This design comes from an exercise in tuning for small area, a short achievable clock period and few clock cycles on the open sky130 flow, not from production work. The RTL was checked by simulation tests, not by an equivalence proof against the original design. The series may have gaps, and a smaller design here may also do less where the tests do not look.

### The whole layout, all layers, run 1

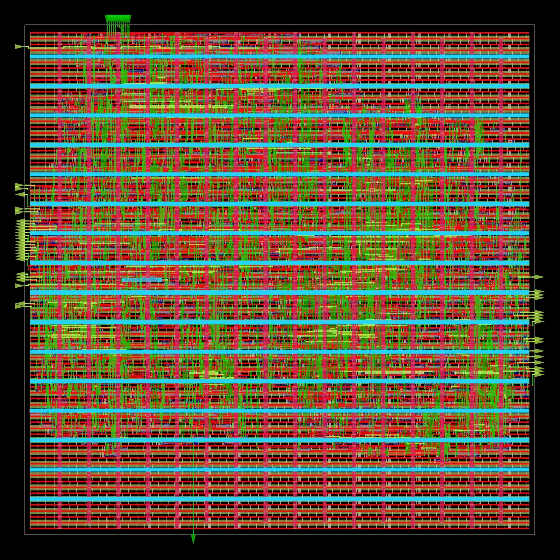
### Ports around the boundary, run 1

Pins as bars across the die edge, other pins in gray.
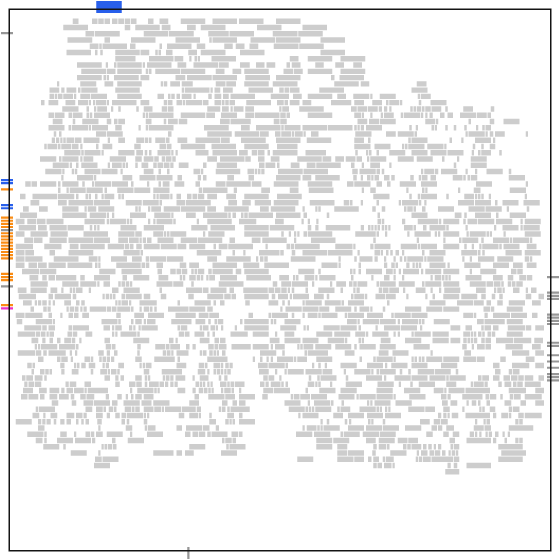
### Cell sizes after repair, run 1

The bar under the picture is 50 um long.
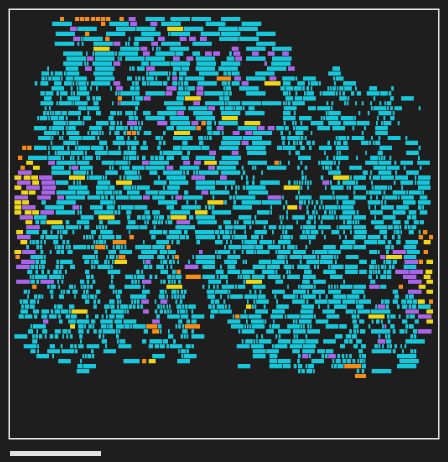
==> flow/design.v, too long to show whole: its modules and the start of the top module <==
// module milestone1: 1327 lines
module milestone1 (
		input logic clock,
		input logic Resetn,
		input logic Enable,
		output	logic [17:0] SRAM_address,
		output 	logic [15:0] SRAM_write_data,
		output	logic SRAM_we_n,
		input		logic [15:0] SRAM_read_data,
		output   logic M1_end
);
  // ...
==> flow/flow/run.sh <==
#!/bin/bash
# Standard layout, with the port buffers made from buf_4 cells instead of the
# default delay-buffer cells, and timing repair aiming at a 15 ns setup margin.
export BUFFER_PORTS_ARGS="-buffer_cell sky130_fd_sc_hd__buf_4"
export SETUP_SLACK_MARGIN=15
bash standard.sh > standard.log 2>&1
==> flow/standard.sh <==
#!/bin/bash
# synth_recipe.tcl (not shown) runs the flow's synth.tcl, then flattens the netlist and writes it again
# the make line also repeats each setting of config.mk as NAME=value (left out here)
make -C /OpenROAD-flow-scripts/flow DESIGN_CONFIG=/design/flow/config.mk WORK_HOME=/design/flow/orfs CLKGATE_MAP_FILE= SYNTH_SCRIPT=/design/flow/synth_recipe.tcl "${@:-finish}"
==> flow/config.mk <==
export PLATFORM = sky130hd
export DESIGN_NAME = milestone1
export DESIGN_NICKNAME = milestone1
export VERILOG_FILES = /design/flow/design.v
export SDC_FILE = /design/flow/constraint.sdc
export NUM_CORES = 4
export LEC_CHECK = 0
export CAP_MARGIN = 20
export CORE_MARGIN = 2
export CORE_UTILIZATION = 40
export CTS_CLUSTER_DIAMETER = 120
export CTS_CLUSTER_SIZE = 22
export SLEW_MARGIN = 20
==> flow/constraint.sdc <==
create_clock -name core_clock -period 20.0 [get_ports {clock}]
set_input_delay 4.0000 -clock core_clock [delete_from_list [all_inputs] [get_ports {clock}]]
set_output_delay 4.0000 -clock core_clock [all_outputs]
set_load 0.01 [all_outputs]
==> impl_results.md, run 1 <==
- HPWL after DPL: 41.8 mm
- Slack of the worst reg-to-reg path: 15.20 ns
- Number of hold violations in the final report: 0
- Routed length on met3: 2.22 mm
- Die Outline Area: 55,100 um2
- Flip-flop and latch area: 7880 um2
- Clock sinks: 312
- Final core utilization: 0.443
- Quantity of hold-fixing buffers added after cts: 0
- Mapped Cells: 1,973
- Average cell area after synthesis: 10.8 um2
- Sequential cells: 312
- Number of antenna violations at the first check in global routing: 2
- Fraction of area in clock buffers and inverters: 0.0226
- Most frequent cells in the layout: inv_1 (377), fa_1 (220), ha_1 (157), edfxtp_1 (156), nand2_1 (132)
- Outcome: complete, no violations
- Number of diodes added for antenna fixing: 0
- Synthesized netlist net count: 2,370
- Placeable core region: 52,600 um2
- Fill count: 4,920
- Number of gates given a new drive strength after cts: 43
- Placement Rows: 84
- Initial core utilization: 0.405
- HP Class: flip-flop to flip-flop
- Number of flops mapped to enable cells by yosys: 156
- Total area of multi-input combinational cells: 11,900 um2
- Post-synth top cells: inv_1 (378), fa_1 (220), ha_1 (158), edfxtp_1 (156), dfxtp_1 (150)
- Slew Viols, Final: 0
- Area share of xor/xnor cells in the synthesized design: 0.0358
- Max Root-Sink Buffers: 3
- Synth Flop Type: edfxtp_1
- Total number of vias: 13,989
- Combinational family with the most area after synthesis: adder cells
- Synthesized flop and latch total: 312
- Number of distinct library cell variants in the gate-level netlist after synthesis: 87
- Data arrival time of the worst path: 1.08 ns
- Number of placed cells counting well taps: 2,678
- Post-DRT Antenna Nets: 0
Testbench counts for the RTL of run 1, summed over its fixed seeds: cycles 774,748.
-- 'The whole layout, all layers' (at the start) --
die height: 235 um
Final Instance Area: 23,300 um2

-- 'Ports around the boundary' (at the start) --
[orange] SRAM_address | pins: 18 | direction: output | edge: west
[blue] SRAM_read_data | pins: 16 | direction: input | edge: 12 north, 4 west
[magenta] Enable | pins: 1 | direction: input | edge: west
all pins by edge: 26 west, 16 east, 12 north, 1 south
die extent in x: 235 um
PortBufs: 54

-- 'Cell sizes after repair' (at the start) --
[orange] _3 and _4 cells | cells: 47 | share: 2.3%
[purple] _2 cells | cells: 118 | share: 5.8%
[cyan] _0 and _1 cells | cells: 1,807 | share: 89%
[yellow] _6 and larger | cells: 56 | share: 2.8%
slack of the critical path: 14.92 ns
Area growth syn-to-layout: 9.32%
number of non-clock buffers in the layout: 71

### Wire density map, run 1

23 x 23 tiles, from dark purple (low) to yellow (high), scaled to the fullest tile. Values are wire area over tile area, all layers added.
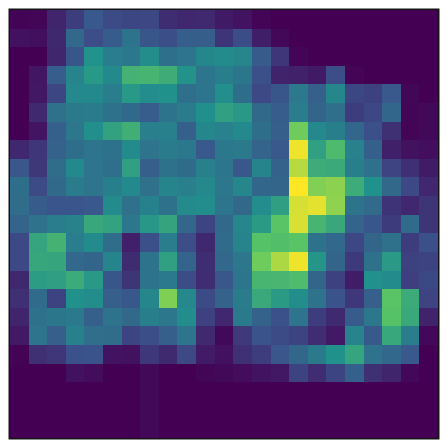

--- run 2 (diff from run 1) ---
==> flow/flow/run.sh (replaced) <==
#!/bin/bash
# Standard layout, with the port buffers made from buf_2 cells instead of the
# default delay-buffer cells, and timing repair aiming at a 14.9 ns setup margin.
export BUFFER_PORTS_ARGS="-buffer_cell sky130_fd_sc_hd__buf_2"
export SETUP_SLACK_MARGIN=14.9
bash standard.sh > standard.log 2>&1
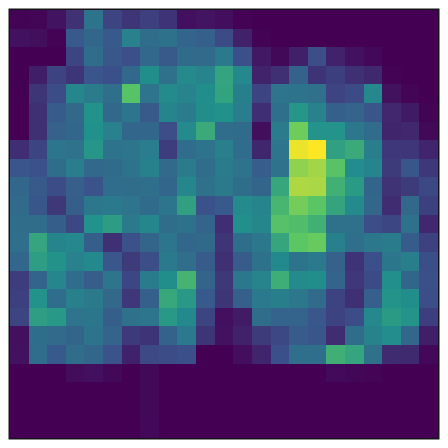
*Wire density map, run 2*
23 x 23 tiles, from dark purple (low) to yellow (high), scaled to the fullest tile. Values are wire area over tile area, all layers added.
fullest tile: 0.58
mean over tiles: 0.15
emptiest ninth of the die: south
overall global routing resource usage: 0.188
Routed WL per cell: 19.1 um

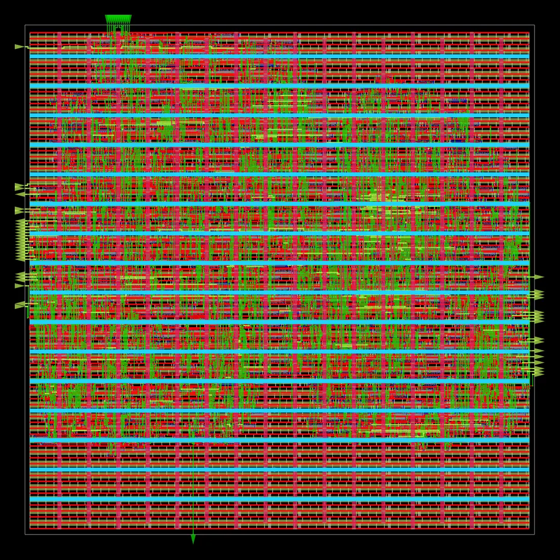
*The whole layout, all layers, run 2*
Placement Rows: 84
Die Outline Area: 55,100 um2
final core utilization: 0.436
Final Instance Area: 22,900 um2

==> run 2 against run 1 <==
Effect of this change:
- still clean
- non-clock buffer count decreased by 2
- clock skew fell by 0.0065 ns
- area after synthesis unchanged
- critical path type unchanged
- critical endpoint unchanged
==> impl_results.md, run 2 <==
- Outcome: complete, no violations (unchanged)
- HP Class: flip-flop to flip-flop (unchanged)
- Most frequent cells in the layout: inv_1 (378), fa_1 (220), ha_1 (157), edfxtp_1 (156), dfxtp_1 (146) (was inv_1 (377), fa_1 (220), ha_1 (157), edfxtp_1 (156), nand2_1 (132))
- PortBufs: 54 (unchanged)
- Number of warnings printed during yosys synthesis: 1 (unchanged)
- Worst slew margin: 0.241 (was 0.275)
- Synthesized flop and latch total: 312 (unchanged)
- Slew Viols, Final: 0 (unchanged)
- Final net count: 2,411 (was 2,413)
- Synthesized netlist net count: 2,370 (unchanged)
- Max Root-Sink Buffers: 3 (unchanged)
- Fraction of area in clock buffers and inverters: 0.0232 (was 0.0226)
- Worst slack at placement: 14.96 ns (was 14.54 ns)
- Post-DRT Antenna Nets: 0 (unchanged)
- Share of Yosys cell area claimed by the top area cell type: 0.220 (unchanged)
- Initial core utilization: 0.405 (unchanged)
- Combinational family with the most area after synthesis: adder cells (unchanged)
- Final total negative setup slack: 0 ns (unchanged)
- Post-synth top cells: inv_1 (378), fa_1 (220), ha_1 (158), edfxtp_1 (156), dfxtp_1 (150) (unchanged)
- Slack of the worst reg-to-reg path: 15.20 ns (about the same)
- Number of gates given a new drive strength after cts: 3 (was 43)
- Placeable core region: 52,600 um2 (unchanged)
- Data arrival time of the worst path: 1.09 ns (was 1.08 ns)
- HPWL after DPL: 41.6 mm (was 41.8 mm)
- Area share of xor/xnor cells in the synthesized design: 0.0358 (unchanged)
- Vias/cell: 5.10 (was 5.15)
- Synth Flop Type: edfxtp_1 (unchanged)
- Number of flops mapped to enable cells by yosys: 156 (unchanged)
- Number of distinct library cell variants in the gate-level netlist after synthesis: 87 (unchanged)
- Number of hold violations in the final report: 0 (unchanged)
- Flip-flop and latch area: 7840 um2 (was 7880 um2)
- Fill count: 4,995 (was 4,920)
- Number of placed cells counting well taps: 2,678 (unchanged)
- Number of global-route vias before repair: 14,187 (was 14,445)
- Routed length on met3: 1.85 mm (was 2.22 mm)
- Average cell area after synthesis: 10.8 um2 (unchanged)
- Remaining design rule violation count: 0 (unchanged)
- Die extent in x: 235 um (unchanged)
- Placed inst area: 22,300 um2 (was 22,500 um2)
- Clock sinks: 312 (unchanged)
- Die height: 235 um (unchanged)
- Quantity of hold-fixing buffers added after cts: 0 (unchanged)
- Sequential cells: 312 (unchanged)
- Total area of multi-input combinational cells: 11,900 um2 (about the same)
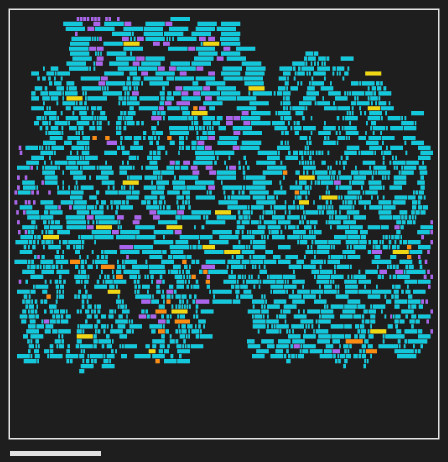
*Cell sizes after repair, run 2*
The bar under the picture is 50 um long.
[orange] _3 and _4 cells | cells: 23 | share: 1.1%
[yellow] _6 and larger | cells: 23 | share: 1.1%
[cyan] _0 and _1 cells | cells: 1,841 | share: 91%
[purple] _2 cells | cells: 139 | share: 6.9%
Area growth syn-to-layout: 7.66%
slack of the critical path: 14.91 ns
number of non-clock buffers in the layout: 69

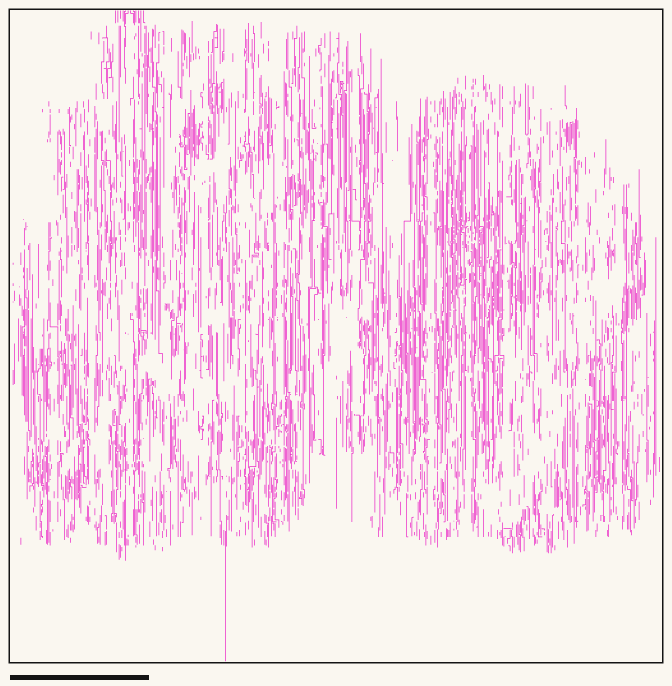
*M2 wires, run 2*
The bar under the picture is 50 um long.
longest straight run: 90.3 um
nets with wire on the layer: 2,019
main direction: vertical
met2 track demand over resource in global routing: 0.318
total number of vias: 13,832

### Ports around the boundary, run 2

Pins as bars across the die edge, other pins in gray.
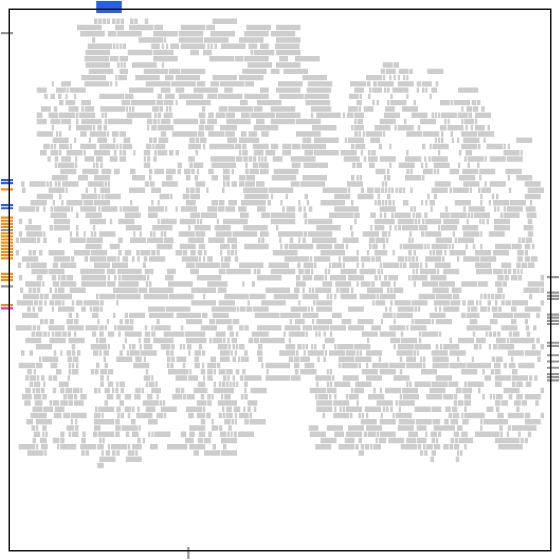

--- run 3 (diff from run 2) ---
--- a/flow/design.v
+++ b/flow/design.v
@@ -17,8 +17,9 @@
 logic [15:0] m;          
 logic [17:0] rgb_addr;
 logic first;             
-logic [7:0] up0, up1, up2, up3, up4, up5, ust;
-logic [7:0] vp0, vp1, vp2, vp3, vp4, vp5, vst;
+logic [7:0] up0, up1, up2, up3, up4, up5;
+logic [7:0] vp0, vp1, vp2, vp3, vp4, vp5;
+logic [7:0] st;
 logic [7:0] ylo;         
 logic [7:0] py;
 logic [9:0] pu, pv;
@@ -1206,46 +1207,48 @@
 	SRAM_write_data[15:8] <= (pos == 3'd0) ? lc : (pos == 3'd2) ? b0reg : gc;
 	SRAM_write_data[7:0] <= (pos == 3'd0) ? gc : lc;
 end
-logic u_sh, u_hi, u_st, u_ld, v_sh, v_hi, v_st, v_ld;
-logic nu_sh, nu_hi, nu_st, nv_sh, nv_hi, nv_st, nv_ld;
+logic u_sh, u_hi, u_lo, u_st, v_sh, v_hi, v_st, st_ld;
+logic nu_sh, nu_hi, nu_lo, nu_st, nv_sh, nv_hi, nv_st, nst_ld;
 always_comb begin
-	nu_sh = 1'b0; nu_hi = 1'b0; nu_st = 1'b0;
-	nv_sh = 1'b0; nv_hi = 1'b0; nv_st = 1'b0; nv_ld = 1'b0;
+	nu_sh = 1'b0; nu_hi = 1'b0; nu_lo = 1'b0; nu_st = 1'b0;
+	nv_sh = 1'b0; nv_hi = 1'b0; nv_st = 1'b0; nst_ld = 1'b0;
 	if (blk) begin
-		if (pos == 3'd0) begin nu_sh = 1'b1; nu_st = 1'b1; nv_sh = 1'b1; end           
-		else begin nu_sh = 1'b1; nu_hi = 1'b1; nv_sh = 1'b1; nv_st = 1'b1; end         
+		case (pos)
+			3'd0: nv_sh = 1'b1;                                                    
+			3'd1: begin nu_sh = 1'b1; nu_lo = 1'b1; nv_sh = 1'b1; nv_st = 1'b1; end    
+			default: begin nv_sh = 1'b1; nv_hi = 1'b1; nst_ld = 1'b1; end             
+		endcase
 	end else if (frm && tail) begin
 		case (pos)
 			3'd1: begin nu_sh = 1'b1; nu_hi = 1'b1; end
 			3'd2: nu_sh = 1'b1;
-			3'd3: begin nu_sh = 1'b1; nv_sh = 1'b1; nv_hi = 1'b1; nv_ld = 1'b1; end
+			3'd3: begin nu_sh = 1'b1; nv_sh = 1'b1; nv_hi = 1'b1; nst_ld = 1'b1; end
 			3'd4: begin nu_sh = 1'b1; nv_sh = 1'b1; end                                 
 			default: ;
 		endcase
 	end else if (frm) begin
-		if (col == 8'd0 && pos == 3'd0) begin nv_sh = 1'b1; nv_hi = 1'b1; nv_ld = 1'b1; end
-		if (col == 8'd0 && pos == 3'd1) begin nv_sh = 1'b1; nv_st = 1'b1; end
+		if (col == 8'd0 && pos == 3'd0) begin nu_sh = 1'b1; nu_hi = 1'b1; nst_ld = 1'b1; nv_sh = 1'b1; nv_st = 1'b1; end
 		if (pos == 3'd3) begin
 			nu_sh = 1'b1;
 			nv_sh = 1'b1;
 			if (col <= 8'd156) begin nu_hi = col[0]; nu_st = ~col[0]; end
-			if (col <= 8'd155) begin nv_hi = ~col[0]; nv_st = col[0]; nv_ld = ~col[0]; end
+			if (col <= 8'd155) begin nv_hi = ~col[0]; nv_st = col[0]; end
+			nst_ld = (col <= 8'd155);
 		end
 	end
 end
 always_ff @(posedge clock) begin
-	u_sh <= nu_sh; u_hi <= nu_hi; u_st <= nu_st; u_ld <= nu_hi;
-	v_sh <= nv_sh; v_hi <= nv_hi; v_st <= nv_st; v_ld <= nv_ld;
+	u_sh <= nu_sh; u_hi <= nu_hi; u_lo <= nu_lo; u_st <= nu_st;
+	v_sh <= nv_sh; v_hi <= nv_hi; v_st <= nv_st; st_ld <= nst_ld;
 	if (u_sh) begin
 		up0 <= up1; up1 <= up2; up2 <= up3; up3 <= up4; up4 <= up5;
-		up5 <= u_hi ? in_hi : u_st ? ust : up5;
+		up5 <= u_hi ? in_hi : u_lo ? in_lo : u_st ? st : up5;
 	end
-	if (u_ld) ust <= in_lo;
 	if (v_sh) begin
 		vp0 <= vp1; vp1 <= vp2; vp2 <= vp3; vp3 <= vp4; vp4 <= vp5;
-		vp5 <= v_hi ? in_hi : v_st ? vst : vp5;
+		vp5 <= v_hi ? in_hi : v_st ? st : vp5;
 	end
-	if (v_ld) vst <= in_lo;
+	if (st_ld) st <= in_lo;
 end
 wire [14:0] mh = m[15:1];
 logic c_v;
@@ -1271,8 +1274,11 @@
 			if (Enable) n_state = S_FRM;    
 		end
 		S_BLK: begin
-			if (pos == 3'd0) begin c_v = 1'b1; c_off = 2'd1; end    
-			else begin n_state = S_FRM; n_pos = 3'd0; a_y = 1'b1; end
+			case (pos)
+				3'd0: begin c_v = 1'b1; c_off = 2'd1; end    
+				3'd1: c_off = 2'd1;                          
+				default: begin n_state = S_FRM; n_pos = 3'd0; a_y = 1'b1; end
+			endcase
 		end
 		S_FRM: begin
 			case (pos)
@@ -1286,7 +1292,7 @@
 				3'd4: begin
 					n_pos = 3'd0;
 					if (last) n_state = S_DONE;
-					else if (tail) begin n_state = S_BLK; c_off = 2'd1; end    
+					else if (tail) n_state = S_BLK;    
 					else if (col != 8'd159) a_y = 1'b1;                         
 				end
 				default: ;
--- a/flow/config.mk
+++ b/flow/config.mk
@@ -7,7 +7,7 @@
 export LEC_CHECK = 0
 export CAP_MARGIN = 20
 export CORE_MARGIN = 2
-export CORE_UTILIZATION = 40
+export CORE_UTILIZATION = 55
 export CTS_CLUSTER_DIAMETER = 120
 export CTS_CLUSTER_SIZE = 22
 export SLEW_MARGIN = 20
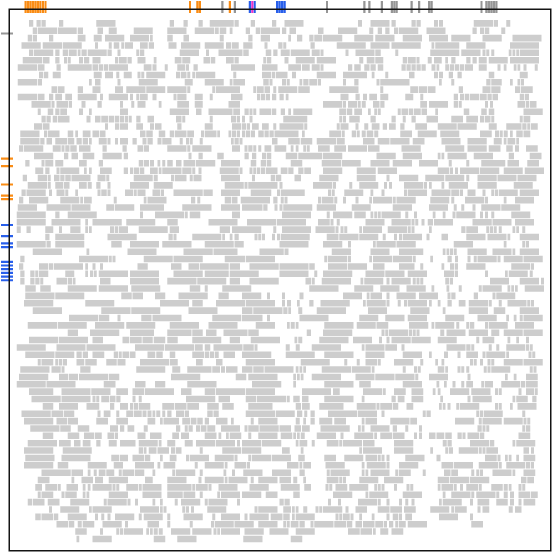
*Ports around the boundary, run 3*
Pins as bars across the die edge, other pins in gray.
[orange] SRAM_address | pins: 18 | direction: output | edge: 13 north, 5 west
[magenta] Enable | pins: 1 | direction: input | edge: north
[blue] SRAM_read_data | pins: 16 | direction: input | edge: 10 west, 6 north
die extent in x: 199 um
die height: 199 um

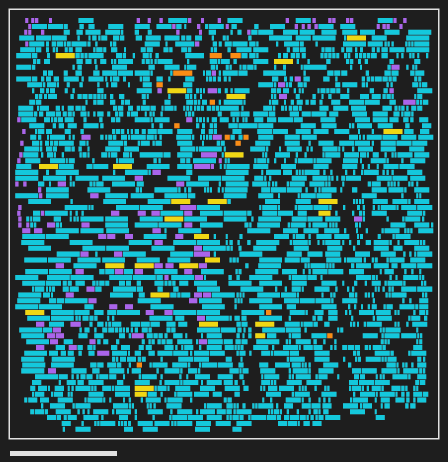
*Cell sizes after repair, run 3*
The bar under the picture is 50 um long.
[orange] _3 and _4 cells | cells: 12 | share: 0.59%
[cyan] _0 and _1 cells | cells: 1,868 | share: 92%
[yellow] _6 and larger | cells: 26 | share: 1.3%
[purple] _2 cells | cells: 129 | share: 6.3%
Area growth syn-to-layout: 6.93%
Final Instance Area: 22,500 um2

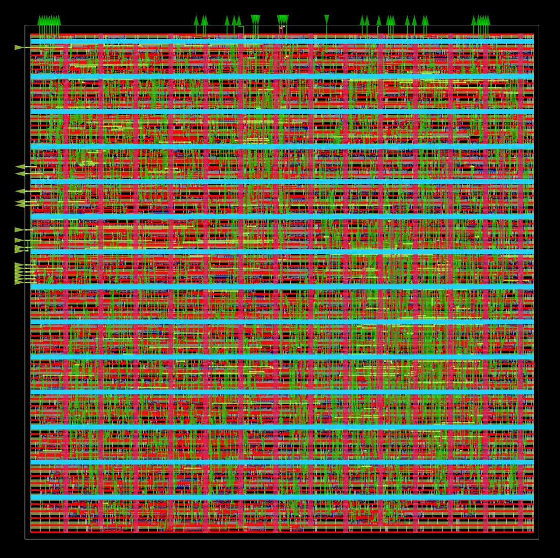
*The whole layout, all layers, run 3*
final core utilization: 0.596
Die Outline Area: 39,800 um2
aggregate routed wire length: 49.6 mm
number of cells in the finished layout apart from fillers: 2,547

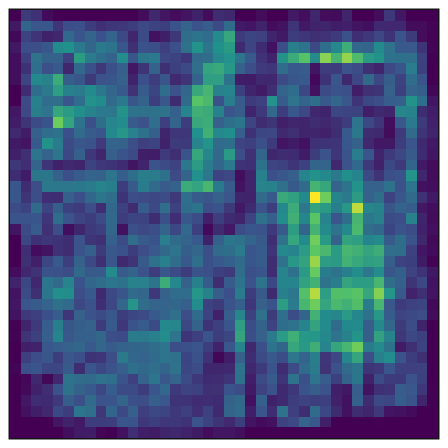
*Wire density map, run 3*
40 x 40 tiles, from dark purple (low) to yellow (high), scaled to the fullest tile. Values are wire area over tile area, all layers added.
mean over tiles: 0.20
densest ninth of the die: east
tiles over half the peak: 8.7%
nearly empty tiles: 5.6%
fullest tile: 0.75
total number of vias: 13,810
overall global routing resource usage: 0.258
Routed WL per cell: 19.5 um

==> run 3 against run 2 <==
Effect of this change:
- non-clock buffer count down 3
- global-route usage up 7.0 points
- die area is 28% lower
- sequential share of layout area is 0.17 points lower
- critical path type unchanged
- highest routed layer unchanged
==> impl_results.md, run 3 <==
- Number of distinct library cell variants in the gate-level netlist after synthesis: 68 (was 87)
- Synthesized flop and latch total: 306 (was 312)
- Area share of xor/xnor cells in the synthesized design: 0.0371 (was 0.0358)
- Slack of the critical path: 14.93 ns (was 14.91 ns)
- Number of antenna violations at the first check in global routing: 1 (was 0)
- Worst slew margin: 0.259 (was 0.241)
- Fill count: 3,336 (was 4,995)
- Number of flops mapped to enable cells by yosys: 148 (was 156)
- Number of diodes added for antenna fixing: 1 (was 0)
- Combinational family with the most area after synthesis: adder cells (unchanged)
- Number of warnings printed during yosys synthesis: 1 (unchanged)
- HPWL after DPL: 39.5 mm (was 41.6 mm)
- PortBufs: 54 (unchanged)
- Post-DRT Antenna Nets: 0 (unchanged)
- Most frequent cells in the layout: inv_1 (373), fa_1 (220), ha_1 (157), dfxtp_1 (148), edfxtp_1 (148) (was inv_1 (378), fa_1 (220), ha_1 (157), edfxtp_1 (156), dfxtp_1 (146))
- Number of gates given a new drive strength after cts: 1 (was 3)
- Average cell area after synthesis: 10.6 um2 (was 10.8 um2)
- Slew Viols, Final: 0 (unchanged)
- Synthesized netlist net count: 2,386 (was 2,370)
- Met2 track demand over resource in global routing: 0.448 (was 0.318)
- Number of non-clock buffers in the layout: 66 (was 69)
- Worst slack at placement: 14.86 ns (was 14.96 ns)
- Post-synth top cells: inv_1 (373), fa_1 (220), ha_1 (158), dfxtp_1 (152), edfxtp_1 (148) (was inv_1 (378), fa_1 (220), ha_1 (158), edfxtp_1 (156), dfxtp_1 (150))
- Total area of multi-input combinational cells: 11,800 um2 (was 11,900 um2)
- Mapped Cells: 1,989 (was 1,973)
- Fraction of area in clock buffers and inverters: 0.0247 (was 0.0232)
- Synth Flop Type: dfxtp_1 (was edfxtp_1)
- Final total negative setup slack: 0 ns (unchanged)
- Slack of the worst reg-to-reg path: 15.19 ns (was 15.20 ns)
- Outcome: complete, no violations (unchanged)
- HP Class: flip-flop to flip-flop (unchanged)
- Final net count: 2,421 (was 2,411)
- Routed length on met3: 2.01 mm (was 1.85 mm)
- Flip-flop and latch area: 7640 um2 (was 7840 um2)
- Placement Rows: 71 (was 84)
- Sequential cells: 306 (was 312)
- Share of Yosys cell area claimed by the top area cell type: 0.212 (was 0.220)
- Initial core utilization: 0.558 (was 0.405)
Testbench counts for the RTL of run 3, summed over its fixed seeds: cycles 775,708.
### M2 wires, run 3

The bar under the picture is 50 um long.
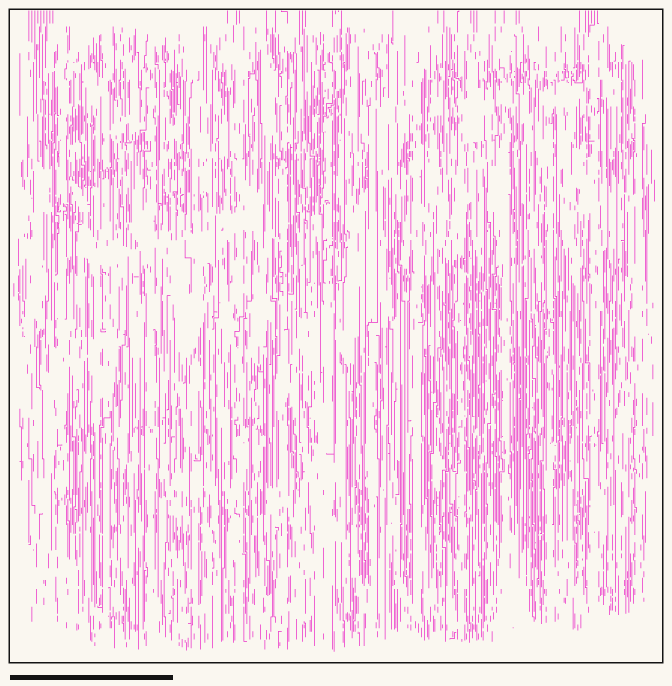

--- run 4 (diff from run 3) ---
--- a/flow/config.mk
+++ b/flow/config.mk
@@ -7,7 +7,7 @@
 export LEC_CHECK = 0
 export CAP_MARGIN = 20
 export CORE_MARGIN = 2
-export CORE_UTILIZATION = 55
+export CORE_UTILIZATION = 40
 export CTS_CLUSTER_DIAMETER = 120
 export CTS_CLUSTER_SIZE = 22
 export SLEW_MARGIN = 20
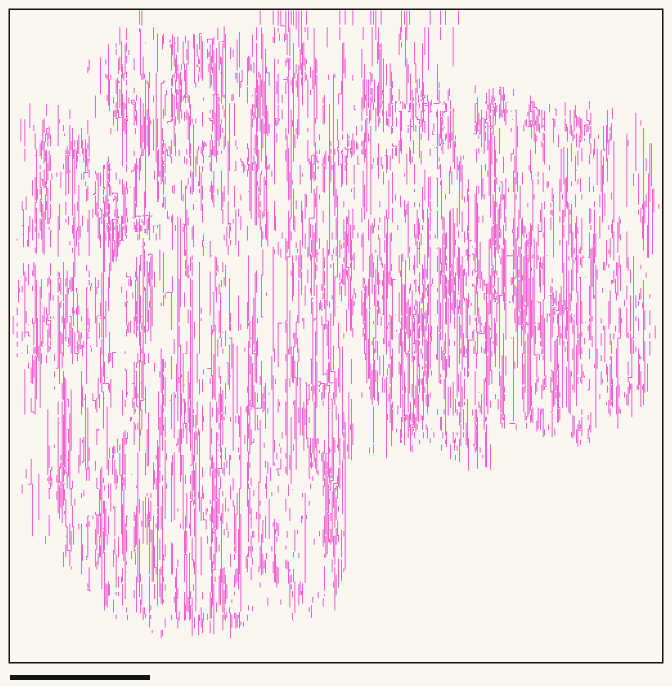
*M2 wires, run 4*
The bar under the picture is 50 um long.
longest straight run: 73.1 um
nets with wire on the layer: 2,042
main direction: vertical
met2 track demand over resource in global routing: 0.309
aggregate routed wire length: 49.1 mm
total number of vias: 13,771

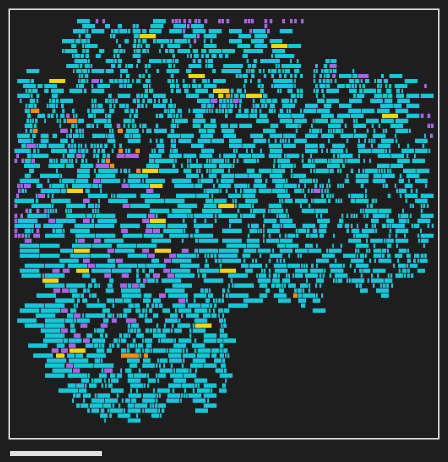
*Cell sizes after repair, run 4*
The bar under the picture is 50 um long.
[orange] _3 and _4 cells | cells: 13 | share: 0.64%
[cyan] _0 and _1 cells | cells: 1,871 | share: 92%
[purple] _2 cells | cells: 126 | share: 6.2%
[yellow] _6 and larger | cells: 21 | share: 1.0%
number of non-clock buffers in the layout: 65
Area growth syn-to-layout: 7.35%
Final Instance Area: 22,500 um2
slack of the critical path: 14.96 ns

==> run 4 against run 3 <==
Effect of this change:
- still clean on timing, DRC and antenna
- critical path depth is the same
- routed wire length fell by 1.1%
- largest cell class unchanged
- hold slack better by 0.0027 ns
- flip-flop and latch count is the same
==> impl_results.md, run 4 <==
- Fill count: 4,884 (was 3,336)
- Outcome: complete, no violations (unchanged)
- Number of distinct library cell variants in the gate-level netlist after synthesis: 68 (unchanged)
- Most frequent cells in the layout: inv_1 (373), fa_1 (220), ha_1 (157), dfxtp_1 (150), edfxtp_1 (148) (was inv_1 (373), fa_1 (220), ha_1 (157), dfxtp_1 (148), edfxtp_1 (148))
- Vias/cell: 5.08 (was 5.42)
- Number of placed cells counting well taps: 2,682 (was 2,512)
- Share of Yosys cell area claimed by the top area cell type: 0.212 (unchanged)
- Placement Rows: 83 (was 71)
- Synth Flop Type: dfxtp_1 (unchanged)
- Clock sinks: 306 (unchanged)
- Initial core utilization: 0.407 (was 0.558)
- Number of warnings printed during yosys synthesis: 1 (unchanged)
- Synthesized netlist net count: 2,386 (unchanged)
- Mapped Cells: 1,989 (unchanged)
- Worst slack at placement: 14.90 ns (was 14.86 ns)
- Placed inst area: 22,000 um2 (was 21,800 um2)
- Routed length on met3: 2.55 mm (was 2.01 mm)
- Placeable core region: 51,600 um2 (was 37,700 um2)
- Fraction of area in clock buffers and inverters: 0.0214 (was 0.0247)
- PortBufs: 54 (unchanged)
- Synthesized flop and latch total: 306 (unchanged)
- Number of flops mapped to enable cells by yosys: 148 (unchanged)
- Data arrival time of the worst path: 1.04 ns (was 1.07 ns)
- Number of gates given a new drive strength after cts: 0 (was 1)
- Number of hold violations in the final report: 0 (unchanged)
- Total area of multi-input combinational cells: 11,800 um2 (about the same)
- Number of diodes added for antenna fixing: 0 (was 1)
- Final total negative setup slack: 0 ns (unchanged)
- Sequential cells: 306 (unchanged)
- Average cell area after synthesis: 10.6 um2 (unchanged)
- Number of global-route vias before repair: 14,583 (was 14,227)
- Slack of the worst reg-to-reg path: 15.16 ns (was 15.19 ns)
- Quantity of hold-fixing buffers added after cts: 0 (unchanged)
- Combinational family with the most area after synthesis: adder cells (unchanged)
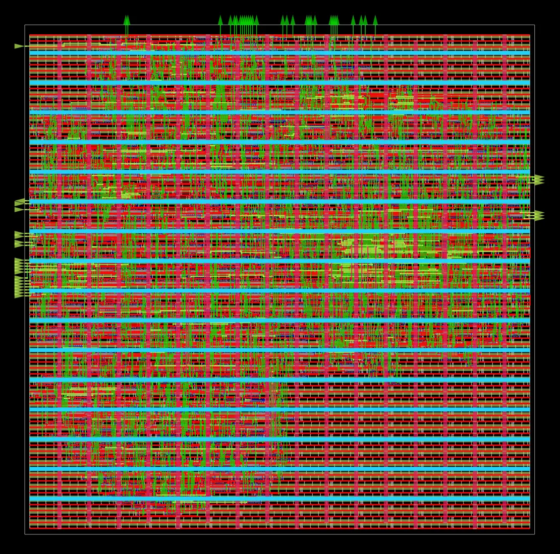
*The whole layout, all layers, run 4*
count of boundary I/O pins: 55
final core utilization: 0.437
number of cells in the finished layout apart from fillers: 2,711
die extent in x: 233 um
Die Outline Area: 54,400 um2

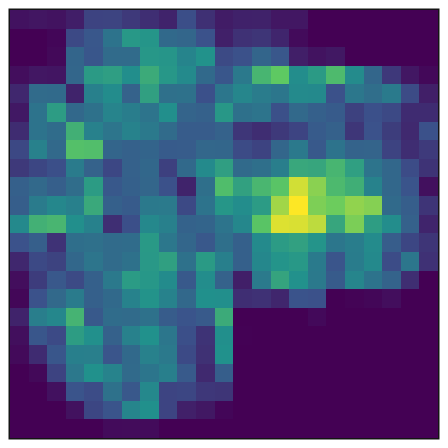
*Wire density map, run 4*
23 x 23 tiles, from dark purple (low) to yellow (high), scaled to the fullest tile. Values are wire area over tile area, all layers added.
tiles over half the peak: 13%
mean over tiles: 0.14
emptiest ninth of the die: south-east
fullest tile: 0.54
nearly empty tiles: 23%
Routed WL per cell: 18.1 um
overall global routing resource usage: 0.187

### Ports around the boundary, run 4

Pins as bars across the die edge, other pins in gray.
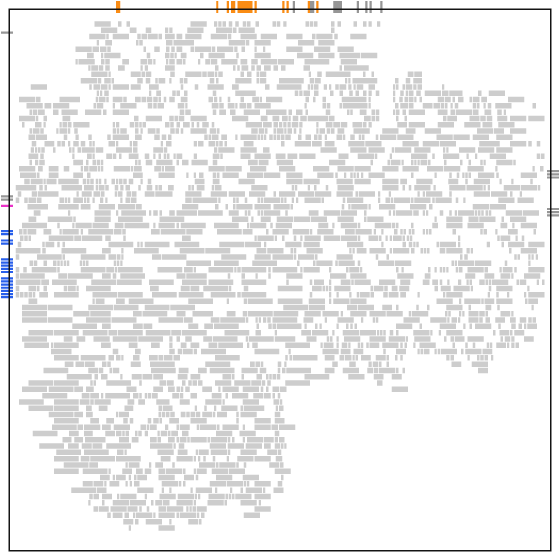

--- run 5 (diff from run 4) ---
==> flow/flow/run.sh (replaced) <==
#!/bin/bash
# Standard layout, with the port buffers made from buf_2 cells instead of the
# default delay-buffer cells, and timing repair aiming at a 15.15 ns setup margin.
export BUFFER_PORTS_ARGS="-buffer_cell sky130_fd_sc_hd__buf_2"
export SETUP_SLACK_MARGIN=15.15
bash standard.sh > standard.log 2>&1
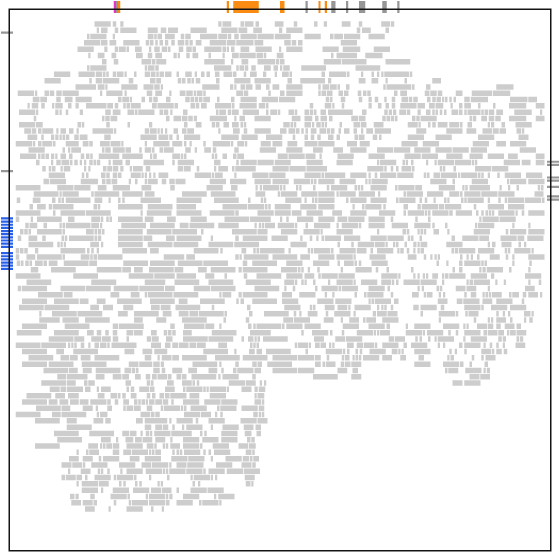
*Ports around the boundary, run 5*
Pins as bars across the die edge, other pins in gray.
[magenta] Enable | pins: 1 | direction: input | edge: north
[blue] SRAM_read_data | pins: 16 | direction: input | edge: west
[orange] SRAM_address | pins: 18 | direction: output | edge: north
die height: 233 um

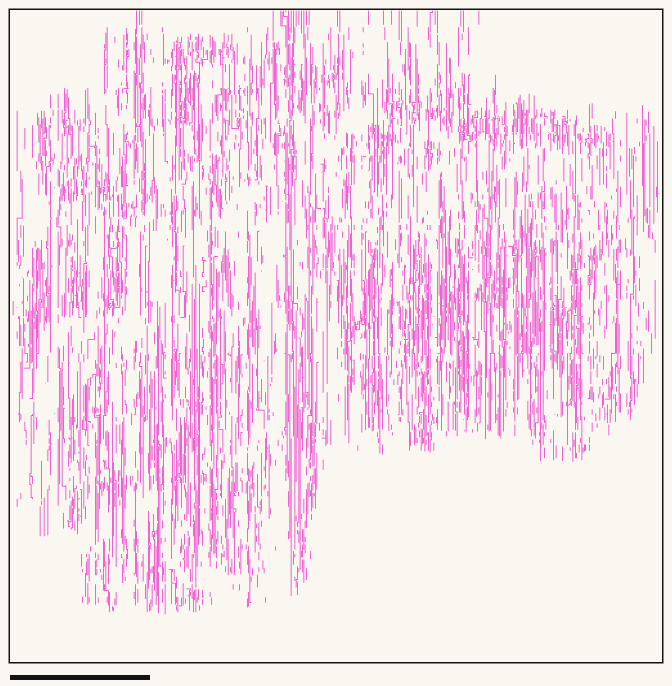
*M2 wires, run 5*
The bar under the picture is 50 um long.
nets with wire on the layer: 2,055
wire length on this layer: 23.8 mm
total number of vias: 13,906
met2 track demand over resource in global routing: 0.315
aggregate routed wire length: 49.3 mm

==> run 5 against run 4 <==
Effect of this change:
- hold slack worse by 0.0069 ns
- sequential share of layout area decreased by 0.32 points
- non-clock buffer count grew 4
- global-route usage decreased by 0.20 points
- synthesized cell count stayed put
- core utilization grew 0.62 points
- routed wire length is 0.51% higher
- first-iteration DRC count rose by 4.1%
- clock-buffer cell count rose by 1
- highest routed layer unchanged
==> impl_results.md, run 5 <==
- PortBufs: 54 (unchanged)
- Synthesized netlist net count: 2,386 (unchanged)
- Slack of the worst reg-to-reg path: 15.22 ns (was 15.16 ns)
- Placement Rows: 83 (unchanged)
- Number of flops mapped to enable cells by yosys: 148 (unchanged)
- Most frequent cells in the layout: inv_1 (372), fa_1 (220), ha_1 (157), edfxtp_1 (148), nand2_1 (146) (was inv_1 (373), fa_1 (220), ha_1 (157), dfxtp_1 (150), edfxtp_1 (148))
- Placeable core region: 51,600 um2 (unchanged)
- Remaining design rule violation count: 0 (unchanged)
- Number of warnings printed during yosys synthesis: 1 (unchanged)
- Sequential cells: 306 (unchanged)
- Clock sinks: 306 (unchanged)
- Number of cells in the finished layout apart from fillers: 2,719 (was 2,711)
- Total area of multi-input combinational cells: 11,800 um2 (about the same)
- Fill count: 4,906 (was 4,884)
- Flip-flop and latch area: 7670 um2 (was 7640 um2)
- Outcome: complete, no violations (unchanged)
- Slew Viols, Final: 0 (unchanged)
- Fraction of area in clock buffers and inverters: 0.0233 (was 0.0214)
- Post-synth top cells: inv_1 (373), fa_1 (220), ha_1 (158), dfxtp_1 (152), edfxtp_1 (148) (unchanged)
- Worst slack at placement: 14.93 ns (was 14.90 ns)
- Average cell area after synthesis: 10.6 um2 (unchanged)
- Data arrival time of the worst path: 1.10 ns (was 1.04 ns)
- Number of placed cells counting well taps: 2,680 (was 2,682)
- Synth Flop Type: dfxtp_1 (unchanged)
- Synthesized flop and latch total: 306 (unchanged)
- Final total negative setup slack: 0 ns (unchanged)
- Die extent in x: 233 um (unchanged)
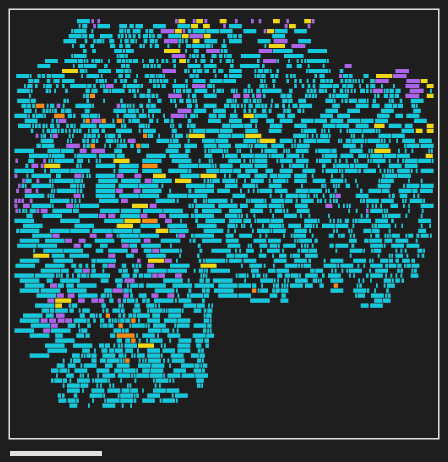
*Cell sizes after repair, run 5*
The bar under the picture is 50 um long.
[yellow] _6 and larger | cells: 46 | share: 2.3%
[orange] _3 and _4 cells | cells: 19 | share: 0.93%
[purple] _2 cells | cells: 132 | share: 6.5%
[cyan] _0 and _1 cells | cells: 1,842 | share: 90%
Final Instance Area: 22,900 um2
number of non-clock buffers in the layout: 69
Area growth syn-to-layout: 8.86%
slack of the critical path: 14.90 ns

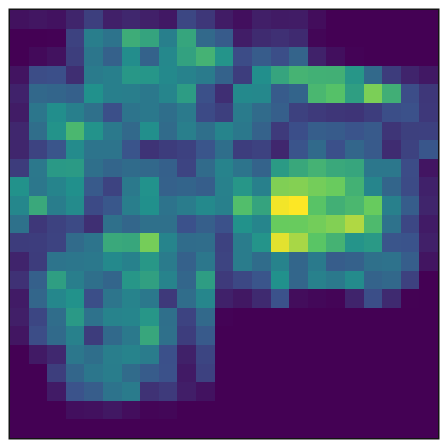
*Wire density map, run 5*
23 x 23 tiles, from dark purple (low) to yellow (high), scaled to the fullest tile. Values are wire area over tile area, all layers added.
nearly empty tiles: 25%
fullest tile: 0.55
tiles over half the peak: 14%
overall global routing resource usage: 0.185
Routed WL per cell: 18.1 um

### The whole layout, all layers, run 5

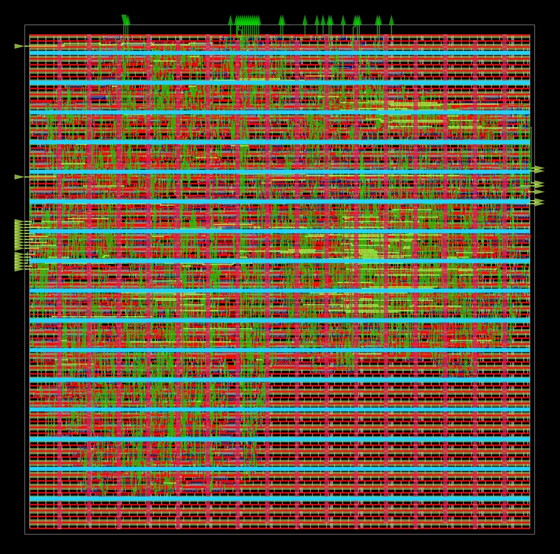

--- run 6 (diff from run 5) ---
--- a/flow/design.v
+++ b/flow/design.v
@@ -25,7 +25,6 @@
 logic [9:0] pu, pv;
 logic lsel;              
 logic fsel, fsel2;       
-logic [7:0] b0reg;
 logic [10:0] l_ha, l_hb, g_ha, g_hb;
 logic l_lc, g_lc;
 logic [9:0] f_ha, f_hb;
@@ -1203,8 +1202,7 @@
 	if (pos == 3'd1) pu <= fout;    
 	fsel <= (pos == 3'd3);
 	fsel2 <= frm && (pos == 3'd3);
-	if (pos == 3'd1) b0reg <= lc;
-	SRAM_write_data[15:8] <= (pos == 3'd0) ? lc : (pos == 3'd2) ? b0reg : gc;
+	if (pos != 3'd2) SRAM_write_data[15:8] <= (pos == 3'd0 || pos == 3'd1) ? lc : gc;
 	SRAM_write_data[7:0] <= (pos == 3'd0) ? gc : lc;
 end
 logic u_sh, u_hi, u_lo, u_st, v_sh, v_hi, v_st, st_ld;
==> flow/flow/run.sh (replaced) <==
#!/bin/bash
# Standard layout, with the port buffers made from buf_2 cells instead of the
# default delay-buffer cells, and timing repair aiming at a 14.9 ns setup margin.
export BUFFER_PORTS_ARGS="-buffer_cell sky130_fd_sc_hd__buf_2"
export SETUP_SLACK_MARGIN=14.9
bash standard.sh > standard.log 2>&1
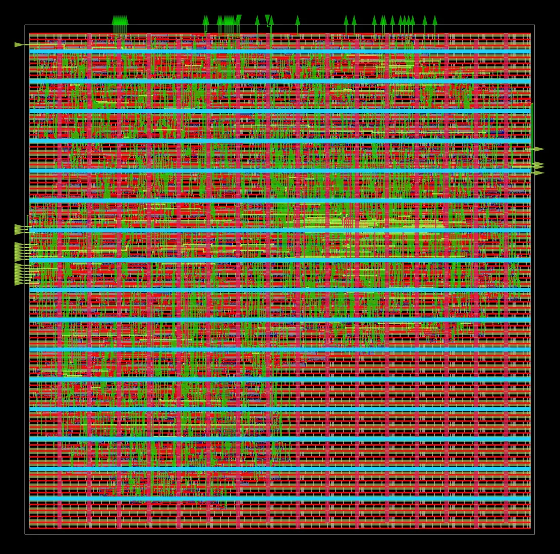
*The whole layout, all layers, run 6*
die extent in x: 232 um
die height: 232 um
final core utilization: 0.436

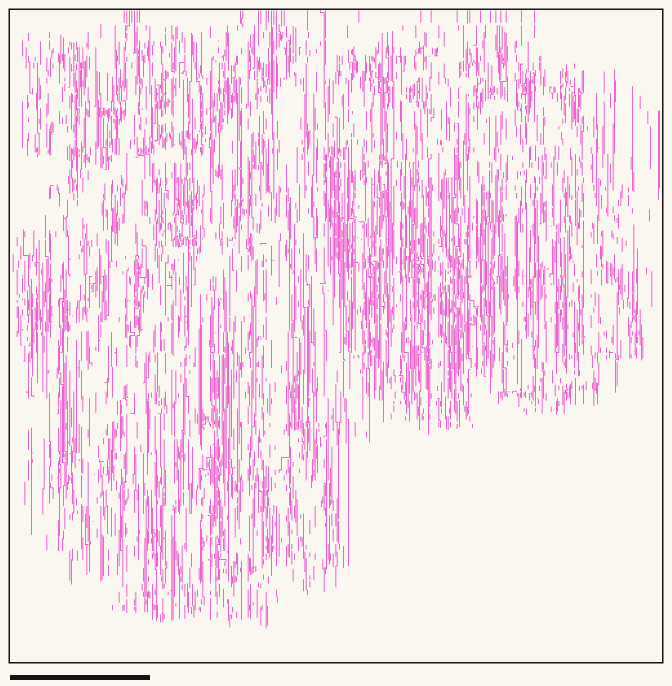
*M2 wires, run 6*
The bar under the picture is 50 um long.
main direction: vertical
longest straight run: 61.4 um
met2 track demand over resource in global routing: 0.310
aggregate routed wire length: 48.4 mm
total number of vias: 13,654

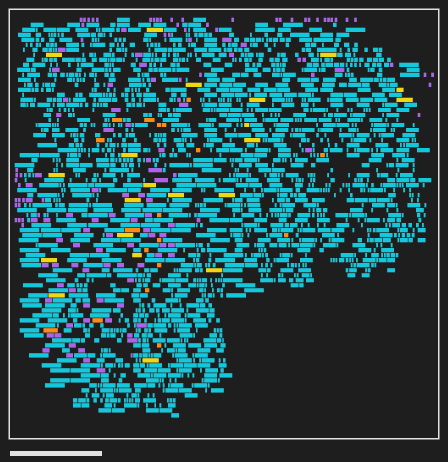
*Cell sizes after repair, run 6*
The bar under the picture is 50 um long.
[purple] _2 cells | cells: 141 | share: 7.0%
[cyan] _0 and _1 cells | cells: 1,826 | share: 91%
[orange] _3 and _4 cells | cells: 18 | share: 0.90%
[yellow] _6 and larger | cells: 21 | share: 1.0%
Area growth syn-to-layout: 7.48%
number of non-clock buffers in the layout: 68
slack of the critical path: 14.94 ns
Final Instance Area: 22,400 um2

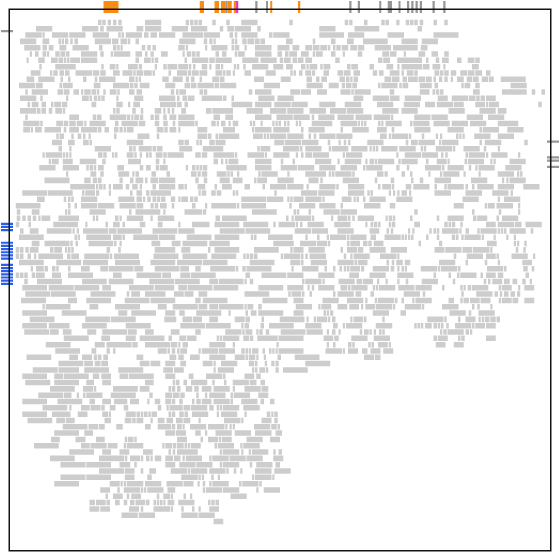
*Ports around the boundary, run 6*
Pins as bars across the die edge, other pins in gray.
[orange] SRAM_address | pins: 18 | direction: output | edge: north
[blue] SRAM_read_data | pins: 16 | direction: input | edge: west
[magenta] Enable | pins: 1 | direction: input | edge: north
all pins by edge: 34 north, 17 west, 4 east

==> run 6 against run 5 <==
Effect of this change:
- routed wire length shrank 1.9%
- synthesized cell count decreased by 1.5%
- global-route usage fell by 0.15 points
- hold slack improved by 0.0069 ns
- highest routed layer unchanged
==> impl_results.md, run 6 <==
- Number of gates given a new drive strength after cts: 4 (was 37)
- Placed inst area: 21,800 um2 (was 22,000 um2)
- Number of warnings printed during yosys synthesis: 1 (unchanged)
- Die Outline Area: 54,000 um2 (was 54,400 um2)
- Slack of the worst reg-to-reg path: 15.18 ns (was 15.22 ns)
- HP Class: flip-flop to flip-flop (unchanged)
- Number of cells in the finished layout apart from fillers: 2,686 (was 2,719)
- Clock sinks: 298 (was 306)
- Routed WL per cell: 18.0 um (was 18.1 um)
- Number of global-route vias before repair: 14,192 (was 14,345)
- Remaining design rule violation count: 0 (unchanged)
- Combinational family with the most area after synthesis: adder cells (unchanged)
- Final total negative setup slack: 0 ns (unchanged)
- Clock H-tree levels: 1 (unchanged)
- Area share of xor/xnor cells in the synthesized design: 0.0378 (was 0.0371)
- Synthesized flop and latch total: 298 (was 306)
- Vias/cell: 5.08 (was 5.11)
- Synth Flop Type: edfxtp_1 (was dfxtp_1)
- Worst slew pin tran: 1.04 ns (was 1.07 ns)
- Data arrival time of the worst path: 1.06 ns (was 1.10 ns)
- PortBufs: 54 (unchanged)
- Outcome: complete, no violations (unchanged)
- Post-synth top cells: inv_1 (373), fa_1 (220), ha_1 (158), edfxtp_1 (148), dfxtp_1 (144) (was inv_1 (373), fa_1 (220), ha_1 (158), dfxtp_1 (152), edfxtp_1 (148))
- Quantity of hold-fixing buffers added after cts: 0 (unchanged)
- Most used routing layer: met2 (unchanged)
- Post-DRT Antenna Nets: 0 (unchanged)
- Final net count: 2,392 (was 2,425)
- Total area of multi-input combinational cells: 11,800 um2 (about the same)
- Max Root-Sink Buffers: 3 (unchanged)
- Number of flops mapped to enable cells by yosys: 148 (unchanged)
- Initial core utilization: 0.405 (was 0.407)
- Worst slew margin: 0.306 (was 0.286)
- Slew Viols, Final: 0 (unchanged)
- Sequential cells: 298 (was 306)
- Placeable core region: 51,500 um2 (was 51,600 um2)
- Placement Rows: 83 (unchanged)
- Number of hold violations in the final report: 0 (unchanged)
- Mapped Cells: 1,960 (was 1,989)
- Worst slack at placement: 14.63 ns (was 14.93 ns)
- Most frequent cells in the layout: inv_1 (372), fa_1 (220), ha_1 (157), edfxtp_1 (148), dfxtp_1 (141) (was inv_1 (372), fa_1 (220), ha_1 (157), edfxtp_1 (148), nand2_1 (146))
- Number of antenna violations at the first check in global routing: 0 (unchanged)
- Synthesized netlist net count: 2,357 (was 2,386)
- Share of Yosys cell area claimed by the top area cell type: 0.213 (was 0.212)
- Fin crit period: 5.06 ns (was 5.10 ns)
- Number of placed cells counting well taps: 2,651 (was 2,680)
- Fill count: 4,973 (was 4,906)
- Routed length on met3: 2.24 mm (was 2.49 mm)
Testbench counts for the RTL of run 6, summed over its fixed seeds: cycles 775,708.
### Wire density map, run 6

23 x 23 tiles, from dark purple (low) to yellow (high), scaled to the fullest tile. Values are wire area over tile area, all layers added.
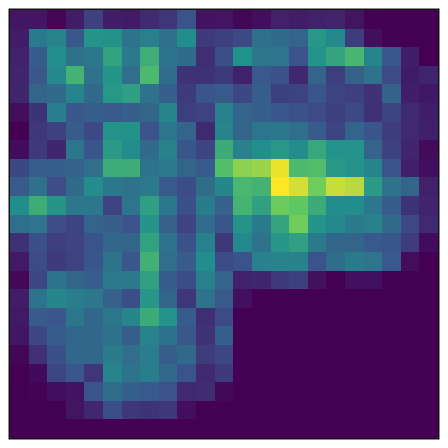

--- run 7 (diff from run 6) ---
--- a/flow/config.mk
+++ b/flow/config.mk
@@ -8,6 +8,6 @@
 export CAP_MARGIN = 20
 export CORE_MARGIN = 2
 export CORE_UTILIZATION = 40
-export CTS_CLUSTER_DIAMETER = 120
-export CTS_CLUSTER_SIZE = 22
+export CTS_CLUSTER_DIAMETER = 140
+export CTS_CLUSTER_SIZE = 26
 export SLEW_MARGIN = 20
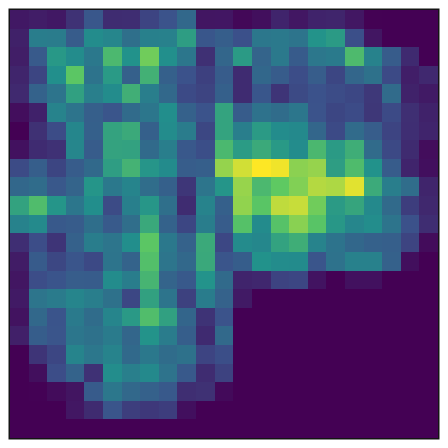
*Wire density map, run 7*
23 x 23 tiles, from dark purple (low) to yellow (high), scaled to the fullest tile. Values are wire area over tile area, all layers added.
tiles over half the peak: 15%
emptiest ninth of the die: south-east
densest ninth of the die: center
mean over tiles: 0.14
nearly empty tiles: 23%
fullest tile: 0.51
total number of vias: 13,637
overall global routing resource usage: 0.183
aggregate routed wire length: 48.3 mm

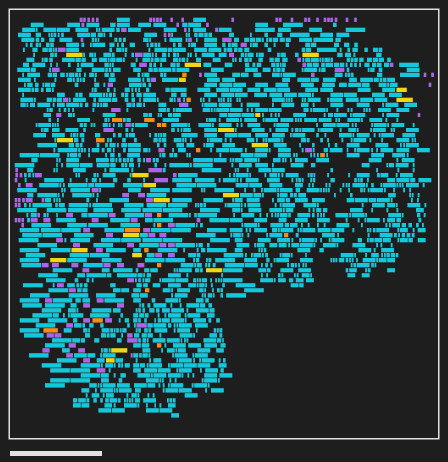
*Cell sizes after repair, run 7*
The bar under the picture is 50 um long.
[cyan] _0 and _1 cells | cells: 1,823 | share: 91%
[yellow] _6 and larger | cells: 21 | share: 1.0%
[purple] _2 cells | cells: 140 | share: 7.0%
[orange] _3 and _4 cells | cells: 19 | share: 0.95%
slack of the critical path: 14.93 ns
number of non-clock buffers in the layout: 69

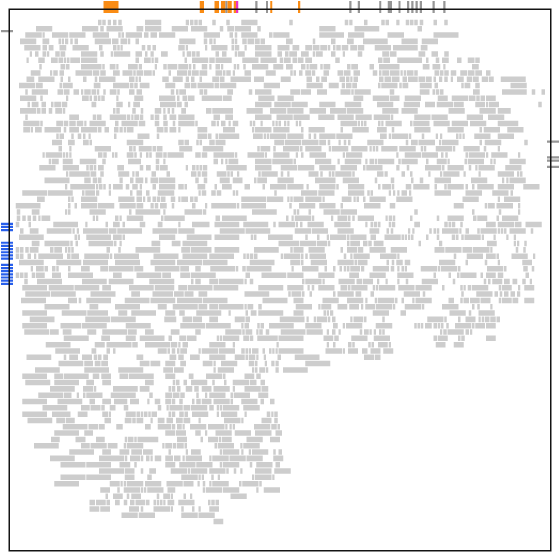
*Ports around the boundary, run 7*
Pins as bars across the die edge, other pins in gray.
[blue] SRAM_read_data | pins: 16 | direction: input | edge: west
[orange] SRAM_address | pins: 18 | direction: output | edge: north
[magenta] Enable | pins: 1 | direction: input | edge: north
all pins by edge: 34 north, 17 west, 4 east

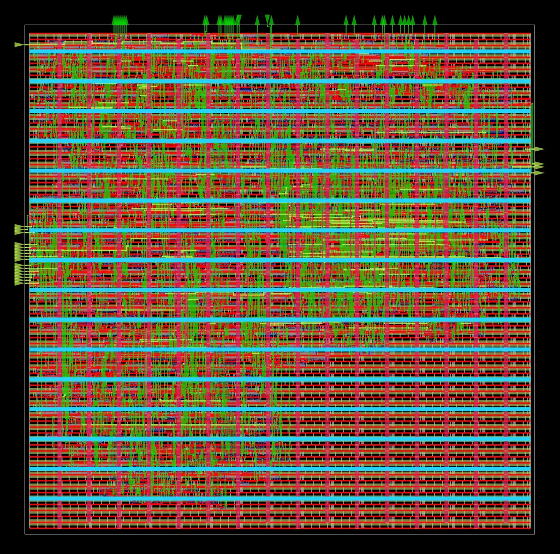
*The whole layout, all layers, run 7*
Placement Rows: 83
number of cells in the finished layout apart from fillers: 2,683
Die Outline Area: 54,000 um2

==> run 7 against run 6 <==
Effect of this change:
- still clean on timing, DRC and antenna
- routed wire length shrank 0.16%
- hold slack improved by 0.0037 ns
- critical path depth stayed put
- clock skew increased by 0.0092 ns
- final cell count fell by 0.11%
- flip-flop and latch count unchanged
- sequential share of layout area about the same
- critical endpoint is now SRAM_address[0]
- largest cell class unchanged
- highest routed layer unchanged
==> impl_results.md, run 7 <==
- Worst slack at placement: 14.63 ns (unchanged)
- Fill count: 4,976 (was 4,973)
- Area share of xor/xnor cells in the synthesized design: 0.0378 (unchanged)
- Share of Yosys cell area claimed by the top area cell type: 0.213 (unchanged)
- Sequential cells: 298 (unchanged)
- Met2 track demand over resource in global routing: 0.308 (was 0.310)
- Mapped Cells: 1,960 (unchanged)
- Number of global-route vias before repair: 14,185 (was 14,192)
- Count of boundary I/O pins: 55 (unchanged)
- Data arrival time of the worst path: 1.07 ns (was 1.06 ns)
- Most used routing layer: met2 (unchanged)
- Vias/cell: 5.08 (about the same)
- Final Instance Area: 22,400 um2 (about the same)
- Number of antenna violations at the first check in global routing: 0 (unchanged)
- Remaining design rule violation count: 0 (unchanged)
- Die extent in x: 232 um (unchanged)
- Clock sinks: 298 (unchanged)
- Synthesized flop and latch total: 298 (unchanged)
- Fin crit period: 5.07 ns (was 5.06 ns)
- Post-DRT Antenna Nets: 0 (unchanged)
- Worst slew margin: 0.310 (was 0.306)
- Initial core utilization: 0.405 (unchanged)
- Average cell area after synthesis: 10.7 um2 (unchanged)
- Routed length on met3: 2.17 mm (was 2.24 mm)
- Number of flops mapped to enable cells by yosys: 148 (unchanged)
- Clock H-tree levels: 1 (unchanged)
- Number of warnings printed during yosys synthesis: 1 (unchanged)
- Outcome: complete, no violations (unchanged)
- Slew Viols, Final: 0 (unchanged)
- Placed inst area: 21,800 um2 (unchanged)
- Final net count: 2,391 (was 2,392)
- Worst slew pin tran: 1.04 ns (about the same)
- Slack of the worst reg-to-reg path: 15.17 ns (was 15.18 ns)
### M2 wires, run 7

The bar under the picture is 50 um long.
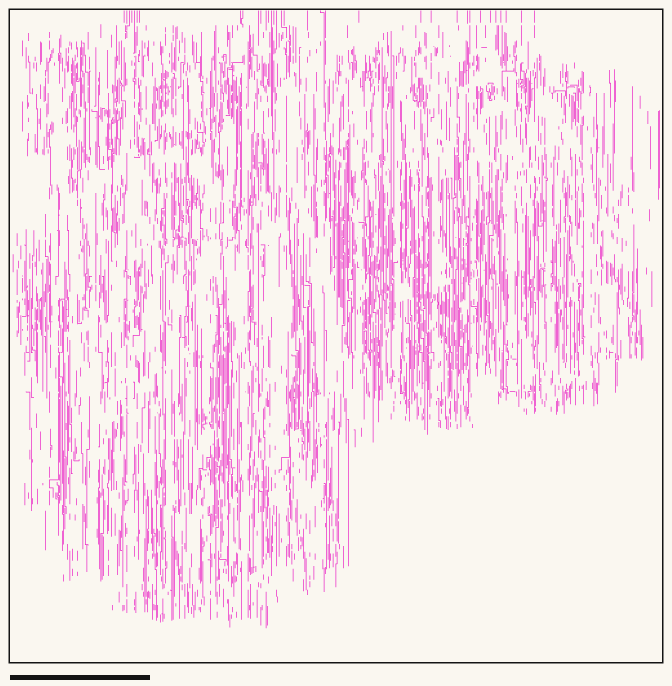

--- run 8 (diff from run 7) ---
--- a/flow/design.v
+++ b/flow/design.v
@@ -1307,7 +1307,7 @@
 	end else begin
 		state <= n_state;
 		pos <= n_pos;
-		if (frm && pos == 3'd4 && last) M1_end <= 1'b1;
+		M1_end <= (n_state == S_DONE);
 	end
 end
 always_ff @(posedge clock) SRAM_we_n <= ~n_wr;
--- a/flow/config.mk
+++ b/flow/config.mk
@@ -8,6 +8,7 @@
 export CAP_MARGIN = 20
 export CORE_MARGIN = 2
 export CORE_UTILIZATION = 40
-export CTS_CLUSTER_DIAMETER = 140
-export CTS_CLUSTER_SIZE = 26
+export CTS_CLUSTER_DIAMETER = 120
+export CTS_CLUSTER_SIZE = 22
+export PLACE_DENSITY = 0.85
 export SLEW_MARGIN = 20
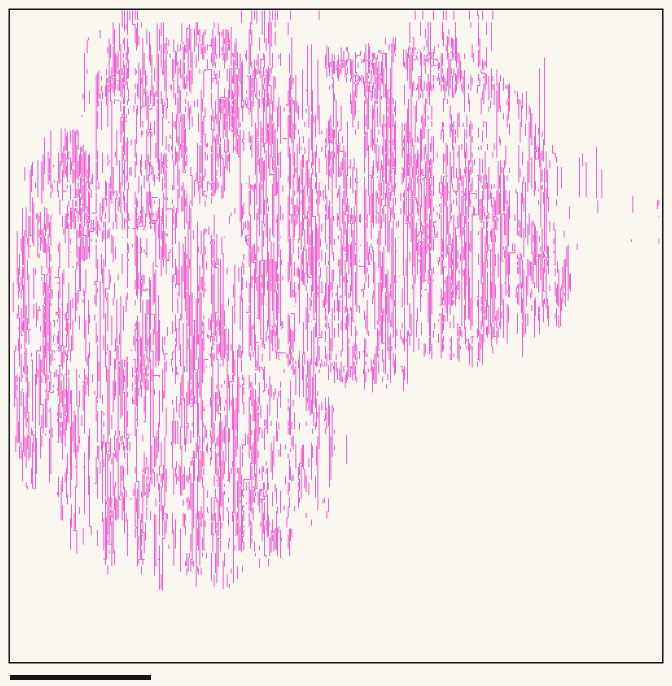
*M2 wires, run 8*
The bar under the picture is 50 um long.
nets with wire on the layer: 2,076
longest straight run: 61.5 um
wire length on this layer: 23.9 mm
main direction: vertical
share of all routed wire: 50%
met2 track demand over resource in global routing: 0.320
aggregate routed wire length: 48.2 mm

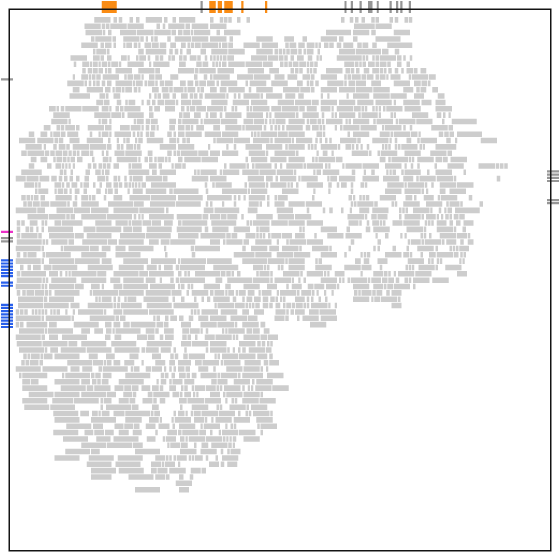
*Ports around the boundary, run 8*
Pins as bars across the die edge, other pins in gray.
[magenta] Enable | pins: 1 | direction: input | edge: west
[blue] SRAM_read_data | pins: 16 | direction: input | edge: west
[orange] SRAM_address | pins: 18 | direction: output | edge: north
die extent in x: 231 um
die height: 231 um

==> run 8 against run 7 <==
Effect of this change:
- setup slack lost 0.017 ns
- sequential share of layout area grew 0.31 points
- first-iteration DRC count grew 19%
- hold slack lost 0.0010 ns
- core utilization shrank 0.16 points
- clock-buffer cell count grew 1
- maximum frequency shrank 0.33%
- via count grew 2.8%
- critical path type unchanged
- largest cell class unchanged
==> impl_results.md, run 8 <==
- Number of diodes added for antenna fixing: 0 (unchanged)
- Routed length on met3: 3.24 mm (was 2.17 mm)
- Number of flops mapped to enable cells by yosys: 148 (unchanged)
- PortBufs: 54 (unchanged)
- Fill count: 4,654 (was 4,976)
- Number of gates given a new drive strength after cts: 0 (was 5)
- Worst slew pin tran: 1.06 ns (was 1.04 ns)
- Quantity of hold-fixing buffers added after cts: 0 (unchanged)
- HPWL after DPL: 38.1 mm (was 38.9 mm)
- Vias/cell: 5.25 (was 5.08)
- Post-DRT Antenna Nets: 0 (unchanged)
- Slew Viols, Final: 0 (unchanged)
- Clock sinks: 298 (unchanged)
- Slack of the critical path: 14.92 ns (was 14.93 ns)
- Post-synth top cells: inv_1 (370), fa_1 (220), ha_1 (159), edfxtp_1 (148), dfxtp_1 (144) (was inv_1 (373), fa_1 (220), ha_1 (158), edfxtp_1 (148), dfxtp_1 (144))
- Number of hold violations in the final report: 0 (unchanged)
- Data arrival time of the worst path: 1.08 ns (was 1.07 ns)
- Die Outline Area: 53,500 um2 (was 54,000 um2)
- Worst slack at placement: 14.74 ns (was 14.63 ns)
- Most frequent cells in the layout: inv_1 (368), fa_1 (220), ha_1 (158), edfxtp_1 (148) (was inv_1 (372), fa_1 (220), ha_1 (157), edfxtp_1 (148), dfxtp_1 (141))
- Count of boundary I/O pins: 55 (unchanged)
- Worst slew margin: 0.293 (was 0.310)
- Number of warnings printed during yosys synthesis: 1 (unchanged)
- Outcome: complete, no violations (unchanged)
- Placeable core region: 51,200 um2 (was 51,500 um2)
- Total area of multi-input combinational cells: 11,600 um2 (was 11,800 um2)
- Clock H-tree levels: 1 (unchanged)
- Final total negative setup slack: 0 ns (unchanged)
- Number of non-clock buffers in the layout: 61 (was 69)
- Placed inst area: 21,600 um2 (was 21,800 um2)
- Synthesized flop and latch total: 298 (unchanged)
Testbench counts for the RTL of run 8, summed over its fixed seeds: cycles 775,708.
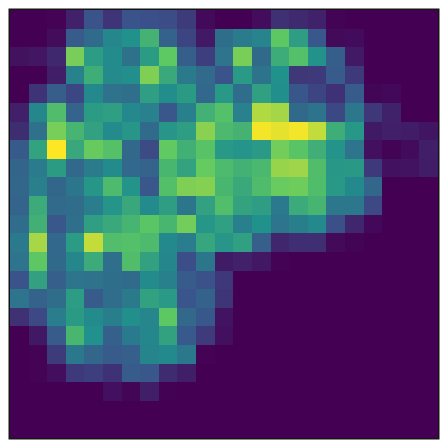
*Wire density map, run 8*
23 x 23 tiles, from dark purple (low) to yellow (high), scaled to the fullest tile. Values are wire area over tile area, all layers added.
tiles over half the peak: 23%
nearly empty tiles: 38%
mean over tiles: 0.15
fullest tile: 0.56
emptiest ninth of the die: south-east
total number of vias: 14,013
Routed WL per cell: 18.1 um
overall global routing resource usage: 0.182

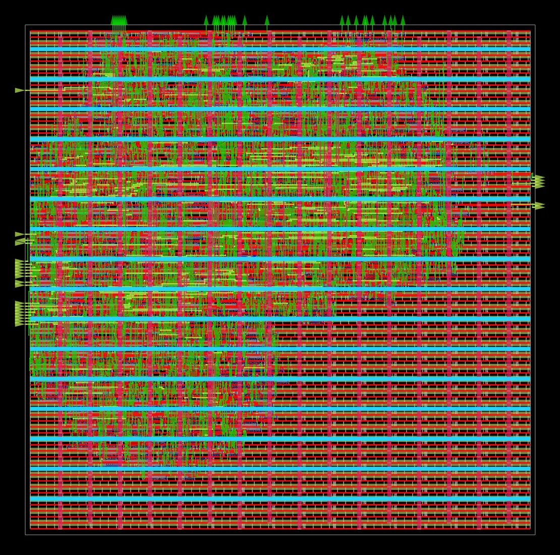
*The whole layout, all layers, run 8*
Final Instance Area: 22,200 um2
number of cells in the finished layout apart from fillers: 2,671

### Cell sizes after repair, run 8

The bar under the picture is 50 um long.
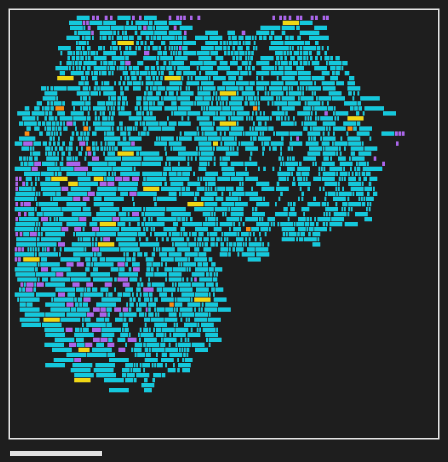

--- run 9 (diff from run 8) ---
--- a/flow/config.mk
+++ b/flow/config.mk
@@ -10,5 +10,4 @@
 export CORE_UTILIZATION = 40
 export CTS_CLUSTER_DIAMETER = 120
 export CTS_CLUSTER_SIZE = 22
-export PLACE_DENSITY = 0.85
 export SLEW_MARGIN = 20
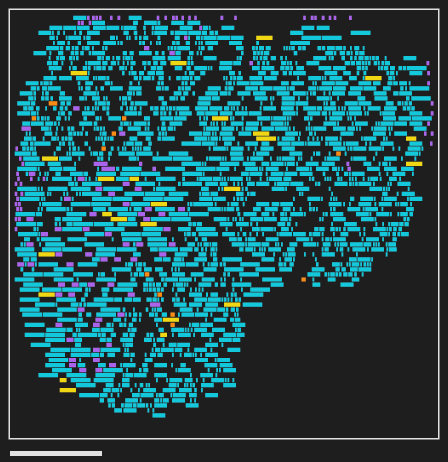
*Cell sizes after repair, run 9*
The bar under the picture is 50 um long.
[purple] _2 cells | cells: 122 | share: 6.1%
[yellow] _6 and larger | cells: 24 | share: 1.2%
[orange] _3 and _4 cells | cells: 11 | share: 0.55%
[cyan] _0 and _1 cells | cells: 1,841 | share: 92%
Final Instance Area: 22,300 um2
slack of the critical path: 14.93 ns
Area growth syn-to-layout: 7.70%

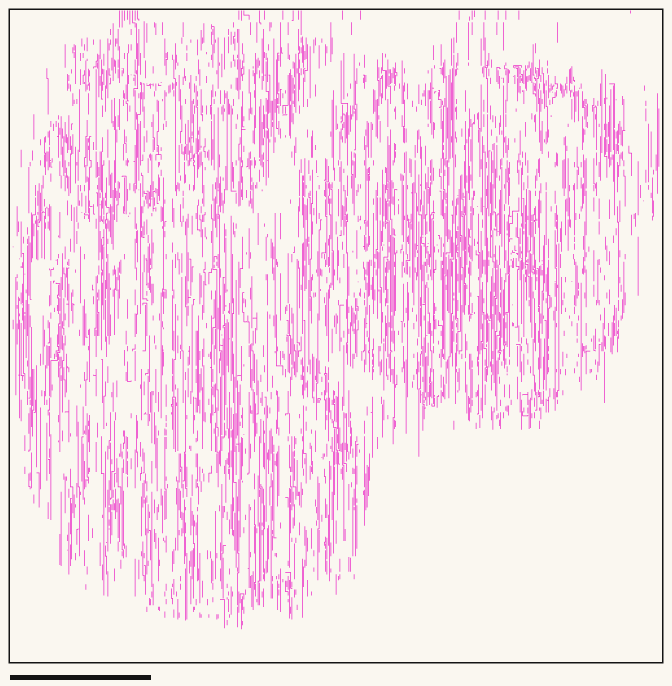
*M2 wires, run 9*
The bar under the picture is 50 um long.
longest straight run: 59.8 um
wire length on this layer: 22.8 mm
share of all routed wire: 48%
main direction: vertical
met2 track demand over resource in global routing: 0.311
total number of vias: 13,527
aggregate routed wire length: 47.8 mm

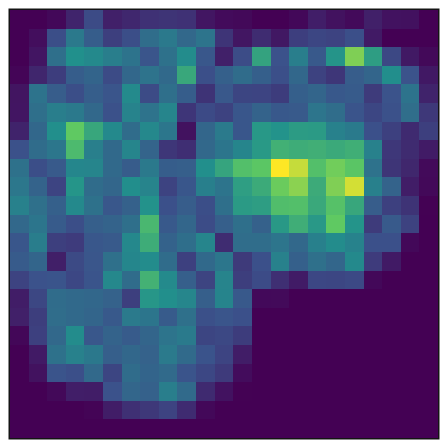
*Wire density map, run 9*
23 x 23 tiles, from dark purple (low) to yellow (high), scaled to the fullest tile. Values are wire area over tile area, all layers added.
tiles over half the peak: 9.6%
mean over tiles: 0.14
densest ninth of the die: center
fullest tile: 0.57
overall global routing resource usage: 0.184
Routed WL per cell: 17.9 um

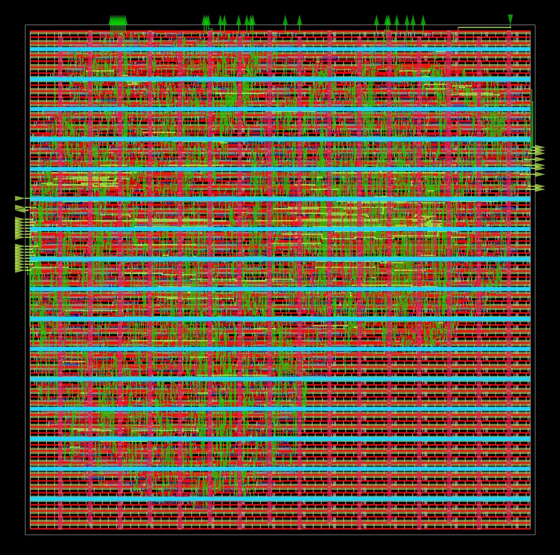
*The whole layout, all layers, run 9*
number of cells in the finished layout apart from fillers: 2,678
final core utilization: 0.435
Die Outline Area: 53,500 um2

==> run 9 against run 8 <==
Effect of this change:
- still clean
- register-to-register slack got worse by 0.05 ns
- flip-flop and latch count unchanged
- non-clock buffer count increased by 4
- area after synthesis unchanged
- critical path depth unchanged
- hold slack got worse by 0.012 ns
- final cell count increased by 0.26%
- clock-buffer cell count increased by 3
- setup slack improved by 0.011 ns
- routed wire length decreased by 0.82%
- critical path type unchanged
==> impl_results.md, run 9 <==
- Outcome: complete, no violations (unchanged)
- Number of flops mapped to enable cells by yosys: 148 (unchanged)
- Worst slew margin: 0.295 (was 0.293)
- Quantity of hold-fixing buffers added after cts: 0 (unchanged)
- Count of boundary I/O pins: 55 (unchanged)
- Mapped Cells: 1,951 (unchanged)
- Post-synth top cells: inv_1 (370), fa_1 (220), ha_1 (159), edfxtp_1 (148), dfxtp_1 (144) (unchanged)
- Worst slack at placement: 14.69 ns (was 14.74 ns)
- Clock H-tree levels: 1 (unchanged)
- Max Root-Sink Buffers: 3 (unchanged)
- Routed length on met3: 2.00 mm (was 3.24 mm)
- HPWL after DPL: 37.8 mm (was 38.1 mm)
- Final net count: 2,384 (was 2,379)
- Fraction of area in clock buffers and inverters: 0.0250 (was 0.0223)
- Synthesized netlist net count: 2,349 (unchanged)
- HP Class: flip-flop to flip-flop (unchanged)
- Slack of the worst reg-to-reg path: 15.10 ns (was 15.15 ns)
- Synthesized flop and latch total: 298 (unchanged)
- Share of Yosys cell area claimed by the top area cell type: 0.215 (unchanged)
- Number of non-clock buffers in the layout: 65 (was 61)
- Placeable core region: 51,200 um2 (unchanged)
- Number of placed cells counting well taps: 2,642 (was 2,640)
- Number of global-route vias before repair: 14,099 (was 14,902)
- Post-DRT Antenna Nets: 0 (unchanged)
- Number of gates given a new drive strength after cts: 1 (was 0)
- PortBufs: 54 (unchanged)
- Average cell area after synthesis: 10.6 um2 (unchanged)
- Total area of multi-input combinational cells: 11,600 um2 (about the same)
- Flip-flop and latch area: 7480 um2 (unchanged)
- Die extent in x: 231 um (unchanged)
- Synth Flop Type: edfxtp_1 (unchanged)
- Most frequent cells in the layout: inv_1 (369), fa_1 (220), ha_1 (158), edfxtp_1 (148) (was inv_1 (368), fa_1 (220), ha_1 (158), edfxtp_1 (148))
- Area share of xor/xnor cells in the synthesized design: 0.0411 (unchanged)
- Final total negative setup slack: 0 ns (unchanged)
--- run 10 (diff from run 9) ---
--- a/flow/config.mk
+++ b/flow/config.mk
@@ -11,3 +11,4 @@
 export CTS_CLUSTER_DIAMETER = 120
 export CTS_CLUSTER_SIZE = 22
 export SLEW_MARGIN = 20
+export TNS_END_PERCENT = 20
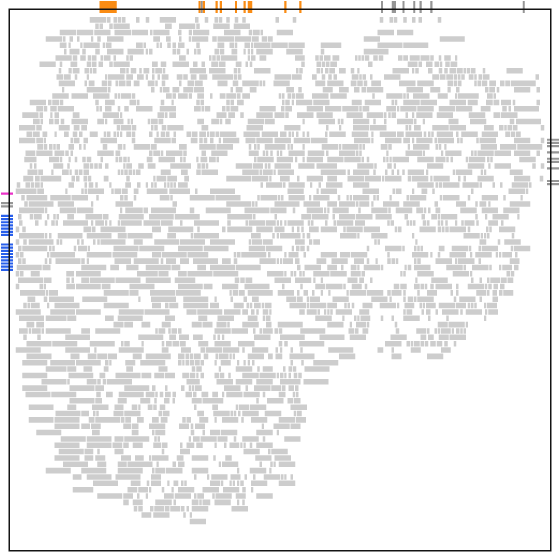
*Ports around the boundary, run 10*
Pins as bars across the die edge, other pins in gray.
[blue] SRAM_read_data | pins: 16 | direction: input | edge: west
[orange] SRAM_address | pins: 18 | direction: output | edge: north
[magenta] Enable | pins: 1 | direction: input | edge: west

==> run 10 against run 9 <==
Effect of this change:
- global-route usage is the same
- sequential share of layout area is the same
- still clean
- synthesized cell count is the same
- register-to-register slack barely moved
- maximum frequency unchanged
- highest routed layer unchanged
- core utilization stayed put
- routed wire length stayed put
==> impl_results.md, run 10 <==
- Final core utilization: 0.435 (unchanged)
- Fin crit period: 5.07 ns (unchanged)
- Quantity of hold-fixing buffers added after cts: 0 (unchanged)
- Number of distinct library cell variants in the gate-level netlist after synthesis: 61 (unchanged)
- Outcome: complete, no violations (unchanged)
- Aggregate routed wire length: 47.8 mm (unchanged)
- Most frequent cells in the layout: inv_1 (369), fa_1 (220), ha_1 (158), edfxtp_1 (148) (unchanged)
- Met2 track demand over resource in global routing: 0.311 (unchanged)
- Number of non-clock buffers in the layout: 65 (unchanged)
- Number of flops mapped to enable cells by yosys: 148 (unchanged)
- Die Outline Area: 53,500 um2 (unchanged)
- Worst slack at placement: 14.69 ns (unchanged)
- Placeable core region: 51,200 um2 (unchanged)
- Sequential cells: 298 (unchanged)
- Number of gates given a new drive strength after cts: 1 (unchanged)
- Number of placed cells counting well taps: 2,642 (unchanged)
- Total area of multi-input combinational cells: 11,600 um2 (unchanged)
- Mapped Cells: 1,951 (unchanged)
- Synthesized netlist net count: 2,349 (unchanged)
- Share of Yosys cell area claimed by the top area cell type: 0.215 (unchanged)
- Clock H-tree levels: 1 (unchanged)
- Remaining design rule violation count: 0 (unchanged)
- Worst slew pin tran: 1.06 ns (unchanged)
--- run 11 (diff from run 10) ---
--- a/flow/config.mk
+++ b/flow/config.mk
@@ -10,5 +10,6 @@
 export CORE_UTILIZATION = 40
 export CTS_CLUSTER_DIAMETER = 120
 export CTS_CLUSTER_SIZE = 22
+export GPL_ROUTABILITY_DRIVEN = 0
+export GPL_TIMING_DRIVEN = 0
 export SLEW_MARGIN = 20
-export TNS_END_PERCENT = 20
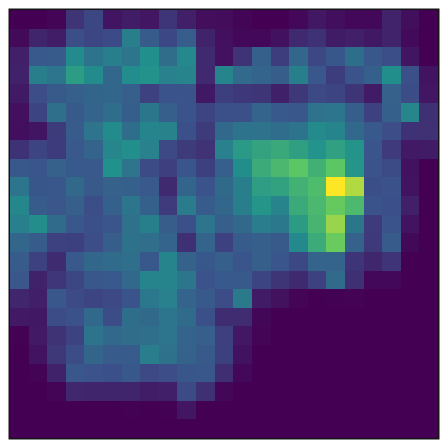
*Wire density map, run 11*
23 x 23 tiles, from dark purple (low) to yellow (high), scaled to the fullest tile. Values are wire area over tile area, all layers added.
emptiest ninth of the die: south-east
nearly empty tiles: 25%
densest ninth of the die: center
total number of vias: 13,791
aggregate routed wire length: 48.6 mm

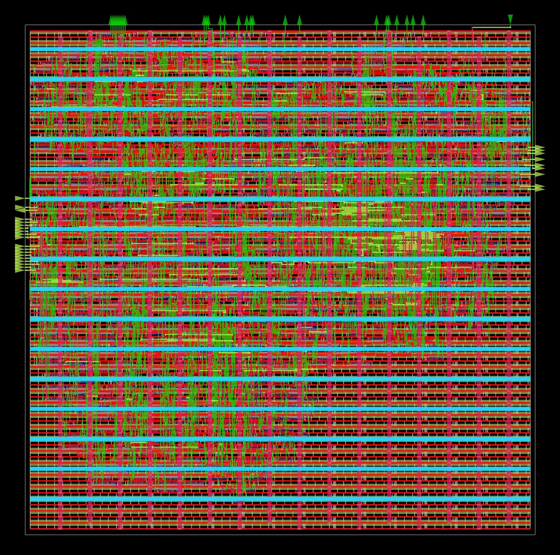
*The whole layout, all layers, run 11*
final core utilization: 0.440
Final Instance Area: 22,500 um2

==> run 11 against run 10 <==
Effect of this change:
- still clean
- flip-flop and latch count stayed put
- maximum frequency is 0.21% lower
- final area is 1.1% higher
- final cell count is 1.7% higher
- synthesized cell count stayed put
- sequential share of layout area is 0.36 points lower
==> impl_results.md, run 11 <==
- Routed length on met3: 2.17 mm (was 2.00 mm)
- Die extent in x: 231 um (unchanged)
- Placeable core region: 51,200 um2 (unchanged)
- Initial core utilization: 0.404 (unchanged)
- Worst slack at placement: 14.19 ns (was 14.69 ns)
- HPWL after DPL: 38.9 mm (was 37.8 mm)
- Number of global-route vias before repair: 14,380 (was 14,099)
- Post-synth top cells: inv_1 (370), fa_1 (220), ha_1 (159), edfxtp_1 (148), dfxtp_1 (144) (unchanged)
- Number of cells in the finished layout apart from fillers: 2,723 (was 2,678)
- Number of flops mapped to enable cells by yosys: 148 (unchanged)
- Fraction of area in clock buffers and inverters: 0.0240 (was 0.0250)
- Synthesized netlist net count: 2,349 (unchanged)
- Number of antenna violations at the first check in global routing: 0 (was 1)
- Area share of xor/xnor cells in the synthesized design: 0.0411 (unchanged)
- HP Class: flip-flop to flip-flop (unchanged)
- Synthesized flop and latch total: 298 (unchanged)
- Clock H-tree levels: 1 (unchanged)
- Outcome: complete, no violations (unchanged)
- Most used routing layer: met2 (unchanged)
- Area growth syn-to-layout: 8.88% (was 7.70%)
- Fill count: 4,838 (was 4,876)
- Clock sinks: 298 (unchanged)
- Data arrival time of the worst path: 1.08 ns (was 1.07 ns)
- Placed inst area: 21,800 um2 (was 21,700 um2)
- Post-DRT Antenna Nets: 0 (unchanged)
- Number of non-clock buffers in the layout: 111 (was 65)
- Vias/cell: 5.06 (was 5.05)
- Number of placed cells counting well taps: 2,687 (was 2,642)
- Count of boundary I/O pins: 55 (unchanged)
- Synth Flop Type: edfxtp_1 (unchanged)
- Max Root-Sink Buffers: 3 (unchanged)
- Number of diodes added for antenna fixing: 0 (unchanged)
- Combinational family with the most area after synthesis: adder cells (unchanged)
- Number of warnings printed during yosys synthesis: 1 (unchanged)
- Overall global routing resource usage: 0.187 (was 0.184)
- Share of Yosys cell area claimed by the top area cell type: 0.215 (unchanged)
- Final total negative setup slack: 0 ns (unchanged)
- Routed WL per cell: 17.8 um (was 17.9 um)
- Number of hold violations in the final report: 0 (unchanged)
- Number of distinct library cell variants in the gate-level netlist after synthesis: 61 (unchanged)
- Remaining design rule violation count: 0 (unchanged)
- Total area of multi-input combinational cells: 11,700 um2 (was 11,600 um2)
- Flip-flop and latch area: 7480 um2 (unchanged)
- Slack of the worst reg-to-reg path: 15.12 ns (was 15.10 ns)
- Worst slew pin tran: 0.883 ns (was 1.06 ns)
- Sequential cells: 298 (unchanged)
- Mapped Cells: 1,951 (unchanged)
- Most frequent cells in the layout: inv_1 (370), fa_1 (220), ha_1 (159), edfxtp_1 (148) (was inv_1 (369), fa_1 (220), ha_1 (158), edfxtp_1 (148))
- Final net count: 2,429 (was 2,384)
- PortBufs: 54 (unchanged)
- Die Outline Area: 53,500 um2 (unchanged)
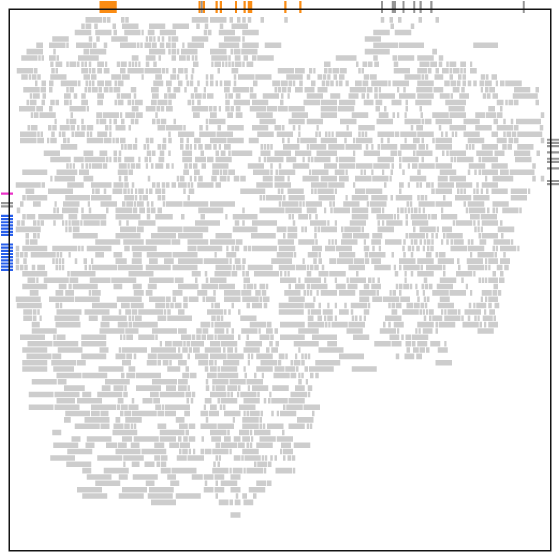
*Ports around the boundary, run 11*
Pins as bars across the die edge, other pins in gray.
[magenta] Enable | pins: 1 | direction: input | edge: west
[blue] SRAM_read_data | pins: 16 | direction: input | edge: west
[orange] SRAM_address | pins: 18 | direction: output | edge: north
all pins by edge: 27 north, 19 west, 9 east

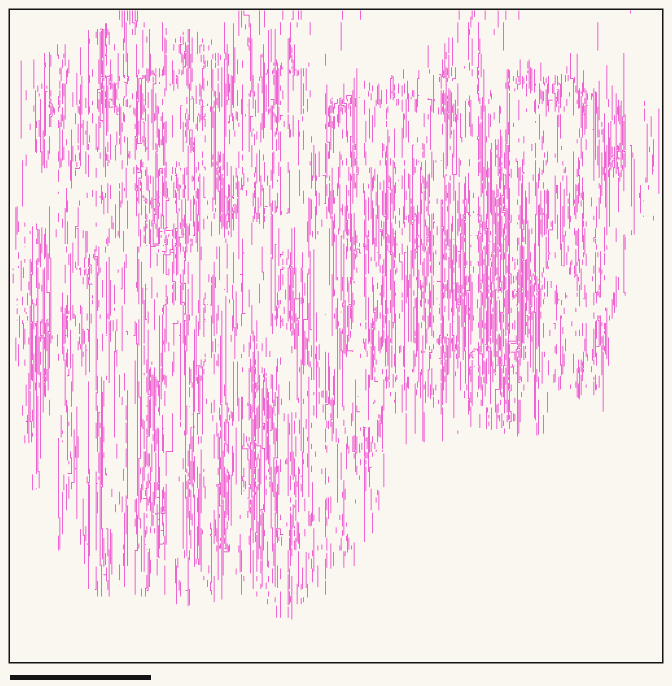
*M2 wires, run 11*
The bar under the picture is 50 um long.
nets with wire on the layer: 2,056
wire length on this layer: 23.0 mm
main direction: vertical
longest straight run: 63.4 um
share of all routed wire: 47%
met2 track demand over resource in global routing: 0.314

### Cell sizes after repair, run 11

The bar under the picture is 50 um long.
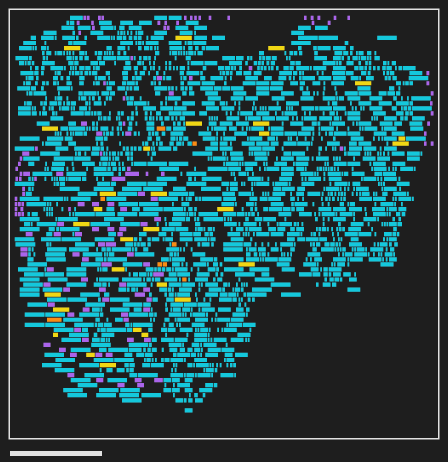

--- run 12 (diff from run 11) ---
==> flow/flow/run.sh (replaced) <==
#!/bin/bash
# Standard layout, with the port buffers made from buf_2 cells instead of the
# default delay-buffer cells.
export BUFFER_PORTS_ARGS="-buffer_cell sky130_fd_sc_hd__buf_2"
bash standard.sh > standard.log 2>&1
--- a/flow/config.mk
+++ b/flow/config.mk
@@ -10,6 +10,4 @@
 export CORE_UTILIZATION = 40
 export CTS_CLUSTER_DIAMETER = 120
 export CTS_CLUSTER_SIZE = 22
-export GPL_ROUTABILITY_DRIVEN = 0
-export GPL_TIMING_DRIVEN = 0
 export SLEW_MARGIN = 20
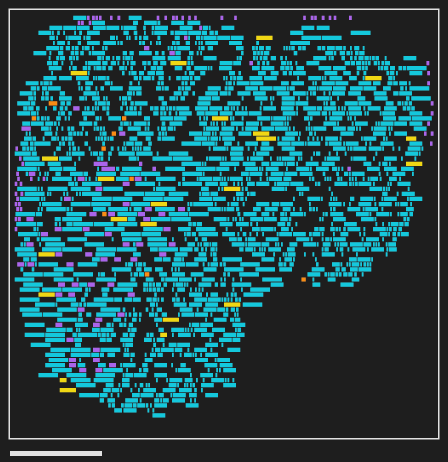
*Cell sizes after repair, run 12*
The bar under the picture is 50 um long.
[purple] _2 cells | cells: 119 | share: 6.0%
[yellow] _6 and larger | cells: 22 | share: 1.1%
[orange] _3 and _4 cells | cells: 9 | share: 0.45%
[cyan] _0 and _1 cells | cells: 1,844 | share: 92%
Area growth syn-to-layout: 7.42%
Final Instance Area: 22,200 um2
slack of the critical path: 14.89 ns
number of non-clock buffers in the layout: 62

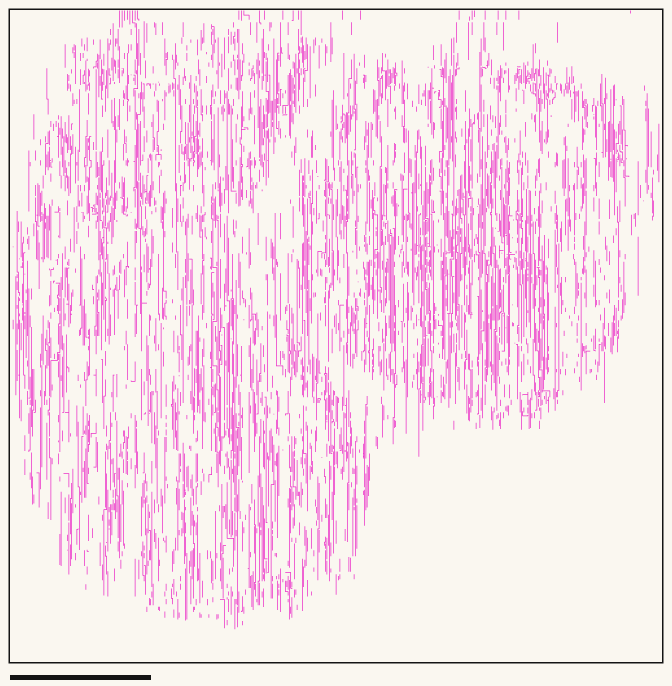
*M2 wires, run 12*
The bar under the picture is 50 um long.
nets with wire on the layer: 2,018
wire length on this layer: 22.8 mm
aggregate routed wire length: 47.7 mm
met2 track demand over resource in global routing: 0.311
total number of vias: 13,429

==> run 12 against run 11 <==
Effect of this change:
- still clean
- core utilization down 0.59 points
- global-route usage down 0.30 points
- highest routed layer unchanged
==> impl_results.md, run 12 <==
- Flip-flop and latch area: 7480 um2 (unchanged)
- Fill count: 4,878 (was 4,838)
- Die height: 231 um (unchanged)
- Number of distinct library cell variants in the gate-level netlist after synthesis: 61 (unchanged)
- Die Outline Area: 53,500 um2 (unchanged)
- Simple-gate share of the synthesized area: 0.0922 (unchanged)
- Most used routing layer: met2 (unchanged)
- Clock H-tree levels: 1 (unchanged)
- Remaining design rule violation count: 0 (unchanged)
- Placed inst area: 21,700 um2 (was 21,800 um2)
- Sequential cells: 298 (unchanged)
- Number of warnings printed during yosys synthesis: 1 (unchanged)
- Initial core utilization: 0.404 (unchanged)
- Clock sinks: 298 (unchanged)
- Number of diodes added for antenna fixing: 0 (unchanged)
- Met2 WL: 22.8 mm (was 23.0 mm)
- Most frequent cells in the layout: inv_1 (370), fa_1 (220), ha_1 (158), edfxtp_1 (148) (was inv_1 (370), fa_1 (220), ha_1 (159), edfxtp_1 (148))
- Worst slew margin: 0.291 (was 0.407)
- Fraction of area in clock buffers and inverters: 0.0251 (was 0.0240)
- Final total negative setup slack: 0 ns (unchanged)
- Final core utilization: 0.434 (was 0.440)
- Placeable core region: 51,200 um2 (unchanged)
- Mapped Cells: 1,951 (unchanged)
- Max Root-Sink Buffers: 3 (unchanged)
- Number of global-route vias before repair: 14,088 (was 14,380)
- HP Class: flip-flop to flip-flop (unchanged)
- Slack of the worst reg-to-reg path: 14.89 ns (was 15.12 ns)
- Data arrival time of the worst path: 5.55 ns (was 1.08 ns)
- HPWL after DPL: 37.8 mm (was 38.9 mm)
- Share of Yosys cell area claimed by the top area cell type: 0.215 (unchanged)
- Quantity of hold-fixing buffers added after cts: 0 (unchanged)
- Fin crit period: 5.11 ns (was 5.08 ns)
- Adder-Cell Fraction of Synth Area: 0.310 (unchanged)
- Smallest hold slack: 0.440 ns (was 0.447 ns)
- Number of hold violations in the final report: 0 (unchanged)
- Synth Flop Type: edfxtp_1 (unchanged)
- Number of flops mapped to enable cells by yosys: 148 (unchanged)
- Average cell area after synthesis: 10.6 um2 (unchanged)
- Area share of xor/xnor cells in the synthesized design: 0.0411 (unchanged)
- Post-synth top cells: inv_1 (370), fa_1 (220), ha_1 (159), edfxtp_1 (148), dfxtp_1 (144) (unchanged)
- Placement Rows: 83 (unchanged)
- CP startpoint kind: flip-flop (unchanged)
- Final net count: 2,380 (was 2,429)
- Number of cells in the finished layout apart from fillers: 2,674 (was 2,723)
- Post-DRT Antenna Nets: 0 (unchanged)
- Combinational family with the most area after synthesis: adder cells (unchanged)
- Synthesized flop and latch total: 298 (unchanged)
- Outcome: complete, no violations (unchanged)
- Worst slack at placement: 14.69 ns (was 14.19 ns)
- PortBufs: 54 (unchanged)
- Routed length on met3: 2.03 mm (was 2.17 mm)
- Number of placed cells counting well taps: 2,642 (was 2,687)
- Number of gates given a new drive strength after cts: 0 (was 16)
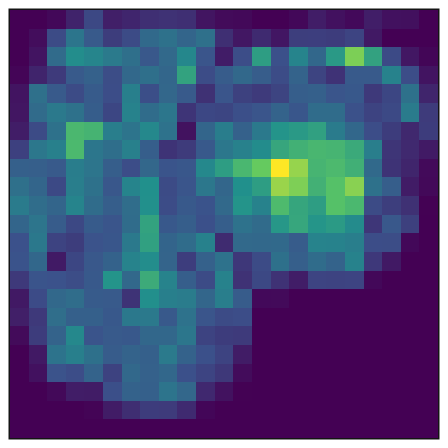
*Wire density map, run 12*
23 x 23 tiles, from dark purple (low) to yellow (high), scaled to the fullest tile. Values are wire area over tile area, all layers added.
fullest tile: 0.59
tiles over half the peak: 8.3%
mean over tiles: 0.14
densest ninth of the die: center
emptiest ninth of the die: south-east
Routed WL per cell: 17.8 um
overall global routing resource usage: 0.184

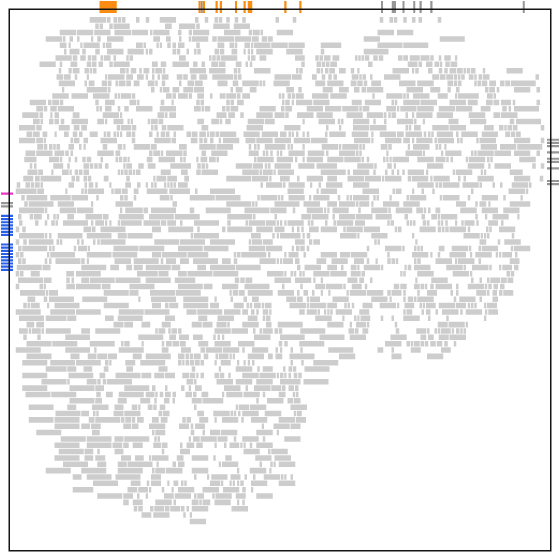
*Ports around the boundary, run 12*
Pins as bars across the die edge, other pins in gray.
[magenta] Enable | pins: 1 | direction: input | edge: west
[orange] SRAM_address | pins: 18 | direction: output | edge: north
[blue] SRAM_read_data | pins: 16 | direction: input | edge: west
all pins by edge: 27 north, 19 west, 9 east

### The whole layout, all layers, run 12

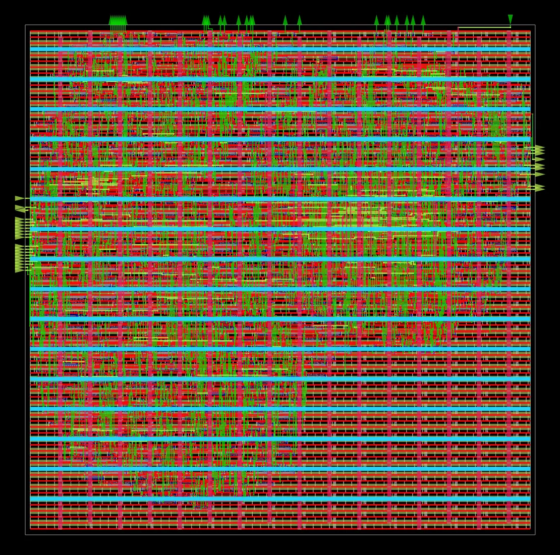

--- run 13 (diff from run 12) ---
==> flow/flow/run.sh (replaced) <==
#!/bin/bash
# Standard layout, with the port buffers made from buf_2 cells instead of the
# default delay-buffer cells, and timing repair aiming at a 15.0 ns setup margin.
export BUFFER_PORTS_ARGS="-buffer_cell sky130_fd_sc_hd__buf_2"
export SETUP_SLACK_MARGIN=15.0
bash standard.sh > standard.log 2>&1
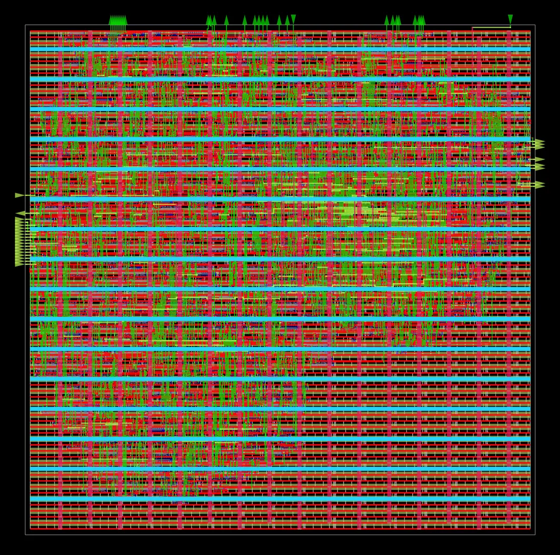
*The whole layout, all layers, run 13*
number of cells in the finished layout apart from fillers: 2,675
Final Instance Area: 22,300 um2
aggregate routed wire length: 47.9 mm
final core utilization: 0.436

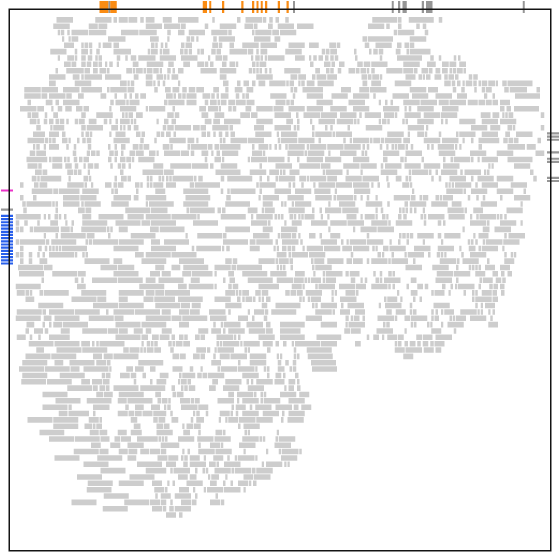
*Ports around the boundary, run 13*
Pins as bars across the die edge, other pins in gray.
[blue] SRAM_read_data | pins: 16 | direction: input | edge: west
[magenta] Enable | pins: 1 | direction: input | edge: west
[orange] SRAM_address | pins: 18 | direction: output | edge: north

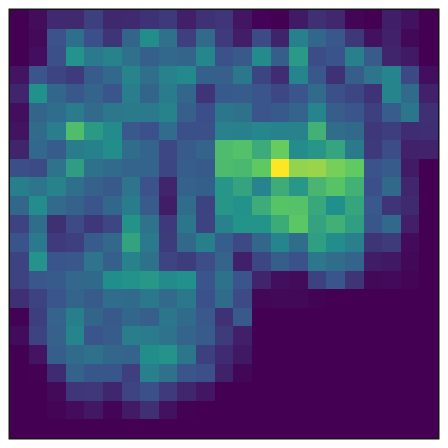
*Wire density map, run 13*
23 x 23 tiles, from dark purple (low) to yellow (high), scaled to the fullest tile. Values are wire area over tile area, all layers added.
fullest tile: 0.59
emptiest ninth of the die: south-east
tiles over half the peak: 9.1%
densest ninth of the die: center
total number of vias: 13,540
Routed WL per cell: 17.9 um

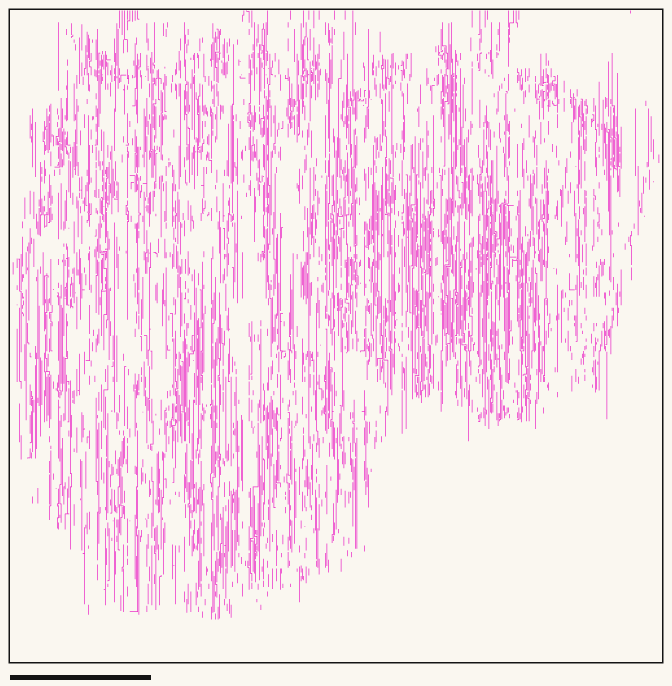
*M2 wires, run 13*
The bar under the picture is 50 um long.
longest straight run: 76.5 um
main direction: vertical
share of all routed wire: 48%
wire length on this layer: 23.0 mm
nets with wire on the layer: 2,027
met2 track demand over resource in global routing: 0.315

==> run 13 against run 12 <==
Effect of this change:
- clock-buffer cell count decreased by 2
- routed wire length increased by 0.45%
- setup slack improved by 0.057 ns
- maximum frequency increased by 1.1%
- die area unchanged
- non-clock buffer count increased by 4
==> impl_results.md, run 13 <==
- Overall global routing resource usage: 0.184 (about the same)
- Combinational family with the most area after synthesis: adder cells (unchanged)
- Slew Viols, Final: 0 (unchanged)
- Number of placed cells counting well taps: 2,644 (was 2,642)
- Total area of multi-input combinational cells: 11,600 um2 (about the same)
- Adder-Cell Fraction of Synth Area: 0.310 (unchanged)
- Average cell area after synthesis: 10.6 um2 (unchanged)
- Most used routing layer: met2 (unchanged)
- Sequential cells: 298 (unchanged)
- Final total negative setup slack: 0 ns (unchanged)
- Placed inst area: 21,700 um2 (about the same)
- Data arrival time of the worst path: 1.05 ns (was 5.55 ns)
- Share of Yosys cell area claimed by the top area cell type: 0.215 (unchanged)
- Number of hold violations in the final report: 0 (unchanged)
- Area growth syn-to-layout: 7.99% (was 7.42%)
- Simple-gate share of the synthesized area: 0.0922 (unchanged)
- Placeable core region: 51,200 um2 (unchanged)
- Slack of the critical path: 14.95 ns (was 14.89 ns)
- Count of boundary I/O pins: 55 (unchanged)
- Number of non-clock buffers in the layout: 66 (was 62)
- Remaining design rule violation count: 0 (unchanged)
- Number of diodes added for antenna fixing: 0 (unchanged)
- Quantity of hold-fixing buffers added after cts: 0 (unchanged)
- Fraction of area in clock buffers and inverters: 0.0224 (was 0.0251)
- HPWL after DPL: 37.9 mm (was 37.8 mm)
- Placement Rows: 83 (unchanged)
- Worst slack at placement: 14.80 ns (was 14.69 ns)
- Number of distinct library cell variants in the gate-level netlist after synthesis: 61 (unchanged)
- Fin crit period: 5.05 ns (was 5.11 ns)
- Mapped Cells: 1,951 (unchanged)
- Initial core utilization: 0.404 (unchanged)
- Smallest hold slack: 0.450 ns (was 0.440 ns)
- Final net count: 2,383 (was 2,380)
- Die Outline Area: 53,500 um2 (unchanged)
- Number of flops mapped to enable cells by yosys: 148 (unchanged)
- Number of antenna violations at the first check in global routing: 0 (was 1)
- Die height: 231 um (unchanged)
- Synthesized netlist net count: 2,349 (unchanged)
- Number of gates given a new drive strength after cts: 10 (was 0)
- Routed length on met3: 1.81 mm (was 2.03 mm)
- Number of global-route vias before repair: 14,182 (was 14,088)
- CP startpoint kind: flip-flop (unchanged)
- HP Class: flip-flop to flip-flop (unchanged)
- Most frequent standard cell in the layout excluding fill and tap cells: inv_1 (unchanged)
- Clock sinks: 298 (unchanged)
- Worst slew margin: 0.312 (was 0.291)
- Vias/cell: 5.06 (was 5.02)
- Die extent in x: 231 um (unchanged)
- Outcome: complete, no violations (unchanged)
- Synth Flop Type: edfxtp_1 (unchanged)
- Worst slew pin tran: 1.03 ns (was 1.06 ns)
- Synthesized flop and latch total: 298 (unchanged)
--- run 14 (diff from run 13) ---
==> flow/flow/run.sh (replaced) <==
#!/bin/bash
# Standard layout, with buf_2 port buffers, timing repair aiming at a 14.9 ns
# setup margin, and no extra buffers along the clock tree's branches.
export BUFFER_PORTS_ARGS="-buffer_cell sky130_fd_sc_hd__buf_2"
export SETUP_SLACK_MARGIN=14.9
export CTS_ARGS="-sink_clustering_enable -repair_clock_nets -sink_clustering_size 22 -sink_clustering_max_diameter 120 -distance_between_buffers 1000 -branching_point_buffers_distance 1000"
bash standard.sh > standard.log 2>&1
==> run 14 against run 13 <==
Effect of this change:
- maximum frequency shrank 0.36%
- final cell count grew 0.11%
- hold slack worse by 0.010 ns
- flip-flop and latch count unchanged
- non-clock buffer count decreased by 1
- via count barely moved
- sequential share of layout area barely moved
- setup slack lost 0.018 ns
- synthesized cell count stayed put
- core utilization down 0.12 points
- highest routed layer unchanged
==> impl_results.md, run 14 <==
- Die extent in x: 231 um (unchanged)
- Outcome: complete, no violations (unchanged)
- Clock sinks: 298 (unchanged)
- Clock H-tree levels: 1 (unchanged)
- Synthesized netlist net count: 2,349 (unchanged)
- Total area of multi-input combinational cells: 11,600 um2 (about the same)
- Number of diodes added for antenna fixing: 0 (unchanged)
- Placed inst area: 21,700 um2 (about the same)
- Number of hold violations in the final report: 0 (unchanged)
- Count of boundary I/O pins: 55 (unchanged)
- Number of antenna violations at the first check in global routing: 1 (was 0)
- Number of placed cells counting well taps: 2,642 (was 2,644)
- Fraction of area in clock buffers and inverters: 0.0250 (was 0.0224)
- Most used routing layer: met2 (unchanged)
- Synth Flop Type: edfxtp_1 (unchanged)
- Final core utilization: 0.435 (was 0.436)
- HPWL after DPL: 37.8 mm (was 37.9 mm)
- Average cell area after synthesis: 10.6 um2 (unchanged)
- Final total negative setup slack: 0 ns (unchanged)
- Share of Yosys cell area claimed by the top area cell type: 0.215 (unchanged)
- Overall global routing resource usage: 0.184 (about the same)
- Fill count: 4,876 (was 4,929)
- Synthesized flop and latch total: 298 (unchanged)
- Met2 WL: 22.8 mm (was 23.0 mm)
- Adder-Cell Fraction of Synth Area: 0.310 (unchanged)
- Area growth syn-to-layout: 7.70% (was 7.99%)
- Slew Viols, Final: 0 (unchanged)
- Fin crit period: 5.07 ns (was 5.05 ns)
- HP Class: flip-flop to flip-flop (unchanged)
- Number of flops mapped to enable cells by yosys: 148 (unchanged)
--- run 15 (diff from run 14) ---
==> flow/flow/run.sh (replaced) <==
#!/bin/bash
# Standard layout, with buf_2 port buffers, timing repair aiming at a 14.9 ns
# setup margin, and two-level sink clustering in the clock tree.
export BUFFER_PORTS_ARGS="-buffer_cell sky130_fd_sc_hd__buf_2"
export SETUP_SLACK_MARGIN=14.9
export CTS_ARGS="-sink_clustering_enable -repair_clock_nets -sink_clustering_size 22 -sink_clustering_max_diameter 120 -sink_clustering_levels 2"
bash standard.sh > standard.log 2>&1
==> run 15 against run 14 <==
Effect of this change:
- still clean on timing, DRC and antenna
- core utilization unchanged
- routed wire length unchanged
- non-clock buffer count unchanged
- hold slack unchanged
- global-route usage unchanged
- critical path depth unchanged
- largest cell class unchanged
==> impl_results.md, run 15 <==
- Worst slack at placement: 14.69 ns (unchanged)
- Number of warnings printed during yosys synthesis: 1 (unchanged)
- Number of placed cells counting well taps: 2,642 (unchanged)
- Number of global-route vias before repair: 14,099 (unchanged)
- Placement Rows: 83 (unchanged)
- Clock H-tree levels: 1 (unchanged)
- Slack of the worst reg-to-reg path: 15.10 ns (about the same)
- Average cell area after synthesis: 10.6 um2 (unchanged)
- Fill count: 4,876 (unchanged)
- Sequential cells: 298 (unchanged)
- Met2 track demand over resource in global routing: 0.311 (unchanged)
- Smallest hold slack: 0.440 ns (unchanged)
- Routed WL per cell: 17.9 um (unchanged)
- Area growth syn-to-layout: 7.70% (unchanged)
- Overall global routing resource usage: 0.184 (unchanged)
- Post-synth top cells: inv_1 (370), fa_1 (220), ha_1 (159), edfxtp_1 (148), dfxtp_1 (144) (unchanged)
- Outcome: complete, no violations (unchanged)
- Number of distinct library cell variants in the gate-level netlist after synthesis: 61 (unchanged)
- Most frequent cells in the layout: inv_1 (369), fa_1 (220), ha_1 (158), edfxtp_1 (148) (unchanged)
- Number of gates given a new drive strength after cts: 1 (unchanged)
- Clock sinks: 298 (unchanged)
- Number of antenna violations at the first check in global routing: 1 (unchanged)
- Number of hold violations in the final report: 0 (unchanged)
- Remaining design rule violation count: 0 (unchanged)
- Final Instance Area: 22,300 um2 (unchanged)
- Total number of vias: 13,527 (unchanged)
- Number of flops mapped to enable cells by yosys: 148 (unchanged)
- PortBufs: 54 (unchanged)
- Die extent in x: 231 um (unchanged)
- HPWL after DPL: 37.8 mm (unchanged)
- Quantity of hold-fixing buffers added after cts: 0 (unchanged)
- Number of non-clock buffers in the layout: 65 (unchanged)
- Max Root-Sink Buffers: 3 (unchanged)
- Worst slew margin: 0.295 (unchanged)
- Most used routing layer: met2 (unchanged)
- Final net count: 2,384 (unchanged)
--- run 16 (diff from run 15) ---
==> flow/flow/run.sh (replaced) <==
#!/bin/bash
# Standard layout, with buf_2 port buffers, timing repair aiming at a 14.9 ns
# setup margin, and clock tree sinks clustered without a diameter limit.
export BUFFER_PORTS_ARGS="-buffer_cell sky130_fd_sc_hd__buf_2"
export SETUP_SLACK_MARGIN=14.9
export CTS_ARGS="-sink_clustering_enable -repair_clock_nets -sink_clustering_size 22 -sink_clustering_max_diameter 400 -clustering_unbalance_ratio 0.2"
bash standard.sh > standard.log 2>&1
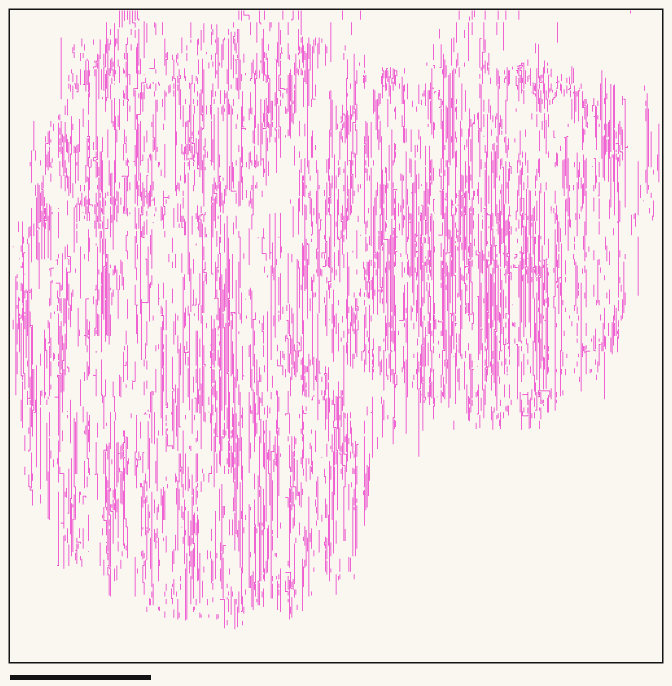
*M2 wires, run 16*
The bar under the picture is 50 um long.
share of all routed wire: 48%
wire length on this layer: 22.9 mm
longest straight run: 55.9 um
met2 track demand over resource in global routing: 0.311
total number of vias: 13,502
aggregate routed wire length: 47.7 mm

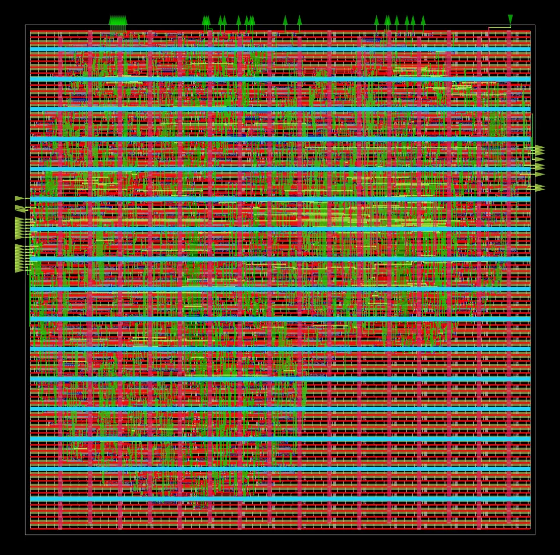
*The whole layout, all layers, run 16*
Final Instance Area: 22,200 um2
final core utilization: 0.434
number of cells in the finished layout apart from fillers: 2,676

==> run 16 against run 15 <==
Effect of this change:
- core utilization fell by 0.11 points
- final cell count hardly changed
- final area fell by 0.25%
- flip-flop and latch count stayed put
- hold slack worse by 0.0087 ns
- setup slack worse by 0.0056 ns
- maximum frequency down 0.11%
- clock skew grew 0.0084 ns
- critical endpoint is now SRAM_write_data[12]
- largest cell class unchanged
==> impl_results.md, run 16 <==
- Outcome: complete, no violations (unchanged)
- Area share of xor/xnor cells in the synthesized design: 0.0411 (unchanged)
- HP Class: flip-flop to flip-flop (unchanged)
- Placed inst area: 21,700 um2 (unchanged)
- Number of antenna violations at the first check in global routing: 1 (unchanged)
- Number of warnings printed during yosys synthesis: 1 (unchanged)
- Synthesized flop and latch total: 298 (unchanged)
- Clock sinks: 298 (unchanged)
- Share of Yosys cell area claimed by the top area cell type: 0.215 (unchanged)
- Placement Rows: 83 (unchanged)
- Adder-Cell Fraction of Synth Area: 0.310 (unchanged)
- Mapped Cells: 1,951 (unchanged)
- PortBufs: 54 (unchanged)
- Number of gates given a new drive strength after cts: 1 (unchanged)
- Number of hold violations in the final report: 0 (unchanged)
- Die extent in x: 231 um (unchanged)
- Worst slack at placement: 14.69 ns (unchanged)
- Slack of the critical path: 14.92 ns (was 14.93 ns)
- Vias/cell: 5.05 (about the same)
- Most used routing layer: met2 (unchanged)
- Sequential cells: 298 (unchanged)
- Clock H-tree levels: 1 (unchanged)
- Number of distinct library cell variants in the gate-level netlist after synthesis: 61 (unchanged)
- Flip-flop and latch area: 7480 um2 (unchanged)
- Fin crit period: 5.08 ns (was 5.07 ns)
- Final net count: 2,383 (was 2,384)
- Fill count: 4,870 (was 4,876)
- Worst slew pin tran: 1.08 ns (was 1.06 ns)
- Quantity of hold-fixing buffers added after cts: 0 (unchanged)
- Met2 WL: 22.9 mm (was 22.8 mm)
- Post-DRT Antenna Nets: 0 (unchanged)
- Die height: 231 um (unchanged)
- Most frequent standard cell in the layout excluding fill and tap cells: inv_1 (unchanged)
- Slew Viols, Final: 0 (unchanged)
- Data arrival time of the worst path: 1.08 ns (was 1.07 ns)
- Post-synth top cells: inv_1 (370), fa_1 (220), ha_1 (159), edfxtp_1 (148), dfxtp_1 (144) (unchanged)
- Initial core utilization: 0.404 (unchanged)
- Final total negative setup slack: 0 ns (unchanged)
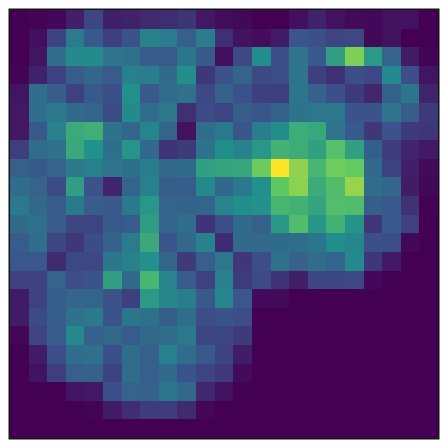
*Wire density map, run 16*
23 x 23 tiles, from dark purple (low) to yellow (high), scaled to the fullest tile. Values are wire area over tile area, all layers added.
densest ninth of the die: center
nearly empty tiles: 24%
mean over tiles: 0.14
emptiest ninth of the die: south-east
Routed WL per cell: 17.8 um
overall global routing resource usage: 0.184

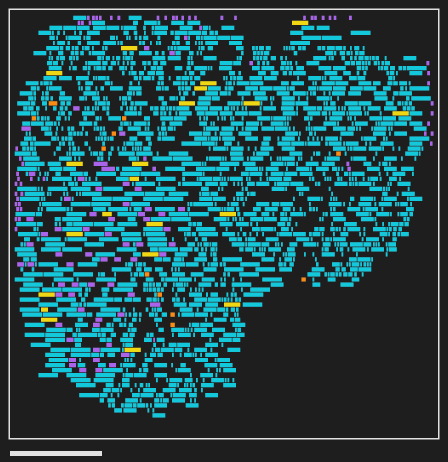
*Cell sizes after repair, run 16*
The bar under the picture is 50 um long.
[orange] _3 and _4 cells | cells: 11 | share: 0.55%
[purple] _2 cells | cells: 124 | share: 6.2%
[cyan] _0 and _1 cells | cells: 1,840 | share: 92%
[yellow] _6 and larger | cells: 21 | share: 1.1%
Area growth syn-to-layout: 7.43%
number of non-clock buffers in the layout: 65

==> separate check: timing with driven ports <==
The results above use ideal ports. As a check the final layouts listed here were re-extracted and re-timed, cells and wires unchanged. Step 1 assumes that a clkbuf_16 drives the clock port and a buf_2 every other input. Step 2 moves the port delays by t, midway between the first and last clock arrival at a register: inputs arrive t later, outputs are due t later. That takes back most of the time a late clock gives input paths. a / b / c = ideal ports / drivers / drivers and shift; a / b = the first two.
run | shift t [ns] | setup WS [ns] | hold WS [ns] | latest minus earliest clock arrival (ns) | worst register clock-pin slew, ns
run 1 | 0.591 | 14.919 / 14.864 / 15.111 | 0.443 / 0.443 / 0.443 | 0.036 / 0.035 | 0.10 / 0.10
run 2 | 0.605 | 14.913 / 14.851 / 15.092 | 0.451 / 0.451 / 0.451 | 0.033 / 0.033 | 0.10 / 0.10
run 3 | 0.583 | 14.933 / 14.879 / 14.843 | 0.446 / 0.446 / 0.446 | 0.032 / 0.032 | 0.10 / 0.10
run 4 | 0.572 | 14.958 / 14.901 / 14.897 | 0.449 / 0.449 / 0.449 | 0.018 / 0.018 | 0.10 / 0.10
run 5 | 0.581 | 14.902 / 14.847 / 14.955 | 0.442 / 0.442 / 0.442 | 0.040 / 0.040 | 0.10 / 0.10
run 6 | 0.578 | 14.941 / 14.883 / 14.879 | 0.449 / 0.449 / 0.449 | 0.020 / 0.020 | 0.09 / 0.09
run 7 | 0.576 | 14.935 / 14.877 / 14.894 | 0.453 / 0.453 / 0.453 | 0.024 / 0.024 | 0.11 / 0.11
run 8 | 0.585 | 14.918 / 14.864 / 14.733 | 0.452 / 0.452 / 0.452 | 0.017 / 0.018 | 0.09 / 0.09
run 9 | 0.594 | 14.929 / 14.871 / 14.722 | 0.440 / 0.440 / 0.440 | 0.045 / 0.044 | 0.10 / 0.10
run 10 | 0.594 | 14.929 / 14.871 / 14.722 | 0.440 / 0.440 / 0.440 | 0.045 / 0.044 | 0.10 / 0.10
run 11 | 0.594 | 14.918 / 14.857 / 14.718 | 0.447 / 0.447 / 0.447 | 0.023 / 0.024 | 0.10 / 0.10
run 12 | 0.593 | 14.890 / 14.872 / 14.713 | 0.440 / 0.440 / 0.440 | 0.043 / 0.043 | 0.10 / 0.10
run 13 | 0.585 | 14.947 / 14.887 / 14.789 | 0.450 / 0.450 / 0.450 | 0.022 / 0.022 | 0.10 / 0.10
run 14 | 0.594 | 14.929 / 14.871 / 14.722 | 0.440 / 0.440 / 0.440 | 0.045 / 0.044 | 0.10 / 0.10
run 15 | 0.594 | 14.929 / 14.871 / 14.722 | 0.440 / 0.440 / 0.440 | 0.045 / 0.044 | 0.10 / 0.10
run 16 | 0.603 | 14.923 / 14.862 / 14.676 | 0.431 / 0.431 / 0.431 | 0.052 / 0.051 | 0.10 / 0.10
After both steps setup and hold are still met in every run listed. For run 16, which loses most, drivers alone change the setup slack by -0.061 ns; drivers and shift together by -0.247 ns.
